Background: an optimization exercise with open tools, aiming at small area. Do not read the settings as production practice.
The RTL was checked by simulation tests, not by an equivalence proof against the original design.
Not every run is shown, and edits may drop behaviour that the tests do not exercise.

==> run_1/route_heat.png <==
Scale: 1 px per um. The die is cut into 30 by 30 equal tiles; dark purple is low, yellow is high, scaled to the fullest tile. Values are wire area over tile area, all layers added.
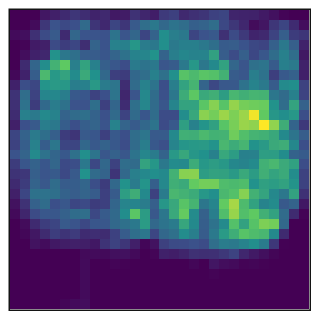
==> run_1/closeup.png <==
Window x 125 to 175, y 125 to 175 um. Cells in gray, sequential cells in the stronger gray; small squares are vias.
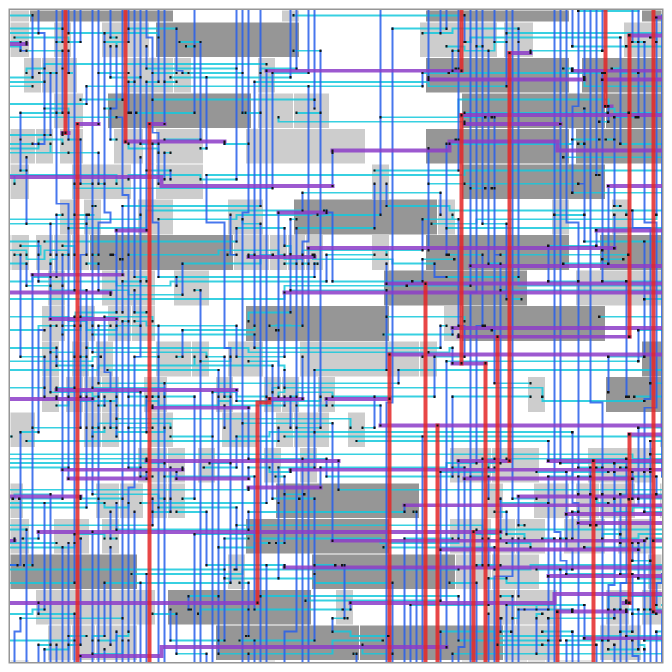
==> run_1/critical_path.png <==
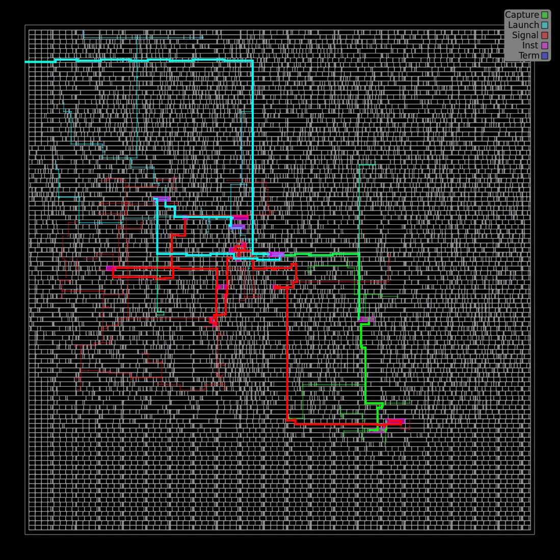
==> design.v <==
`timescale 1ns / 1ps
module tomasulo #(
    parameter NUM_INSTRUCTIONS = 16,
    parameter NUM_REGISTERS = 8,
    parameter INSTR_WIDTH = 12,   
    parameter NUM_CYCLES = 500,
    parameter CYCLE_WIDTH = $clog2(NUM_CYCLES),
    parameter INSTRUCTION_WIDTH = $clog2(NUM_INSTRUCTIONS)
)(
    input wire clk,
    input wire reset,
    input wire [INSTR_WIDTH-1:0] instruction,
    input wire load_instruction,
    input wire loading_complete,
    output reg [NUM_INSTRUCTIONS-1:0] issue,
    output reg [NUM_INSTRUCTIONS-1:0] ex_start,
    output reg [NUM_INSTRUCTIONS-1:0] ex_comp,
    output reg [NUM_INSTRUCTIONS-1:0] write,
    output reg [NUM_INSTRUCTIONS-1:0] commit
);
    localparam LOAD  = 3'b001, LD_LATENCY = 2;
    localparam ADD   = 3'b010, ADD_LATENCY = 2;
    localparam SUB   = 3'b011, SUB_LATENCY = 2;
    localparam MUL   = 3'b100, MUL_LATENCY = 6;
    localparam DIV   = 3'b101, DIV_LATENCY = 25;
    reg [2:0] opcode [0:NUM_INSTRUCTIONS-1];
    reg [2:0] dst_reg [0:NUM_INSTRUCTIONS-1];
    reg [2:0] src_reg1 [0:NUM_INSTRUCTIONS-1];
    reg [2:0] src_reg2 [0:NUM_INSTRUCTIONS-1];
    reg [INSTRUCTION_WIDTH - 1:0] instr_count;
    reg [NUM_REGISTERS-1:0] reg_busy;
    reg [INSTRUCTION_WIDTH - 1:0] reg_producer [0:NUM_REGISTERS-1];
    reg [CYCLE_WIDTH - 1:0] reg_write_cycle [0:NUM_REGISTERS-1];
    reg [INSTRUCTION_WIDTH - 1:0] src1_dep [0:NUM_INSTRUCTIONS-1];
    reg [INSTRUCTION_WIDTH - 1:0] src2_dep [0:NUM_INSTRUCTIONS-1];
    reg src1_has_dep [0:NUM_INSTRUCTIONS-1];
    reg src2_has_dep [0:NUM_INSTRUCTIONS-1];
    reg [1:0] load_rs_valid;
    reg [INSTRUCTION_WIDTH - 1:0] load_rs_instr [0:1];
    reg [1:0] add_rs_valid;
    reg [INSTRUCTION_WIDTH - 1:0] add_rs_instr [0:1];
    reg [1:0] mul_rs_valid;
    reg [INSTRUCTION_WIDTH - 1:0] mul_rs_instr [0:1];
    reg mem_unit_busy;
    reg [INSTRUCTION_WIDTH - 1:0] mem_unit_instr;
    reg [CYCLE_WIDTH - 1:0] mem_unit_finish_cycle;
    reg add_unit_busy;
    reg [INSTRUCTION_WIDTH - 1:0] add_unit_instr;
    reg [CYCLE_WIDTH - 1:0] add_unit_finish_cycle;
    reg mul_unit_busy;
    reg [INSTRUCTION_WIDTH - 1:0] mul_unit_instr;
    reg [CYCLE_WIDTH - 1:0] mul_unit_finish_cycle;
    reg [INSTRUCTION_WIDTH - 1:0] issue_ptr;
    reg [INSTRUCTION_WIDTH - 1:0] commit_ptr;
    reg [CYCLE_WIDTH - 1:0] current_cycle;
    reg [INSTRUCTION_WIDTH - 1:0] write_buffer [0:2];
    reg [2:0] write_buffer_valid;
    wire can_issue = (issue_ptr < NUM_INSTRUCTIONS) && !issue[issue_ptr];
    wire load_rs_full = load_rs_valid[0] && load_rs_valid[1];
    wire add_rs_full = add_rs_valid[0] && add_rs_valid[1];
    wire mul_rs_full = mul_rs_valid[0] && mul_rs_valid[1];
    always @(posedge clk or posedge reset) begin
        if (reset) begin
            instr_count <= 0;
        end
        else if (!loading_complete && load_instruction) begin
            if (instr_count < NUM_INSTRUCTIONS) begin
            opcode[instr_count] <= instruction[11:9];
            dst_reg[instr_count] <= instruction[8:6];
            src_reg1[instr_count] <= instruction[5:3];
            src_reg2[instr_count] <= instruction[2:0];
            end
            instr_count <= instr_count + 1;
        end
        else begin
        end
    end
    always @(posedge clk or posedge reset) begin
        if (reset) begin
            issue <= 0;
            ex_start <= 0;
            ex_comp <= 0;
            write <= 0;
            commit <= 0;
            load_rs_valid <= 0;
            add_rs_valid <= 0;
            mul_rs_valid <= 0;
            mem_unit_busy <= 0;
            add_unit_busy <= 0;
            mul_unit_busy <= 0;
            issue_ptr <= 0;
            commit_ptr <= 0;
            current_cycle <= 0;
            reg_busy <= 0;
            write_buffer_valid <= 0;
        end else if (loading_complete) begin
            current_cycle <= current_cycle + 1;
            if (can_issue) begin
                case (opcode[issue_ptr])
                    LOAD: begin
                        if (!load_rs_full) begin
                            issue[issue_ptr] <= 1;
                            if (!load_rs_valid[0]) begin
                                load_rs_valid[0] <= 1;
                                load_rs_instr[0] <= issue_ptr;
                            end else begin
                                load_rs_valid[1] <= 1;
                                load_rs_instr[1] <= issue_ptr;
                            end
                            reg_busy[dst_reg[issue_ptr]] <= 1;
                            reg_producer[dst_reg[issue_ptr]] <= issue_ptr;
                            issue_ptr <= issue_ptr + 1;
                        end
                        else begin
                        end
                    end
                    ADD, SUB: begin
                        if (!add_rs_full) begin
                            src1_has_dep[issue_ptr] <= reg_busy[src_reg1[issue_ptr]];
                            src2_has_dep[issue_ptr] <= reg_busy[src_reg2[issue_ptr]];
                            if (reg_busy[src_reg1[issue_ptr]]) 
                                src1_dep[issue_ptr] <= reg_producer[src_reg1[issue_ptr]];
                            else begin
                            end
                            if (reg_busy[src_reg2[issue_ptr]]) 
                                src2_dep[issue_ptr] <= reg_producer[src_reg2[issue_ptr]];
                            else begin
                            end
                            issue[issue_ptr] <= 1;
                            if (!add_rs_valid[0]) begin
                                add_rs_valid[0] <= 1;
                                add_rs_instr[0] <= issue_ptr;
                            end else begin
                                add_rs_valid[1] <= 1;
                                add_rs_instr[1] <= issue_ptr;
                            end
                            reg_busy[dst_reg[issue_ptr]] <= 1;
                            reg_producer[dst_reg[issue_ptr]] <= issue_ptr;
                            issue_ptr <= issue_ptr + 1;
                        end
                        else begin
                        end
                    end
                    MUL, DIV: begin
                        if (!mul_rs_full) begin
                            src1_has_dep[issue_ptr] <= reg_busy[src_reg1[issue_ptr]];
                            src2_has_dep[issue_ptr] <= reg_busy[src_reg2[issue_ptr]];
                            if (reg_busy[src_reg1[issue_ptr]]) 
                                src1_dep[issue_ptr] <= reg_producer[src_reg1[issue_ptr]];
                            else begin
                            end
                            if (reg_busy[src_reg2[issue_ptr]]) 
                                src2_dep[issue_ptr] <= reg_producer[src_reg2[issue_ptr]];
                            else begin
                            end
                            issue[issue_ptr] <= 1;
                            if (!mul_rs_valid[0]) begin
                                mul_rs_valid[0] <= 1;
                                mul_rs_instr[0] <= issue_ptr;
                            end else begin
                                mul_rs_valid[1] <= 1;
                                mul_rs_instr[1] <= issue_ptr;
                            end
                            reg_busy[dst_reg[issue_ptr]] <= 1;
                            reg_producer[dst_reg[issue_ptr]] <= issue_ptr;
                            issue_ptr <= issue_ptr + 1;
                        end
                        else begin
                        end
                    end
                    default: begin
                    end
                endcase
            end
            else begin
            end
            if (load_rs_valid[0] && !mem_unit_busy) begin
                ex_start[load_rs_instr[0]] <= 1;
                mem_unit_busy <= 1;
                mem_unit_instr <= load_rs_instr[0];
                mem_unit_finish_cycle <= current_cycle + LD_LATENCY;
                load_rs_valid[0] <= 0;
                if (load_rs_valid[1]) begin
                    load_rs_valid[0] <= 1;
                    load_rs_instr[0] <= load_rs_instr[1];
                    load_rs_valid[1] <= 0;
                end
                else begin
                end
            end
            else if (load_rs_valid[1] && !mem_unit_busy) begin
                ex_start[load_rs_instr[1]] <= 1;
                mem_unit_busy <= 1;
                mem_unit_instr <= load_rs_instr[1];
                mem_unit_finish_cycle <= current_cycle + LD_LATENCY;
                load_rs_valid[1] <= 0;
            end
            else begin
            end
            if (add_rs_valid[0] && !add_unit_busy) begin
                if ((!src1_has_dep[add_rs_instr[0]] || write[src1_dep[add_rs_instr[0]]]) &&
                    (!src2_has_dep[add_rs_instr[0]] || write[src2_dep[add_rs_instr[0]]])) begin
                    ex_start[add_rs_instr[0]] <= 1;
                    add_unit_busy <= 1;
                    add_unit_instr <= add_rs_instr[0];
                    add_unit_finish_cycle <= current_cycle + ADD_LATENCY;
                    add_rs_valid[0] <= 0;
                    if (add_rs_valid[1]) begin
                        add_rs_valid[0] <= 1;
                        add_rs_instr[0] <= add_rs_instr[1];
                        add_rs_valid[1] <= 0;
                    end
                    else begin
                    end
                end
                else begin
                end
            end
            else if (add_rs_valid[1] && !add_unit_busy) begin
                if ((!src1_has_dep[add_rs_instr[1]] || write[src1_dep[add_rs_instr[1]]]) &&
                    (!src2_has_dep[add_rs_instr[1]] || write[src2_dep[add_rs_instr[1]]])) begin
                    ex_start[add_rs_instr[1]] <= 1;
                    add_unit_busy <= 1;
                    add_unit_instr <= add_rs_instr[1];
                    add_unit_finish_cycle <= current_cycle + ADD_LATENCY;
                    add_rs_valid[1] <= 0;
                end
                else begin
                end
            end
            else begin
            end
            if (mul_rs_valid[0] && !mul_unit_busy) begin
                if ((!src1_has_dep[mul_rs_instr[0]] || write[src1_dep[mul_rs_instr[0]]]) &&
                    (!src2_has_dep[mul_rs_instr[0]] || write[src2_dep[mul_rs_instr[0]]])) begin
                    ex_start[mul_rs_instr[0]] <= 1;
                    mul_unit_busy <= 1;
                    mul_unit_instr <= mul_rs_instr[0];
                    mul_unit_finish_cycle <= current_cycle + 
                        ((opcode[mul_rs_instr[0]] == MUL) ? MUL_LATENCY : DIV_LATENCY);
                    mul_rs_valid[0] <= 0;
                    if (mul_rs_valid[1]) begin
                        mul_rs_valid[0] <= 1;
                        mul_rs_instr[0] <= mul_rs_instr[1];
                        mul_rs_valid[1] <= 0;
                    end
                    else begin
                    end
                end
                else begin
                end
            end
            else if (mul_rs_valid[1] && !mul_unit_busy) begin
                if ((!src1_has_dep[mul_rs_instr[1]] || write[src1_dep[mul_rs_instr[1]]]) &&
                    (!src2_has_dep[mul_rs_instr[1]] || write[src2_dep[mul_rs_instr[1]]])) begin
                    ex_start[mul_rs_instr[1]] <= 1;
                    mul_unit_busy <= 1;
                    mul_unit_instr <= mul_rs_instr[1];
                    mul_unit_finish_cycle <= current_cycle + 
                        ((opcode[mul_rs_instr[1]] == MUL) ? MUL_LATENCY : DIV_LATENCY);
                    mul_rs_valid[1] <= 0;
                end
                else begin
                end
            end
            else begin
            end
            if (mem_unit_busy) begin  
                ex_comp[mem_unit_instr] <= 1;
                mem_unit_busy <= 0;
                write_buffer[0] <= mem_unit_instr;
                write_buffer_valid[0] <= 1'b1;
            end
            else begin
            end
            if (add_unit_busy) begin  
                ex_comp[add_unit_instr] <= 1;
                add_unit_busy <= 0;
                write_buffer[1] <= add_unit_instr;
                write_buffer_valid[1] <= 1'b1;
            end
            else begin
            end
            if (mul_unit_busy && current_cycle == mul_unit_finish_cycle - {{(CYCLE_WIDTH-1){1'b0}}, 1'b1}) begin
                ex_comp[mul_unit_instr] <= 1;
                mul_unit_busy <= 0;
                write_buffer[2] <= mul_unit_instr;
                write_buffer_valid[2] <= 1'b1;
            end
            else begin
            end
            if (write_buffer_valid[0]) begin
                write[write_buffer[0]] <= 1;
                reg_busy[dst_reg[write_buffer[0]]] <= 0;
                write_buffer_valid[0] <= 1'b0;
            end
            else begin
            end
            if (write_buffer_valid[1]) begin
                write[write_buffer[1]] <= 1;
                reg_busy[dst_reg[write_buffer[1]]] <= 0;
                write_buffer_valid[1] <= 1'b0;
            end
            else begin
            end
            if (write_buffer_valid[2]) begin
                write[write_buffer[2]] <= 1;
                reg_busy[dst_reg[write_buffer[2]]] <= 0;
                write_buffer_valid[2] <= 1'b0;
            end
            else begin
            end
            if ((commit_ptr < NUM_INSTRUCTIONS) && write[commit_ptr] && !commit[commit_ptr] && (commit_ptr == 0 || commit[commit_ptr-1])) begin
                commit[commit_ptr] <= 1;
                commit_ptr <= commit_ptr + 1;
            end
            else begin
            end
        end
        else begin
        end
    end
endmodule
==> run.sh <==
#!/bin/bash
# synth_recipe.tcl (not shown) runs the flow's synth.tcl, then flattens the netlist and writes it again
# the make line also repeats each setting of config.mk as NAME=value (left out here)
make -C /OpenROAD-flow-scripts/flow DESIGN_CONFIG=/design/flow/config.mk WORK_HOME=/design/flow/orfs CLKGATE_MAP_FILE= SYNTH_SCRIPT=/design/flow/synth_recipe.tcl finish
==> config.mk <==
export PLATFORM = sky130hd
export DESIGN_NAME = tomasulo
export DESIGN_NICKNAME = tomasulo
export VERILOG_FILES = /design/flow/design.v
export SDC_FILE = /design/flow/constraint.sdc
export NUM_CORES = 4
export LEC_CHECK = 0
export CAP_MARGIN = 20
export CORE_MARGIN = 2
export CORE_UTILIZATION = 40
export SLEW_MARGIN = 20
==> constraint.sdc <==
create_clock -name core_clock -period 10.0 [get_ports {clk}]
set_input_delay 2.0000 -clock core_clock [delete_from_list [all_inputs] [get_ports {clk}]]
set_output_delay 2.0000 -clock core_clock [all_outputs]
set_load 0.01 [all_outputs]
==> impl_metrics.ini, run 1 <==
[critical_path]
startpoint_type = flop
arrival_ps = 5750
crit_type = reg2reg
reg2reg_from = issue_ptr[0]
path_max_fanout = 32
slowest_delay_ps = 620
crit_start = issue_ptr[0]
worstSetupEndpoint = src1_dep[9][2]
reg2reg_slack_ps = 4530
end_kind = flop
worstRegToRegCells = 12
crit_required_ps = 10280
crit_buf_inv = 2
cpMaxStageDelayCell = nor3_2

[synth]
syn-num-nets = 3518
yosysMostFrequentCell = edfxtp_1
synth_cell_type_count = 100
synthSimpleGateAreaFrac = 0.1388
synthArstFlopShare = 0.2153
synth_top_family_by_area = compound AO/OA/AOI/OAI gates
synth_xor_area_frac = 0.01630
synth-compound-area-share = 0.2230
synth_area_leaders = edfxtp_1, dfrtp_1, mux2i_1
synth_seq_cells = 562
synthCells = 3410
synth-seq-area-share = 0.4659
synth_top_area_frac = 0.3792
synth_common_cells = edfxtp_1, nand2_1, nor2_1
avgSynthCellArea_sq_um = 10.24
synthMuxAreaShare = 0.07989
synth_edf_count = 441
ys_warn_count = 14
synth_area_sq_um = 34920
synthAdderAreaFrac = 0.03317
ys.flop_type = edfxtp_1

[grt]
grt_start_max_net_pins = 72
grt_util_met1 = 0.4139
antenna_found_initial = 2
grtUsageMet2 = 0.4485
grt.overflow.total = 0
met3_usage = 0.06965
grt_pass1_wl_um = 201400
grt_pass1_vias = 29296

[die]
initial_core_util = 0.4032
die-area_sq_um = 89690
core_sq_um = 86620
rows = 108
fp.dieH_um = 299.5
pin_count = 96
fp.dieW_um = 299.5

[final_layout]
seqAreaFraction = 0.4183
antennaDiodeCount = 2
design.seq.count = 562
top_regs = src1_dep x64, src2_dep x64
seq_area_sq_um = 16270
largest_cell_class = multi-input combinational cells
fin_nets = 3493
syn2layout_area_growth_pct = 11.39
drive_gt1_frac = 0.08591
multi_input_area_sq_um = 17250
clockBufferCount = 73
inv_count = 124
multiInputCombCellCount = 2470
final_area_sq_um = 38900
layout.nonclk_buf_frac = 0.03827
fillCellCount = 8131
nNonClkBuffers = 167

[clocking]
cts_hold_buf = 0
cts_max_path_buffers = 3
root_buffer = clkbuf_16
cts_num_sinks = 562
numCtsBuffers = 60
clkLatencyLatePin_ps = 680
cts_resized = 0

[sta]
clock_skew_ps = 72.30
period_share = 0.5471
final_max_slew_viol_count = 0
finalSetupViolations = 0
relSlewSlack = 0.2143
worst_slew_pin_slew_ps = 1179
finalHoldViolations = 0
rsz0062_at_grt = false
holdWs_ps = 456.3

[drt]
drc_errors = 0
wl_met3_um = 16240
routedWlPerCell_um = 30.15
drt-pass1-iter-count = 11
ant_nets = 0
top_layer_used = met4
viasPerCell = 6.751
drt-total-wl_um = 138400
num_vias = 30993
met1_length_um = 55530
wl_met2_um = 59570

[worst_hold_path]
hold_path_class = reg2reg
hold_path_end = ex_comp[13]
hp-start = ex_comp[13]

[status]
status = complete, no violations

[flow_run]
cap_viol_max_count = 0

[place]
place_ws_ps = 4456
dpl.hpwl_um = 97100
post-place-cells = 4478
About route_heat.png:
densest ninth of the die = east
nearly empty tiles = 20%
fullest tile = 0.91
mean over tiles = 0.27

About closeup.png:
M1 -> cyan
M2 -> blue
M4 -> red
M3 -> purple
most frequent = nand2_1 (34), edfxtp_1 (21), buf_4 (13)
cells with their middle in the window = 136
netlist names of flops here include = `src2_dep` (11), `mul_rs_instr` (4), `src1_has_dep` (3)
sequential cells in the window = 21

About critical_path.png:
minimum clock period: 5471 ps
Final Util: 0.4491
Setup TNS: 0 ps
PnR worst setup slack: 4529 ps

## run 1: logic make-up after synthesis
family | after synthesis
AO/OA/AOI/OAI | 1079
XOR/XNOR | 65
adder cells (fa/ha/maj) | 92
buffers and inverters | 378
flip-flops | 562
multiplexers | 229
AND/OR/NAND/NOR | 1005
## run 1: worst reg2reg max path: stages (launching register included)
cell and delay (ps):
dfrtp_1 540, buf_4 320, ha_2 560, buf_4 450, nor3_1 120, nand2_1 580
nor2_1 90, a31oi_1 450, and2_1 260, a22oi_1 140, nor3_2 620, nand2_1 520
nor2_1 440
## run 1: cells in the final DEF (no fill, tap or decap), types with 48 or more instances in the layout
cell and instances:
clkbuf_16 60, edfxtp_1 441, a21oi_1 139, nand2_1 303
a31oi_1 69, nor3_1 66, a22o_1 48, dfrtp_1 119
clkdlybuf4s50_1 94, a222oi_1 57, ha_1 82, o21ai_0 184
nor2_1 221, buf_4 73, a221oi_1 66, nand3_1 119
a22oi_1 135, mux2_2 48, mux2i_1 131, inv_1 118
--- run 2 (changed files replaced; the others as in run 1) ---
==> design.v <==
`timescale 1ns / 1ps
module tomasulo (
    input wire clk,
    input wire reset,
    input wire [11:0] instruction,
    input wire load_instruction,
    input wire loading_complete,
    output wire [15:0] issue,
    output wire [15:0] ex_start,
    output wire [15:0] ex_comp,
    output reg  [15:0] write,
    output wire [15:0] commit
);
    wire [2:0] op = instruction[11:9];
    wire in_k1 = op[2] & ~op[1];
    wire in_k0 = (~op[2] & op[1]) | (op[2] & ~op[1] & op[0]);
    wire in_none = ~(in_k1 | in_k0) & (op != 3'b001);
    wire [10:0] enc = {in_k1, in_k0, instruction[8:1], (in_k1 | in_k0) ? instruction[0] : in_none};
    reg [10:0] q [0:15];
    wire [10:0] head = q[0];
    wire [1:0] hk = head[10:9];
    wire [2:0] hdst = head[8:6];
    wire [2:0] hs1 = head[5:3];
    wire [2:0] hs2 = head[2:0];
    wire is_ld  = (hk == 2'b00) & ~head[0];
    wire is_add = (hk == 2'b01);
    wire is_mul = hk[1];
    wire is_div = hk[0];
    reg [4:0] icnt;
    wire [3:0] tag = icnt[3:0];
    reg [7:0] busy;
    reg [3:0] prod [0:7];
    wire h1 = busy[hs1];
    wire h2 = busy[hs2];
    wire [3:0] d1 = prod[hs1];
    wire [3:0] d2 = prod[hs2];
    reg [1:0] lv; reg lp;
    reg [3:0] lt [0:1]; reg [2:0] ld [0:1];
    reg [1:0] av; reg ap;
    reg [3:0] at [0:1]; reg [2:0] ad [0:1];
    reg ah1 [0:1]; reg ah2 [0:1]; reg [3:0] ad1 [0:1]; reg [3:0] ad2 [0:1];
    reg [1:0] xv; reg xp;
    reg [3:0] xt [0:1]; reg [2:0] xd [0:1]; reg xdiv [0:1];
    reg xh1 [0:1]; reg xh2 [0:1]; reg [3:0] xd1 [0:1]; reg [3:0] xd2 [0:1];
    reg mE, mW; reg [3:0] mtag; reg [2:0] mdst;
    reg aE, aW; reg [3:0] atag; reg [2:0] adst;
    reg [4:0] xc; reg xW; reg [3:0] xtag; reg [2:0] xdst;
    wire xE = |xc;
    wire lv0 = lp ? lv[1] : lv[0];
    wire lv1 = lp ? lv[0] : lv[1];
    wire lsel = lv0 ? lp : ~lp;
    wire av0 = ap ? av[1] : av[0];
    wire av1 = ap ? av[0] : av[1];
    wire asel = av0 ? ap : ~ap;
    wire xv0 = xp ? xv[1] : xv[0];
    wire xv1 = xp ? xv[0] : xv[1];
    wire xsel = xv0 ? xp : ~xp;
    wire lfull = &lv;
    wire afull = &av;
    wire xfull = &xv;
    wire can_issue = loading_complete & ~icnt[4];
    wire iss_l = can_issue & is_ld & ~lfull;
    wire iss_a = can_issue & is_add & ~afull;
    wire iss_x = can_issue & is_mul & ~xfull;
    wire do_issue = iss_l | iss_a | iss_x;
    wire a_rdy = (~ah1[asel] | write[ad1[asel]]) & (~ah2[asel] | write[ad2[asel]]);
    wire x_rdy = (~xh1[xsel] | write[xd1[xsel]]) & (~xh2[xsel] | write[xd2[xsel]]);
    wire st_l = (lv0 | lv1) & ~mE;
    wire st_a = (av0 | av1) & ~aE & a_rdy;
    wire st_x = (xv0 | xv1) & ~xE & x_rdy;
    wire ltgt = lv0 ? ~lp : lp;
    wire atgt = av0 ? ~ap : ap;
    wire xtgt = xv0 ? ~xp : xp;
    wire shift = loading_complete ? do_issue : load_instruction;
    integer k;
    always @(posedge clk) begin
        if (shift) begin
            for (k = 0; k < 15; k = k + 1) q[k] <= q[k + 1];
            q[15] <= enc;
        end
    end
    always @(posedge clk) begin
        if (do_issue) prod[hdst] <= tag;
        if (iss_l) begin lt[ltgt] <= tag; ld[ltgt] <= hdst; end
        if (iss_a) begin
            at[atgt] <= tag; ad[atgt] <= hdst;
            ah1[atgt] <= h1; ah2[atgt] <= h2; ad1[atgt] <= d1; ad2[atgt] <= d2;
        end
        if (iss_x) begin
            xt[xtgt] <= tag; xd[xtgt] <= hdst; xdiv[xtgt] <= is_div;
            xh1[xtgt] <= h1; xh2[xtgt] <= h2; xd1[xtgt] <= d1; xd2[xtgt] <= d2;
        end
        if (st_l) begin mtag <= lt[lsel]; mdst <= ld[lsel]; end
        if (st_a) begin atag <= at[asel]; adst <= ad[asel]; end
        if (st_x) begin xtag <= xt[xsel]; xdst <= xd[xsel]; end
    end
    reg [4:0] ccnt;
    wire do_commit = ~ccnt[4] & write[ccnt[3:0]];
    wire [15:0] mdec = 16'd1 << mtag;
    wire [15:0] adec = 16'd1 << atag;
    wire [15:0] xdec = 16'd1 << xtag;
    assign ex_comp = write | (mW ? mdec : 16'd0) | (aW ? adec : 16'd0) | (xW ? xdec : 16'd0);
    assign ex_start = ex_comp | (mE ? mdec : 16'd0) | (aE ? adec : 16'd0) | (xE ? xdec : 16'd0);
    wire [7:0] bset = do_issue ? (8'd1 << hdst) : 8'd0;
    wire [7:0] bclr = (mW ? (8'd1 << mdst) : 8'd0) | (aW ? (8'd1 << adst) : 8'd0) |
                      (xW ? (8'd1 << xdst) : 8'd0);
    always @(posedge clk or posedge reset) begin
        if (reset) begin
            icnt <= 0; ccnt <= 0; write <= 0; busy <= 0;
            lv <= 0; lp <= 0; av <= 0; ap <= 0; xv <= 0; xp <= 0;
            mE <= 0; mW <= 0; aE <= 0; aW <= 0; xc <= 0; xW <= 0;
        end else begin
            if (do_issue) icnt <= icnt + 5'd1;
            if (do_commit) ccnt <= ccnt + 5'd1;
            write <= ex_comp;
            busy <= (busy | bset) & ~bclr;
            if (iss_l) lv[ltgt] <= 1'b1;
            if (st_l) begin lv[lsel] <= 1'b0; if (lv0 & lv1) lp <= ~lp; end
            if (iss_a) av[atgt] <= 1'b1;
            if (st_a) begin av[asel] <= 1'b0; if (av0 & av1) ap <= ~ap; end
            if (iss_x) xv[xtgt] <= 1'b1;
            if (st_x) begin xv[xsel] <= 1'b0; if (xv0 & xv1) xp <= ~xp; end
            mE <= st_l; mW <= mE;
            aE <= st_a; aW <= aE;
            if (st_x) xc <= xdiv[xsel] ? 5'd24 : 5'd5;
            else if (xE) xc <= xc - 5'd1;
            xW <= (xc == 5'd1);
        end
    end
    genvar g;
    generate
        for (g = 0; g < 16; g = g + 1) begin : therm
            assign issue[g] = icnt > g;
            assign commit[g] = ccnt > g;
        end
    endgenerate
endmodule
==> run_2/ff_map.png <==
Scale: 2 px per um.
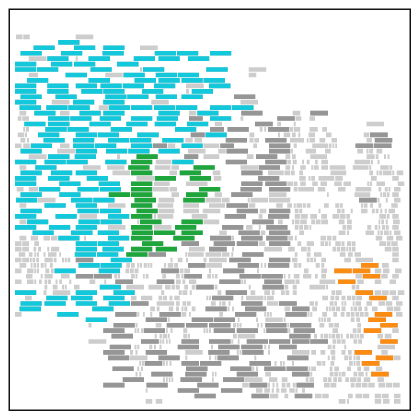
`prod` -> green  # placed flops 32
`write` -> orange  # placed flops 16, where south-east
`q` -> cyan  # placed flops 176
not colored = 148

==> run 2 against run 1 <==
  * Flip-flop and latch count decreased by 190
  * Hold slack got worse by 44 ps
  * Final area decreased by 53%
  * Register-to-register slack improved by 2100 ps
  * Clock skew decreased by 47 ps
  * Synthesized cell count decreased by 70%
  * Die area decreased by 56%
  * Routed wire length decreased by 77%
  * Setup slack improved by 490 ps
==> impl_metrics.ini, run 2 <==
[final_layout]
multi_input_area_share = 0.2361
syn2layout_area_growth_pct = 18.58
fin_nets = 1167
inv_count = 21
largest_cell_class = flip-flops and latches
clockBufferCount = 55
multi_input_area_sq_um = 4292
final_cell_mix = edfxtp_1, nand2_1, clkdlybuf4s50_1
seqAreaFraction = 0.5966
top_regs = q x176, prod x32, write x16
nNonClkBuffers = 102
largest-register = q
clock_area_frac = 0.07199
drive_gt1_frac = 0.1213
largest_reg_flops = 176
final_common_cell = edfxtp_1
design.seq.count = 372
layout.nonclk_buf_frac = 0.05588
multiInputCombCellCount = 602
seq_area_sq_um = 10850
antennaDiodeCount = 0
fillCellCount = 3294

[grt]
grt_util_met1 = 0.2233
antenna_found_initial = 0
grt.overflow.total = 0
grt_pass1_vias = 8812
met3_usage = 0.02806
grt_pass1_wl_um = 50270
track_usage = 0.1633
grt_start_max_net_pins = 183
gr-max-usage-layer = met2
grtUsageMet2 = 0.2681

[sta]
period_share = 0.4981
clock_skew_ps = 25.06
worst_slew_pin_slew_ps = 981.1
holdWs_ps = 412.5
rsz0062_at_grt = false
finalSetupViolations = 0
tns_ps = 0
relSlewSlack = 0.3399
fmax_ghz = 0.2008
final_max_slew_viol_count = 0
finalHoldViolations = 0

[drt]
drt-pass1-iter-count = 5
viasPerCell = 5.360
num_vias = 9016
initialDrtViolationCount = 704
routedWlPerCell_um = 19.09
drc_errors = 0
drt-total-wl_um = 32120
ant_nets = 0

[synth]
yosysMostFrequentCell = edfxtp_1
synthMuxAreaShare = 0.07623
synth-seq-area-share = 0.7074
synth_common_cells = edfxtp_1, nand2_1, nor2_1
synthArstFlopShare = 0.1425
synth_top_area_frac = 0.6131
synth_edf_count = 313
synth_cell_type_count = 71
ys_warn_count = 2
synth_top_family_by_area = simple AND/OR/NAND/NOR gates
synthCells = 1027
ys.flop_type = edfxtp_1
synth_seq_cells = 372
synthSimpleGateAreaFrac = 0.1129
synth_area_sq_um = 15330
synth_xor_area_frac = 0.006284
syn-num-nets = 1055
synthAdderAreaFrac = 0.009794
avgSynthCellArea_sq_um = 14.93
synth-compound-area-share = 0.07370
synth_top_area_cell = edfxtp_1
synth_area_leaders = edfxtp_1, dfrtp_1, mux4_2

[clocking]
clkLatencyLatePin_ps = 540
cts_resized = 0
root_buffer = clkbuf_16
cts_max_path_buffers = 3
cts_hold_buf = 0
cts_num_sinks = 372
clk_pin_slew_ps = 60
numCtsBuffers = 40
htreeDepth = 2

[critical_path]
worstRegToRegCells = 8
cpMaxStageDelayCell = nor3b_1
crit_start = xc[0]
path_max_fanout = 8
crit_buf_inv = 3
crit_type = reg2out
crit_required_ps = 8000
cp_top_family = buffers and inverters
end_kind = output pin
arrival_ps = 2980
path_depth = 8
startpoint_type = flop
reg2reg_slack_ps = 6620
slowest_delay_ps = 560
reg2reg_from = xv[1]
crit_chain = inv_1 > ha_1 > nand2b_1 > nor3_1 > buf_4 > nor3b_1 > a311o_1 > clkdlybuf4s50_1
worstSetupEndpoint = ex_start[13]

[worst_hold_path]
hp-start = q[5][1]
hold_path_end = q[4][1]
hold_path_class = reg2reg
whs_path_depth = 0

[flow_run]
cap_viol_max_count = 0

[die]
core_sq_um = 37670
fp.dieW_um = 199.8
initial_core_util = 0.4070
rows = 71
die-area_sq_um = 39910
fp.dieH_um = 199.8
pin_count = 96

[place]
dpl.hpwl_um = 21160
place_ws_ps = 5015
gp_congestion = 0.8780

[status]
status = complete, no violations
==> run_2/critical_path.png <==
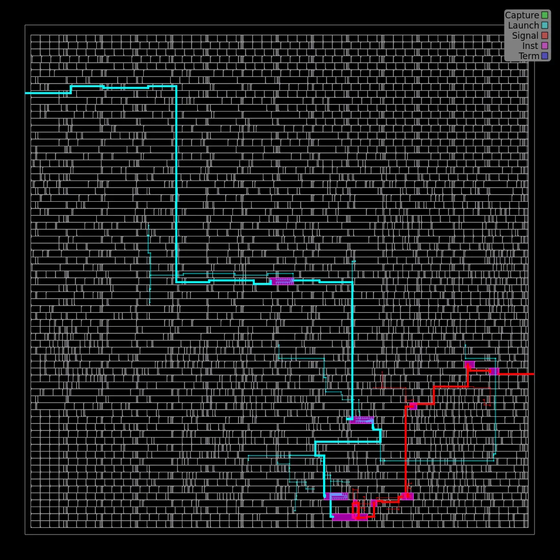
PnR worst setup slack: 5019 ps
Final Util: 0.4827
Non-Filler Instances: 1682
minimum clock period: 4981 ps

[run 2: changes by cell type in the layout (fill, tap and decap cells not counted), moves of 65 or more]
cell | previous run | this run
mux2i_1 | 131 | 20
edfxtp_1 | 441 | 313
a21oi_1 | 139 | 15
a221oi_1 | 66 | 1
a22oi_1 | 135 | 1
dfrtp_1 | 119 | 53
nand3_1 | 119 | 13
inv_1 | 118 | 18
nand2_1 | 303 | 123
nor2_1 | 221 | 61
buf_4 | 73 | 6
ha_1 | 82 | 12
o21ai_0 | 184 | 30
[run 2: per-stage QoR]
step / cells / instance area (sq um)
after floorplan: 1027 / 15330
after global placement: 1608 / 16870
after detailed placement: 1608 / 16870
after CTS: 1682 / 18180
after global routing: 1682 / 18180
final: 1682 / 18180
[run 2: layer usage]
metal | routed length, um | up-vias
met2 | 15090 | 313
met3 | 1813 | 73
met1 | 14370 | 4441
met5 | 0 | -
li1 | - | 4189
met4 | 835 | 0
==> inputs of run 3 (changes only) <==
==> flow/run.sh (new file) <==
#!/bin/bash
# Standard ORFS layout (standard.sh, unchanged synthesis, floorplan,
# power grid and routing) with two changes:
#  - clock tree built from clkbuf_4 cells in small sink clusters, without
#    dummy loads (instead of large clkbuf_16 cells)
#  - the port buffers that buffer_ports inserts use buf_1
# Make's full output goes to standard_finish.log; each ORFS step keeps its
# own log under orfs/logs/.
set -euo pipefail
bash standard.sh \
  'CTS_ARGS=-sink_clustering_enable -repair_clock_nets -dont_use_dummy_load -buf_list sky130_fd_sc_hd__clkbuf_4 -sink_clustering_size 10 -sink_clustering_max_diameter 40' \
  'BUFFER_PORTS_ARGS=-buffer_cell sky130_fd_sc_hd__buf_1' \
  finish > standard_finish.log 2>&1
==> standard.sh (new file) <==
#!/bin/bash
# synth_recipe.tcl (not shown) runs the flow's synth.tcl, then flattens the netlist and writes it again
# the make line also repeats each setting of config.mk as NAME=value (left out here)
make -C /OpenROAD-flow-scripts/flow DESIGN_CONFIG=/design/flow/config.mk WORK_HOME=/design/flow/orfs CLKGATE_MAP_FILE= SYNTH_SCRIPT=/design/flow/synth_recipe.tcl "${@:-finish}"
removed: run.sh
==> run_3/m1.png <==
Scale: 2 px per um. Supply wires on this layer in gray.
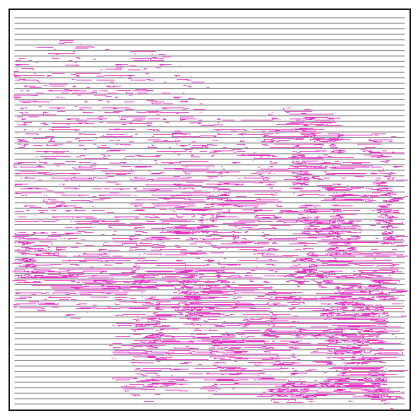
share of all routed wire = 45%
longest straight run = 62.6 um
nets with wire on the layer = 1082
met1 Use GR: 0.2302
Post-Route WL: 32220 um
routed vias: 9116

==> run 3 against run 2 <==
  * Die area is the same
  * Fmax increased by 6.2%
  * First-iteration DRC count is 18% higher
  * Still clean
  * Cell count down 1.2%
  * Via count is 1.1% higher
  * Setup slack improved by 290 ps
  * Clock skew rose by 100 ps
  * Non-clock buffer count is 1 higher
  * Critical path depth stayed put
==> impl_metrics.ini, run 3 <==
[final_layout]
largest-register = q
fillCellCount = 3418
fin_nets = 1180
seq_area_sq_um = 10850
largest_reg_flops = 176
multi_input_area_sq_um = 4292
syn2layout_area_growth_pct = 8.724
drive_gt1_frac = 0.1139
final_cell_mix = edfxtp_1, nand2_1, buf_1

[drt]
viasPerCell = 5.485
routedWlPerCell_um = 19.39
drt-pass1-iter-count = 6
drc_errors = 0
ant_nets = 0

[synth]
synth_top_area_frac = 0.6131
synthMuxAreaShare = 0.07623
synth_top_family_by_area = simple AND/OR/NAND/NOR gates
synthArstFlopShare = 0.1425
synth_edf_count = 313
yosysMostFrequentCell = edfxtp_1
ys_warn_count = 2
synth_seq_cells = 372
ys.flop_type = edfxtp_1
synth_cell_type_count = 71
synth_area_leaders = edfxtp_1, dfrtp_1, mux4_2
synth-seq-area-share = 0.7074
synth-compound-area-share = 0.07370
synth_common_cells = edfxtp_1, nand2_1, nor2_1
synth_top_area_cell = edfxtp_1
synth_xor_area_frac = 0.006284
synthCells = 1027
synth_area_sq_um = 15330
synthAdderAreaFrac = 0.009794

[critical_path]
crit_chain = inv_1 > ha_1 > nand2b_1 > nor3_1 > buf_4 > nor3b_1 > a311o_1 > buf_1
cpMaxStageDelayCell = nor3b_1
path_max_fanout = 8
arrival_ps = 2690
crit_start = xc[0]
reg2reg_from = q[0][10]
reg2reg_slack_ps = 6520
crit_buf_inv = 3
slowest_delay_ps = 550
end_kind = output pin
crit_type = reg2out
path_depth = 8
worstRegToRegCells = 6
cp_top_family = simple AND/OR/NAND/NOR gates
startpoint_type = flop

[clocking]
cts_hold_buf = 0
cts_resized = 0
cts_num_sinks = 372
numCtsBuffers = 52
clk_pin_slew_ps = 90
root_buffer = clkbuf_4
htreeDepth = 2
cts_max_path_buffers = 3

[grt]
track_usage = 0.1633
grt_start_max_net_pins = 98
grt.overflow.total = 0
grt_pass1_vias = 8627

[worst_hold_path]
whs_path_depth = 0
hold_path_end = q[2][5]
hold_path_class = reg2reg
hp-start = q[3][5]

[sta]
clock_skew_ps = 126.2
worst_slew_pin_slew_ps = 1052
tns_ps = 0
period_share = 0.4691
final_max_slew_viol_count = 0
fin_crit_ps = 4691
relSlewSlack = 0.2924
holdWs_ps = 389.7
finalHoldViolations = 0
rsz0062_at_grt = false
fmax_ghz = 0.2132

[die]
fp.dieH_um = 199.8
fp.dieW_um = 199.8
die-area_sq_um = 39910
rows = 71
pin_count = 96
initial_core_util = 0.4070
core_sq_um = 37670

[flow_run]
cap_viol_max_count = 0

[place]
dpl.hpwl_um = 21480

[status]
status = complete, no violations
==> run_3/closeup.png <==
Window x 75 to 125, y 75 to 125 um. Cells in gray, sequential cells in the stronger gray; small squares are vias.
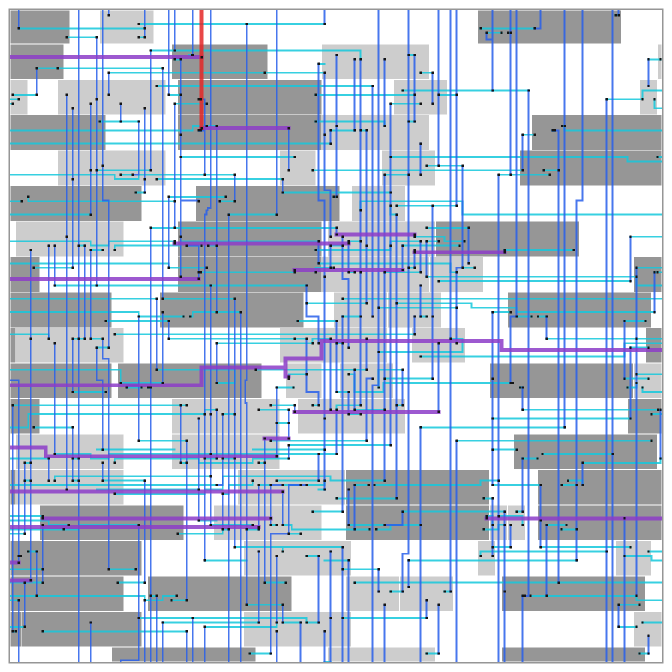
M3 -> purple
M2 -> blue
M4 -> red
M1 -> cyan
most frequent = edfxtp_1 (27), mux4_2 (18), mux2_2 (11)
cells with their middle in the window = 68
netlist names of flops here include = `prod` (16), `xd2` (3), `ad` (2)
sequential cells in the window = 30

-- run 3: cell counts after synthesis --
Identical to the previous run, type by type.
-- run 3: layer usage --
layer / vias to the layer above / track usage / part of all wire
met2: 365 / 0.2553 / 0.46
met1: 4493 / 0.2302 / 0.45
met5: - / 0 / 0
met4: 0 / 0.05432 / 0.024
met3: 69 / 0.03276 / 0.068
li1: 4189 / - / -
-- run 3: area by class of cell --
| class | instances | share of cell area |
|---|---|---|
| Multi-Input combinational cell | 602 | 0.2575 |
| Tap cell | 511 | 0.03836 |
| Timing Repair Buffer | 103 | 0.02522 |
| Inverter | 21 | 0.004729 |
| Sequential cell | 372 | 0.6507 |
| Clock buffer | 52 | 0.02342 |
| Antenna cell | 1 | 0.0001501 |
-- run 3: metrics by stage --
step                  util  std cells  area (sq um)  worst slack [ps]
floorplan                -       1027         15330              2511
global placement    0.4319       1609         16270              4713
detailed placement  0.4320       1609         16270              4492
CTS                 0.4424       1661         16660              5286
global route        0.4425       1662         16670              5111
finish              0.4425       1662         16670              5309
==> inputs of run 4 (changes only) <==
--- a/design.v
+++ b/design.v
@@ -27,4 +27,27 @@
     wire is_mul = hk[1];
     wire is_div = hk[0];
+    function [15:0] therm(input [4:0] n);
+        reg o, a, b, c, d, hi, lo;
+        begin
+            o = n[4]; a = n[3]; b = n[2]; c = n[1]; d = n[0];
+            hi = o | a;
+            therm[0]  = hi | b | c | d;
+            therm[1]  = hi | b | c;
+            therm[2]  = hi | b | (c & d);
+            therm[3]  = hi | b;
+            therm[4]  = hi | (b & (c | d));
+            therm[5]  = hi | (b & c);
+            therm[6]  = hi | (b & c & d);
+            therm[7]  = hi;
+            therm[8]  = o | (a & (b | c | d));
+            therm[9]  = o | (a & (b | c));
+            therm[10] = o | (a & (b | (c & d)));
+            therm[11] = o | (a & b);
+            therm[12] = o | (a & b & (c | d));
+            therm[13] = o | (a & b & c);
+            therm[14] = o | (a & b & c & d);
+            therm[15] = o;
+        end
+    endfunction
     reg [4:0] icnt;
     wire [3:0] tag = icnt[3:0];
@@ -123,15 +146,11 @@
             mE <= st_l; mW <= mE;
             aE <= st_a; aW <= aE;
-            if (st_x) xc <= xdiv[xsel] ? 5'd24 : 5'd5;
-            else if (xE) xc <= xc - 5'd1;
+            if (st_x) xc <= {2'b01, xdiv[xsel], ~xdiv[xsel], 1'b0};
+            else if (xc == 5'd1) xc <= 5'd0;
+            else xc <= {xc[3:0], xc[4] ^ xc[2]};
             xW <= (xc == 5'd1);
         end
     end
-    genvar g;
-    generate
-        for (g = 0; g < 16; g = g + 1) begin : therm
-            assign issue[g] = icnt > g;
-            assign commit[g] = ccnt > g;
-        end
-    endgenerate
+    assign issue = therm(icnt);
+    assign commit = therm(ccnt);
 endmodule
==> run_4/route_heat.png <==
Scale: 2 px per um. The die is cut into 39 by 39 equal tiles; dark purple is low, yellow is high, scaled to the fullest tile. Values are wire area over tile area, all layers added.
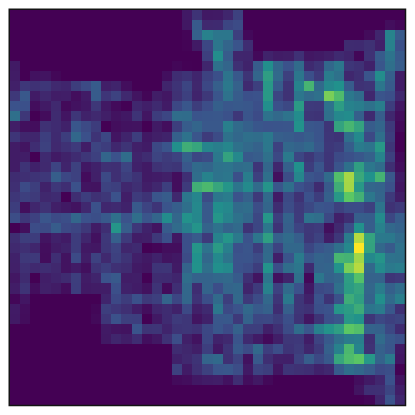
emptiest ninth of the die = south-west
fullest tile = 0.71
tiles over half the peak = 5.1%
nearly empty tiles = 24%
Post-Route WL: 31750 um
DR WL/cell: 20.11 um
routed vias: 8677
total track usage: 0.1651

==> run 4 against run 3 <==
  * Still clean on timing, DRC and antenna
  * Via count decreased by 4.8%
  * Non-clock buffer count increased by 1
  * Clock-buffer cell count fell by 3
  * Die area decreased by 2.4%
  * Sequential share of layout area grew 1.8 points
  * Cell count down 5.0%
==> impl_metrics.ini, run 4 <==
[die]
die-area_sq_um = 38960
pin_count = 96
initial_core_util = 0.4077
rows = 70
fp.dieH_um = 197.4
core_sq_um = 36700
fp.dieW_um = 197.4
tap_cells = 468

[final_layout]
fin_util = 0.4421
syn2layout_area_growth_pct = 8.439
largest_cell_class = flip-flops and latches
inv_count = 28
final_cell_mix = edfxtp_1, nand2_1, buf_1
multi_input_area_share = 0.2399
top_regs = q x176, prod x32, write x16
largest_reg_flops = 176
stdcell_count = 1579
clock_area_frac = 0.02267
seqAreaFraction = 0.6685
layout.nonclk_buf_frac = 0.02615
antennaDiodeCount = 1
multi_input_area_sq_um = 3892
design.seq.count = 372
fin_nets = 1134
seq_area_sq_um = 10850
nNonClkBuffers = 104
clockBufferCount = 49
final_common_cell = edfxtp_1
multiInputCombCellCount = 557
final_area_sq_um = 16220
largest-register = q
fillCellCount = 3324
drive_gt1_frac = 0.1207

[place]
gp_congestion = 0.9489
dpl.hpwl_um = 21460
place_ws_ps = 4259
post-place-cells = 1529
io_buffer_count = 95
place_area_sq_um = 15850

[synth]
ys_warn_count = 2
syn-num-nets = 1008
synth_edf_count = 313
synthArstFlopShare = 0.1425
synth-seq-area-share = 0.7249
yosysMostFrequentCell = edfxtp_1
avgSynthCellArea_sq_um = 15.17
ys.flop_type = edfxtp_1
synth_common_cells = edfxtp_1, nand2_1, nor2_1
synthCells = 986
synth_cell_type_count = 71
synth_top_area_cell = edfxtp_1
synth_seq_cells = 372
synth_area_leaders = edfxtp_1, dfrtp_1, mux4_2
synth_top_area_frac = 0.6283
synth_area_sq_um = 14960

[critical_path]
arrival_ps = 5240
crit_required_ps = 10340
cp_top_family = buffers and inverters
path_max_fanout = 76
crit_chain = buf_1 > inv_1 > or4b_2 > nand3_1 > a21o_4 > buf_4 > buf_4
crit_type = in2reg
worstRegToRegCells = 6
startpoint_type = input pin
slowest_delay_ps = 710
cpMaxStageDelayCell = a21o_4
cpMostUsedCell = buf_4
end_kind = flop
path_depth = 7
crit_buf_inv = 4

[sta]
period_share = 0.4897
finalSetupViolations = 0
tns_ps = 0
clock_skew_ps = 71.08
holdWs_ps = 396.1
finalHoldViolations = 0
rsz0062_at_grt = false
final_max_slew_viol_count = 0
relSlewSlack = 0.3083
fin_crit_ps = 4897
worst_slew_pin_slew_ps = 1034
fmax_ghz = 0.2042
finalWorstSetupSlack_ps = 5103

[worst_hold_path]
whs_path_depth = 0
hold_path_class = reg2reg

[clocking]
cts_resized = 0
post_cts_buffers = 0
cts_tree = yes
cts_num_sinks = 372
htreeDepth = 2
cts_hold_buf = 0
clk_pin_slew_ps = 100
numCtsBuffers = 49
root_buffer = clkbuf_4
cts_max_path_buffers = 3

[drt]
initialDrtViolationCount = 581
drc_errors = 0
viasPerCell = 5.495
ant_nets = 0
drt-pass1-iter-count = 7

[grt]
grt_pass1_vias = 8615
grt_pass1_wl_um = 49290
grt_start_max_net_pins = 77
antenna_found_initial = 1
grt.overflow.total = 0

[flow_run]
cap_viol_max_count = 0

[status]
status = complete, no violations
==> run_4/ff_map.png <==
Scale: 2 px per um.
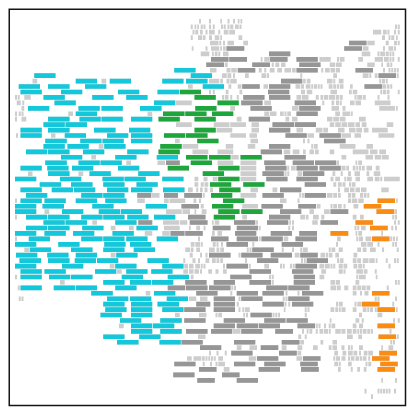
`q` -> cyan  # placed flops 176
`write` -> orange  # placed flops 16
`prod` -> green  # placed flops 32

-- run 4: changes by cell type in the layout (fill, tap and decap cells not counted), sizes merged, moves of 7 or more --
cell,previous run,this run
a311oi,11,4
nand2,124,100
nand3,13,28
nand2b,35,20
inv,19,26
a21oi,15,4
a211oi,11,4
nor2b,16,6
-- run 4: per-layer routing --
layer	vias to the layer above	wire length, um	global-route usage
met5	-	0	0
met4	0	772	0.05514
met3	52	1610	0.03039
met2	266	15880	0.2896
met1	4317	13490	0.2063
li1	4042	-	-
-- run 4: final timing paths --
| path | slack, ps | to | from |
|---|---|---|---|
| setup / recovery | 5100 | q[1][5] | loading_complete |
| hold / removal | 400 | q[12][10] | q[13][10] |
| setup reg to reg | 5920 | q[1][5] | xv[1] |
| hold reg to reg | 400 | q[12][10] | q[13][10] |
| max in group asynchronous | 7980 | write[2] | reset |
| min in group asynchronous | 1490 | mE | reset |
-- run 4: logic make-up (layout without fill, tap and decap cells) --
kind of cell,Yosys count,after routing,synth area share
buf+inv,57,181,0.01589
mux,77,77,0.07669
compound gates,147,147,0.06850
fa+ha+maj,6,6,0.005018
other cells,0,1,0
simple gates,320,320,0.1049
flops,372,372,0.7249
xor+xnor,7,7,0.004098
==> inputs of run 5 (changes only) <==
==> flow/run.sh (replaced) <==
#!/bin/bash
# Standard ORFS layout through standard.sh with three changes:
#  - synthesis: flow/synth.tcl = the standard flow's synthesis script, but ABC maps with
#    flow/area.script (area-oriented); flip-flop mapping is untouched
#  - clock tree built from clkbuf_4 cells in small sink clusters, without
#    dummy loads (instead of large clkbuf_16 cells)
#  - the port buffers that buffer_ports inserts use buf_1
# Make's full output goes to standard_finish.log; each ORFS step keeps its
# own log under orfs/logs/.
set -euo pipefail
W=$(pwd)
export FLOW_ABC_SCRIPT="$W/flow/area.script"
bash standard.sh \
  "SYNTH_SCRIPT=$W/flow/synth.tcl" \
  'CTS_ARGS=-sink_clustering_enable -repair_clock_nets -dont_use_dummy_load -buf_list sky130_fd_sc_hd__clkbuf_4 -sink_clustering_size 10 -sink_clustering_max_diameter 40' \
  'BUFFER_PORTS_ARGS=-buffer_cell sky130_fd_sc_hd__buf_1' \
  finish > standard_finish.log 2>&1
==> flow/area.script (new file) <==
&get -n
&st
&dch
&nf -R 1000 -p -a
&st
&syn2
&if -g -K 6
&synch2
&nf -R 1000 -p -a
&st
&dch
&nf -R 1000 -p -a
&put
==> flow/synth.tcl (new file) <==
# The standard synthesis script (synth_recipe.tcl), with one change: the
# ABC technology-mapping call uses flow/area.script (area-oriented mapping)
# instead of ORFS's abc_speed.script. Everything before ABC (including
# flip-flop mapping) is unchanged, so the registers are the same.
proc synth {args} { yosys synth -nofsm -noshare {*}$args }
proc abc {args} {
  set i [lsearch -exact $args -script]
  if {$i >= 0 && [info exists ::env(FLOW_ABC_SCRIPT)]} {
    lset args [expr {$i + 1}] $::env(FLOW_ABC_SCRIPT)
  }
  yosys abc {*}$args
}
source $::env(SCRIPTS_DIR)/synth.tcl
# left out here: clear keep_hierarchy, flatten, clean up, hide names made inside functions, write 1_2_yosys.v
==> run_5/closeup.png <==
Window x 72 to 122, y 72 to 122 um. Cells in gray, sequential cells in the stronger gray; small squares are vias.
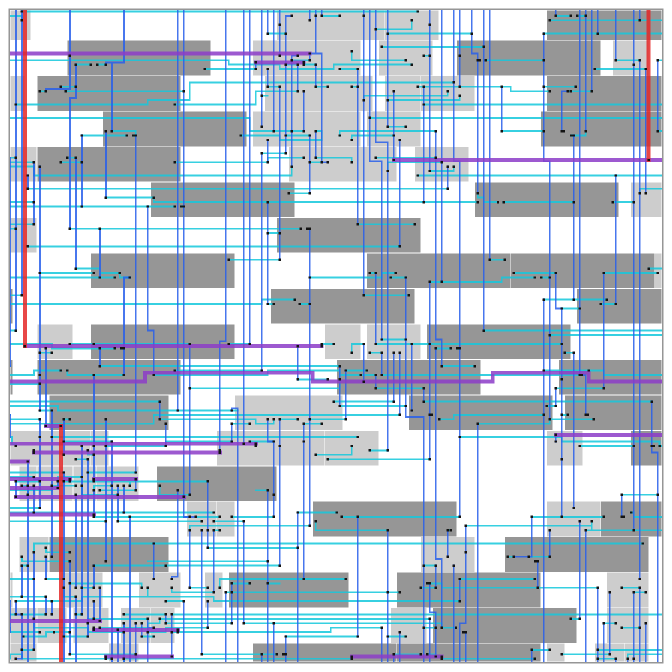
M1 -> cyan
M4 -> red
M2 -> blue
M3 -> purple
most frequent = edfxtp_1 (29), mux2_1 (9), mux4_2 (7)
netlist names of flops here include = `prod` (12), `ad` (4), `busy` (4)
sequential cells in the window = 33
cells with their middle in the window = 80

==> run 5 against run 4 <==
  * Global-route usage fell by 0.89 points
  * First-iteration DRC count fell by 4.1%
  * Flip-flop and latch count did not move
  * Critical endpoint is now ex_start[6]
  * Setup slack improved by 270 ps
  * Cell count fell by 4.7%
  * Clock skew rose by 47 ps
  * Critical path type is now reg2out
  * Sequential share of layout area rose by 1.7 points
==> impl_metrics.ini, run 5 <==
[status]
status = complete, no violations

[critical_path]
worstSetupEndpoint = ex_start[6]
slowest_delay_ps = 600
worstRegToRegCells = 10
reg2reg_to = xc[1]
reg2reg_from = xp
path_depth = 5
crit_start = xc[1]
path_max_fanout = 4
crit_required_ps = 8000
crit_type = reg2out
end_kind = output pin
cpMaxStageDelayCell = or4_1
reg2reg_slack_ps = 6090
startpoint_type = flop
crit_chain = or4_1 > nor2_1 > nor3b_1 > a211o_1 > buf_1

[die]
fp.dieW_um = 194.1
initial_core_util = 0.4062
fp.dieH_um = 194.1
die-area_sq_um = 37660
core_sq_um = 35570
pin_count = 96

[drt]
viasPerCell = 5.452
initialDrtViolationCount = 557
drc_errors = 0
drt-pass1-iter-count = 5
ant_nets = 0
drt-total-wl_um = 29540

[synth]
synth_area_sq_um = 14450
synthCells = 896
synth_edf_count = 313
synth_top_area_cell = edfxtp_1
synth_common_cells = edfxtp_1, nand2_1, nor2_1
synth_cell_type_count = 56
synthArstFlopShare = 0.1425
syn-num-nets = 918
avgSynthCellArea_sq_um = 16.12
yosysMostFrequentCell = edfxtp_1
synth_area_leaders = edfxtp_1, dfrtp_1, mux4_2
synth_seq_cells = 372
synth_top_area_frac = 0.6506

[clocking]
root_buffer = clkbuf_4
numCtsBuffers = 49
clk_pin_slew_ps = 90
cts_hold_buf = 0
cts_resized = 0
cts_num_sinks = 372
cts_tree = yes

[grt]
grt.overflow.total = 0
grt_pass1_wl_um = 45790
antenna_found_initial = 1
grt_pass1_vias = 8064
track_usage = 0.1563

[final_layout]
largest_reg_flops = 176
final_common_cell = edfxtp_1
final_area_sq_um = 15810
fin_nets = 1067
syn2layout_area_growth_pct = 9.457
drive_gt1_frac = 0.08150
stdcell_count = 1505
final_cell_mix = edfxtp_1, buf_1, nand2_1
largest-register = q

[place]
post-place-cells = 1455
place_area_sq_um = 15440
io_buffer_count = 95
gp_congestion = 0.9020

[sta]
finalWorstSetupSlack_ps = 5368
finalSetupViolations = 0
fin_crit_ps = 4632
rsz0062_at_grt = false
finalHoldViolations = 0
clock_skew_ps = 117.8
tns_ps = 0
period_share = 0.4632
relSlewSlack = 0.3089

[worst_hold_path]
hp-start = xc[3]
hold_path_end = xc[4]
whs_path_depth = 0

[flow_run]
cap_viol_max_count = 0
==> run_5/ff_map.png <==
Scale: 2 px per um.
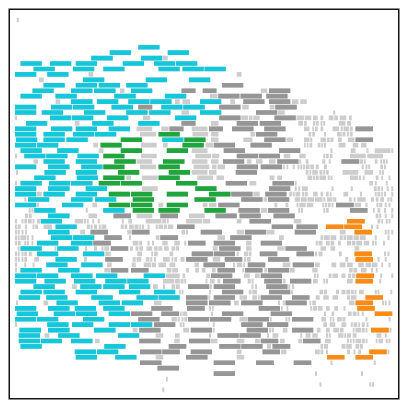
`q` -> cyan  # placed flops 176
`write` -> orange  # placed flops 16
`prod` -> green  # placed flops 32
not colored = 148
Final Util: 0.4446
register area: 10850 sq um
Seq/total area: 0.6858

-- run 5: area by class of cell --
cell class	count	area share
Multi-Input combinational cell	499	0.2229
Antenna cell	1	0.0001582
Timing Repair Buffer	101	0.02619
Tap cell	461	0.03647
Clock buffer	49	0.02326
Sequential cell	372	0.6858
Inverter	22	0.005222
-- run 5: cells by family after synthesis --
group	after synthesis	synth area share
multiplexers	81	0.07967
AND/OR/NAND/NOR	239	0.07881
adder cells (fa/ha/maj)	6	0.005196
AO/OA/AOI/OAI	164	0.07318
XOR/XNOR	9	0.005456
flip-flops	372	0.7507
buffers and inverters	25	0.007014
-- run 5: metal layers --
layer / vias to the layer above / wire length (um) / global-route usage
met5: - / 0 / 0
met4: 0 / 909 / 0.06229
met3: 66 / 2216 / 0.03566
met2: 340 / 13560 / 0.2453
met1: 3989 / 12850 / 0.2121
li1: 3810 / - / -
==> inputs of run 6 (changes only) <==
--- a/design.v
+++ b/design.v
@@ -53,9 +53,21 @@
     wire [3:0] tag = icnt[3:0];
     reg [7:0] busy;
-    reg [3:0] prod [0:7];
+    reg [31:0] prod;             
+    function [3:0] prod_of(input [31:0] p, input [2:0] r);
+        case (r)
+            3'd0: prod_of = p[3:0];
+            3'd1: prod_of = p[7:4];
+            3'd2: prod_of = p[11:8];
+            3'd3: prod_of = p[15:12];
+            3'd4: prod_of = p[19:16];
+            3'd5: prod_of = p[23:20];
+            3'd6: prod_of = p[27:24];
+            default: prod_of = p[31:28];
+        endcase
+    endfunction
     wire h1 = busy[hs1];
     wire h2 = busy[hs2];
-    wire [3:0] d1 = prod[hs1];
-    wire [3:0] d2 = prod[hs2];
+    wire [3:0] d1 = prod_of(prod, hs1);
+    wire [3:0] d2 = prod_of(prod, hs2);
     reg [1:0] lv; reg lp;
     reg [3:0] lt [0:1]; reg [2:0] ld [0:1];
@@ -79,4 +91,7 @@
     wire xv1 = xp ? xv[0] : xv[1];
     wire xsel = xv0 ? xp : ~xp;
+    reg msel, asel_q;
+    wire lsel_u = mE ? msel : lsel;
+    wire asel_u = aE ? asel_q : asel;
     wire lfull = &lv;
     wire afull = &av;
@@ -104,5 +119,15 @@
     end
     always @(posedge clk) begin
-        if (do_issue) prod[hdst] <= tag;
+        if (do_issue)
+            case (hdst)
+                3'd0: prod[3:0] <= tag;
+                3'd1: prod[7:4] <= tag;
+                3'd2: prod[11:8] <= tag;
+                3'd3: prod[15:12] <= tag;
+                3'd4: prod[19:16] <= tag;
+                3'd5: prod[23:20] <= tag;
+                3'd6: prod[27:24] <= tag;
+                default: prod[31:28] <= tag;
+            endcase
         if (iss_l) begin lt[ltgt] <= tag; ld[ltgt] <= hdst; end
         if (iss_a) begin
@@ -114,6 +139,6 @@
             xh1[xtgt] <= h1; xh2[xtgt] <= h2; xd1[xtgt] <= d1; xd2[xtgt] <= d2;
         end
-        if (st_l) begin mtag <= lt[lsel]; mdst <= ld[lsel]; end
-        if (st_a) begin atag <= at[asel]; adst <= ad[asel]; end
+        msel <= lsel_u; mtag <= lt[lsel_u]; mdst <= ld[lsel_u];
+        asel_q <= asel_u; atag <= at[asel_u]; adst <= ad[asel_u];
         if (st_x) begin xtag <= xt[xsel]; xdst <= xd[xsel]; end
     end
==> run_6/ff_map.png <==
Scale: 2 px per um.
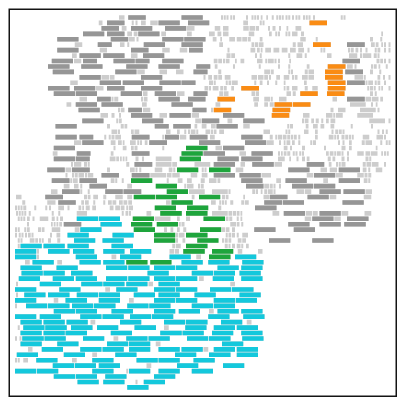
`q` -> cyan  # placed flops 176
`prod` -> green  # placed flops 32, where center
`write` -> orange  # placed flops 16, where north-east
not colored = 144
register area: 10630 sq um
Final Util: 0.4424
Seq/total area: 0.6802

==> run 6 against run 5 <==
  * Area after synthesis shrank 1.3%
  * Via count increased by 2.1%
  * Setup slack lost 190 ps
  * Critical path depth rose by 1
  * First-iteration DRC count increased by 16%
  * Clock skew down 51 ps
  * Synthesized cell count rose by 5.1%
  * Core utilization down 0.22 points
  * Critical endpoint is now ex_start[4]
  * Largest cell class unchanged
==> impl_metrics.ini, run 6 <==
[status]
status = complete, no violations

[drt]
ant_nets = 0
num_vias = 8378
drc_errors = 0
drt-pass1-iter-count = 5
initialDrtViolationCount = 645
routedWlPerCell_um = 19.44
viasPerCell = 5.395
drt-total-wl_um = 30190

[synth]
synth_area_leaders = edfxtp_1, dfrtp_1, nand2_1
syn-num-nets = 964
synth_seq_cells = 368
synth_common_cells = edfxtp_1, nand2_1, a21oi_1, nor2_1, dfrtp_1
synth_edf_count = 299
synth-seq-area-share = 0.7453
synth_top_family_by_area = compound AO/OA/AOI/OAI gates
synthMuxAreaShare = 0.06582
avgSynthCellArea_sq_um = 15.13
ys_warn_count = 2
synthArstFlopShare = 0.1440
yosysMostFrequentCell = edfxtp_1
synth_xor_area_frac = 0.005529
synthSimpleGateAreaFrac = 0.08197
synthCells = 942
ys.flop_type = edfxtp_1
synth-compound-area-share = 0.08610
synthAdderAreaFrac = 0.005266
synth_top_area_cell = edfxtp_1
synth_area_sq_um = 14260
synth_top_area_frac = 0.6298
synth_cell_type_count = 53

[sta]
finalHoldViolations = 0
tns_ps = 0
period_share = 0.4824
relSlewSlack = 0.3240
holdWs_ps = 371.6
clock_skew_ps = 66.52
worst_slew_pin_slew_ps = 1010
fmax_ghz = 0.2073
rsz0062_at_grt = false
finalSetupViolations = 0
final_max_slew_viol_count = 0

[place]
post-place-cells = 1504
io_buffer_count = 95
gp_congestion = 0.8915
dpl.hpwl_um = 20110
place_ws_ps = 5083
place_area_sq_um = 15260

[final_layout]
drive_gt1_frac = 0.06691
fillCellCount = 3163
multi_input_area_sq_um = 3507
largest-register = q
top_regs = q x176, prod x32, write x16
final_common_cell = edfxtp_1
syn2layout_area_growth_pct = 9.567
largest_reg_flops = 176
fin_nets = 1115
final_cell_mix = edfxtp_1, buf_1, nand2_1
final_area_sq_um = 15620

[grt]
grt_start_max_net_pins = 62
grt.overflow.total = 0
grt_pass1_wl_um = 46030
track_usage = 0.1641
grt_pass1_vias = 7969
antenna_found_initial = 1

[clocking]
clk_pin_slew_ps = 100
htreeDepth = 2
cts_max_path_buffers = 3
root_buffer = clkbuf_4
numCtsBuffers = 48
cts_resized = 0
post_cts_buffers = 0
cts_hold_buf = 0
cts_num_sinks = 368
cts_tree = yes
clkLatencyLatePin_ps = 710

[die]
fp.dieW_um = 192.8
die-area_sq_um = 37170
fp.dieH_um = 192.8
rows = 69
pin_count = 96
initial_core_util = 0.4037
core_sq_um = 35310

[critical_path]
arrival_ps = 2820
worstRegToRegCells = 14
reg2reg_from = xv[0]
crit_required_ps = 8000
crit_type = reg2out
worstSetupEndpoint = ex_start[4]
slowest_delay_ps = 800
crit_start = mW
path_depth = 6
reg2reg_to = xp
crit_chain = nand2_1 > or2_0 > o311ai_0 > a221oi_1 > o21ai_0 > buf_1
end_kind = output pin
startpoint_type = flop
reg2reg_slack_ps = 6220
path_max_fanout = 5
crit_buf_inv = 1
cp_top_family = compound AO/OA/AOI/OAI gates
cpMaxStageDelayCell = o311ai_0

[flow_run]
cap_viol_max_count = 0

[worst_hold_path]
hold_path_class = reg2reg
==> run_6/critical_path.png <==
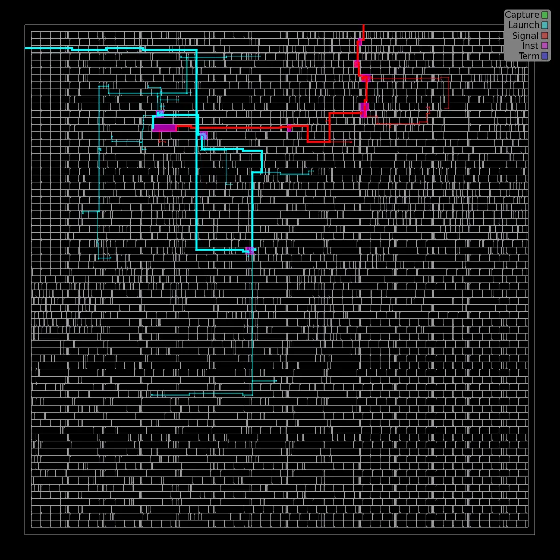
PnR worst setup slack: 5176 ps
Non-Filler Instances: 1553
minimum clock period: 4824 ps

run 6: routing by layer:
layer,part of all wire,up-vias,global-route usage
met5,0,-,0
met4,0.021,0,0.05021
met3,0.063,63,0.02946
met2,0.44,287,0.2477
met1,0.47,4104,0.2418
li1,-,3924,-
run 6: area by class of cell:
class / instances / share of cell area
multi-input combinational: 538 / 0.2245
timing repair buffer: 104 / 0.02715
antenna: 1 / 0.0001602
sequential: 368 / 0.6802
tap: 461 / 0.03693
clock buffer: 48 / 0.02307
inverter: 33 / 0.007930
run 6: logic make-up after synthesis:
family,count (synthesis)
and+or+nand+nor,255
adders and majority gates,6
DFF,368
muxes,75
xor gates and xnor gates,9
buffers and inverters,36
AOI/OAI and AO/OA,193
run 6: how the worst min path moves through the flow:
stage / start / end / depth (start not counted)
3_5_place_dp: xc[3] / xc[4] / 0
5_1_grt: q[15][4] / q[14][4] / 0
2_1_floorplan: q[1][0] / q[0][0] / 0
4_1_cts: q[15][4] / q[14][4] / 0
3_3_place_gp: xc[3] / xc[4] / 0
6_report: q[15][4] / q[14][4] / 0
==> inputs of run 7 (changes only) <==
==> flow/area.script (replaced) <==
&get -n
&st
&dch
&nf -R 1000 -p -a -A 6 -F 6
&st
&syn2
&if -g -K 6
&synch2
&nf -R 1000 -p -a -A 6 -F 6
&st
&dch
&nf -R 1000 -p -a -A 6 -F 6
&put
==> run_7/critical_path.png <==
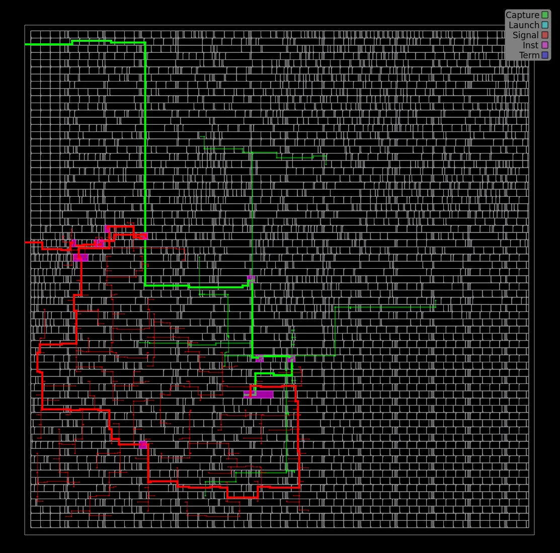
minimum clock period: 4811 ps
Non-Filler Instances: 1529
PnR worst setup slack: 5189 ps
Final Util: 0.4417

==> run 7 against run 6 <==
  * Hold slack got worse by 13 ps
  * Area after synthesis fell by 0.24%
  * Core utilization fell by 0.064 points
  * Still clean
  * Clock-buffer cell count rose by 2
  * Die area fell by 0.23%
  * Sequential share of layout area rose by 0.098 points
==> impl_metrics.ini, run 7 <==
[status]
status = complete, no violations

[final_layout]
largest_reg_flops = 176
final_area_sq_um = 15600
drive_gt1_frac = 0.07123
largest-register = q
final_common_cell = edfxtp_1
final_cell_mix = edfxtp_1, buf_1, nand2_1
syn2layout_area_growth_pct = 9.669
fin_nets = 1091

[synth]
synth_edf_count = 299
ys.flop_type = edfxtp_1
ys_warn_count = 2
synth_top_area_cell = edfxtp_1
synth-seq-area-share = 0.7471
avgSynthCellArea_sq_um = 15.51
syn-num-nets = 939
yosysMostFrequentCell = edfxtp_1
synth_top_area_frac = 0.6313

[critical_path]
slowest_delay_ps = 920
reg2reg_from = xv[0]
worstRegToRegCells = 11
end_kind = flop
crit_chain = buf_1 > clkinv_1 > nor3_1 > nand3_1 > nand3_1 > a21o_4 > buf_4
path_max_fanout = 89
reg2reg_slack_ps = 6240
cp_top_family = buffers and inverters
startpoint_type = input pin
crit_start = loading_complete
crit_required_ps = 10310
path_depth = 7
cpMaxStageDelayCell = buf_4

[clocking]
clkLatencyLatePin_ps = 680
clk_pin_slew_ps = 100
cts_tree = yes
cts_max_path_buffers = 3
post_cts_buffers = 0
cts_resized = 0

[worst_hold_path]
hold_path_class = reg2reg
whs_path_depth = 0
hp-start = q[13][4]

[place]
post-place-cells = 1478
gp_congestion = 0.9187
io_buffer_count = 95
place_ws_ps = 4544
place_area_sq_um = 15210

[drt]
wl_met3_um = 1787
viasPerCell = 5.424
top_layer_used = met4
drt-pass1-iter-count = 5
wl_met2_um = 12610
num_vias = 8293
initialDrtViolationCount = 703
drc_errors = 0
ant_nets = 0

[die]
die-area_sq_um = 37080
pin_count = 96
initial_core_util = 0.4028
fp.dieH_um = 192.6
rows = 69

[grt]
track_usage = 0.1563
grt_start_max_net_pins = 90
met3_usage = 0.03546
antenna_found_initial = 1
grt_util_met1 = 0.2250
gr-max-usage-layer = met2
grtUsageMet2 = 0.2322

[sta]
period_share = 0.4811
fmax_ghz = 0.2078
tns_ps = 0
worst_slew_pin_slew_ps = 1057
finalHoldViolations = 0
finalSetupViolations = 0
==> run_7/cts.png <==
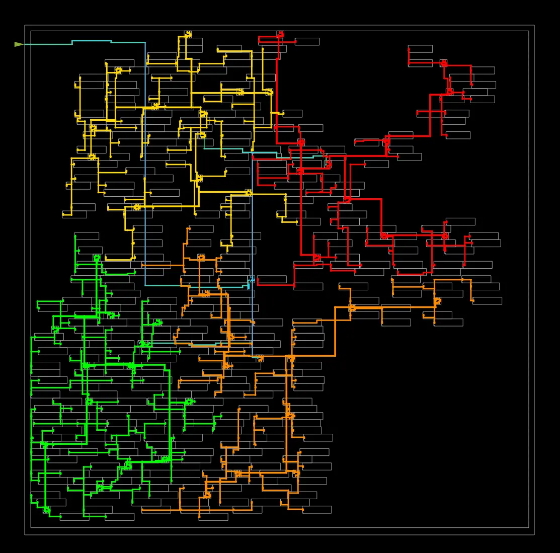
root buffer selected by CTS: clkbuf_4
CTS Sinks: 368

## run 7: cell count changes after synthesis, sizes merged, moves of 2 or more
cell / previous run / this run
a211oi: 3 / 7
a21oi: 64 / 51
a22o: 1 / 3
a31oi: 14 / 11
mux2i: 33 / 42
nand2: 92 / 72
nand4: 3 / 1
o2111ai: 2 / 0
o211ai: 5 / 8
o21ai: 39 / 37
o22ai: 7 / 9
## run 7: layout make-up
class	instances	area, sq um
Multi-Input combinational cell	513	3477
Clock buffer	50	375.4
Inverter	33	123.9
Sequential cell	368	10630
Tap cell	461	576.8
Timing Repair Buffer	103	416.7
Antenna cell	1	2.502
Fill cell	3163	19710
## run 7: kinds of logic (layout without fill, tap and decap cells)
family	count (synthesis)	after routing	share of synthesized area
DFF	368	368	0.7471
and+or+nand+nor	229	229	0.07399
AOI/OAI and AO/OA	183	183	0.08340
muxes	86	86	0.07469
buffers and inverters	36	186	0.01003
xor gates and xnor gates	9	9	0.005543
adders and majority gates	6	6	0.005278
other	0	1	0

==> notes/layouts.md <==
Pictures saved along the way, in no particular order.

Met1 routing.
shot_01.png
Scale: 2 px per um. Supply wires on this layer in gray.
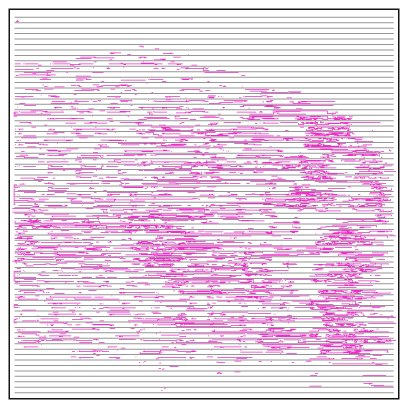
shot_02.png
Scale: 2 px per um. Supply wires on this layer in gray.
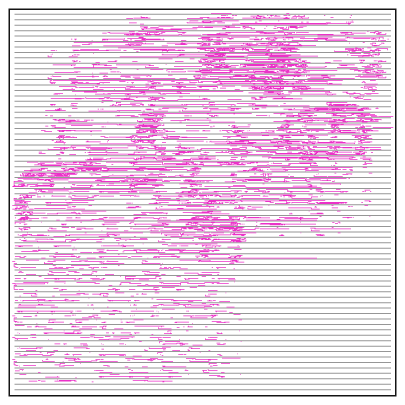
shot_03.png
Scale: 2 px per um. Supply wires on this layer in gray.
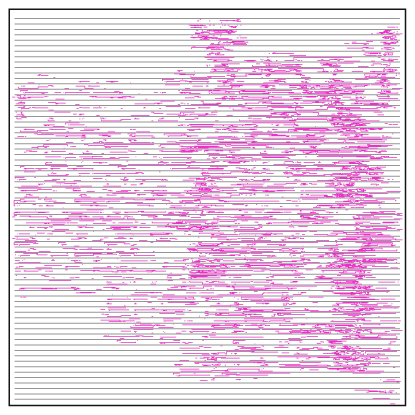
shot_04.png
Scale: 1.5 px per um. Supply wires on this layer in gray.
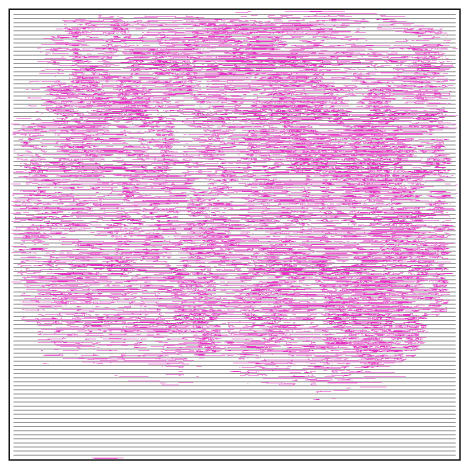
shot_05.png
Scale: 2 px per um. Supply wires on this layer in gray.
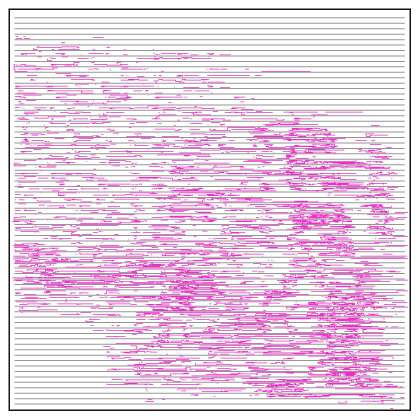
shot_05.png comes from run 2.
shot_02.png comes from run 7.
shot_01.png comes from run 5.
shot_03.png comes from run 4.
shot_04.png comes from run 1.

Key to shot_01.png:
share of all routed wire = 44%
main direction = horizontal
longest straight run = 69.0 um


## Gallery

A small window of the routed layout.
(a)
Window x 74 to 124, y 74 to 124 um. Cells in gray, sequential cells in the stronger gray; small squares are vias.
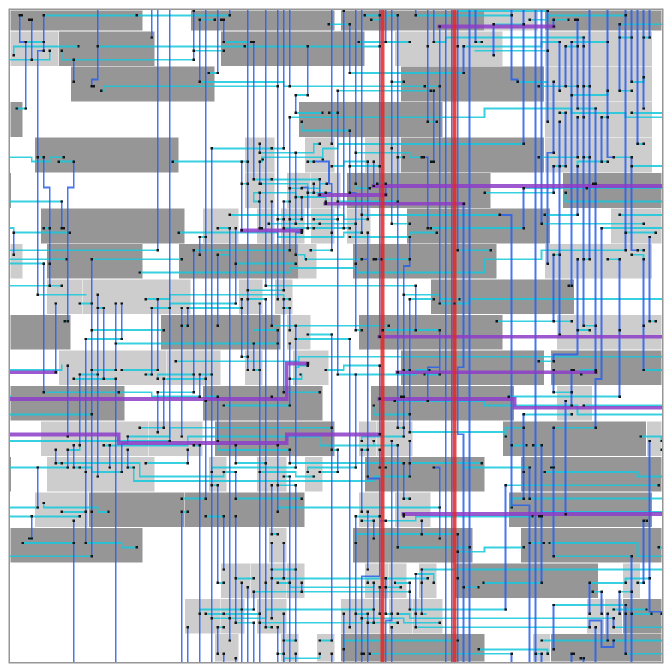
(b)
Window x 71 to 121, y 71 to 121 um. Cells in gray, sequential cells in the stronger gray; small squares are vias.
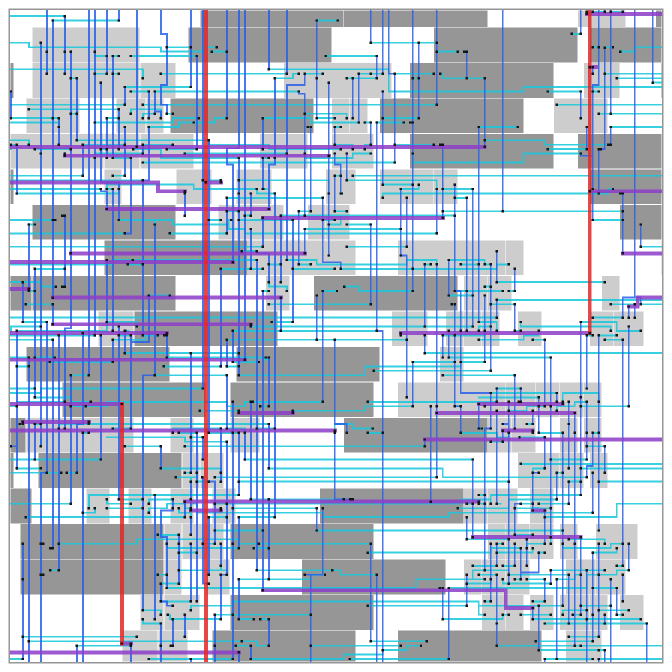
(c)
Window x 71 to 121, y 71 to 121 um. Cells in gray, sequential cells in the stronger gray; small squares are vias.
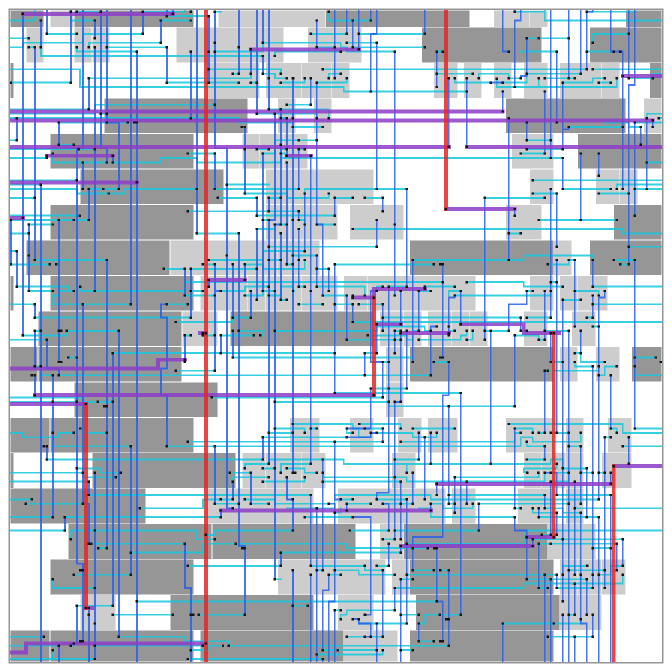
(d)
Window x 75 to 125, y 75 to 125 um. Cells in gray, sequential cells in the stronger gray; small squares are vias.
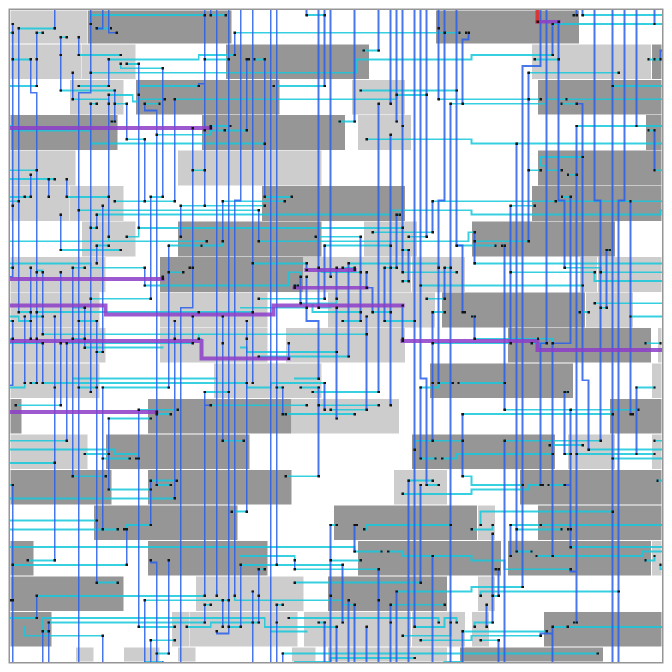
(d) is run 2.
(a) is run 4.
(c) is run 7.
(b) is run 6.

Key to (b):
M1 -> cyan
M2 -> blue
M4 -> red
M3 -> purple
sequential cells in the window = 28
most frequent = edfxtp_1 (28), o21ai_0 (13), a21oi_1 (13)
cells with their middle in the window = 119
netlist names of flops here include = `prod` (22), `ad2` (2), `ah2` (2)

separate check: timing with driven ports:
How much do the figures lean on ideal ports? The routed layouts below were timed once more, with nothing changed but the port constraints.
Step 1 assumes that a clkbuf_16 drives the clock port and a buf_2 every other input.
Step 2 times the ports against the registers' clock, not the clock port: input delays grow and output delays shrink by t, the midpoint of the rising clock arrivals with the driver on.
Three values: ideal ports, drivers, drivers and shift; two values: the first two.
| run | t, ns | setup slack, ns | worst hold slack (ns) | worst register clock-pin slew, ns | pins driven straight from the clock port |
|---|---|---|---|---|---|
| run 1 | 0.717 | 4.529 / 4.529 / 4.529 | 0.456 / 0.456 / 0.456 | 0.07 / 0.07 | 1 |
| run 2 | 0.583 | 5.019 / 4.969 / 5.005 | 0.413 / 0.413 / 0.413 | 0.06 / 0.06 | 1 |
| run 3 | 0.717 | 5.309 / 5.261 / 4.801 | 0.390 / 0.390 / 0.390 | 0.11 / 0.11 | 1 |
| run 4 | 0.717 | 5.103 / 5.121 / 4.404 | 0.396 / 0.396 / 0.396 | 0.11 / 0.11 | 1 |
| run 5 | 0.703 | 5.368 / 5.323 / 5.435 | 0.382 / 0.382 / 0.382 | 0.12 / 0.12 | 1 |
| run 6 | 0.716 | 5.176 / 5.130 / 5.098 | 0.372 / 0.372 / 0.372 | 0.11 / 0.11 | 1 |
| run 7 | 0.705 | 5.189 / 5.172 / 4.493 | 0.359 / 0.359 / 0.359 | 0.10 / 0.10 | 1 |
After both steps every run listed still meets setup and hold. The setup slack of run 4, which loses most, moves by +0.018 ns with the drivers and by -0.699 ns with both steps.
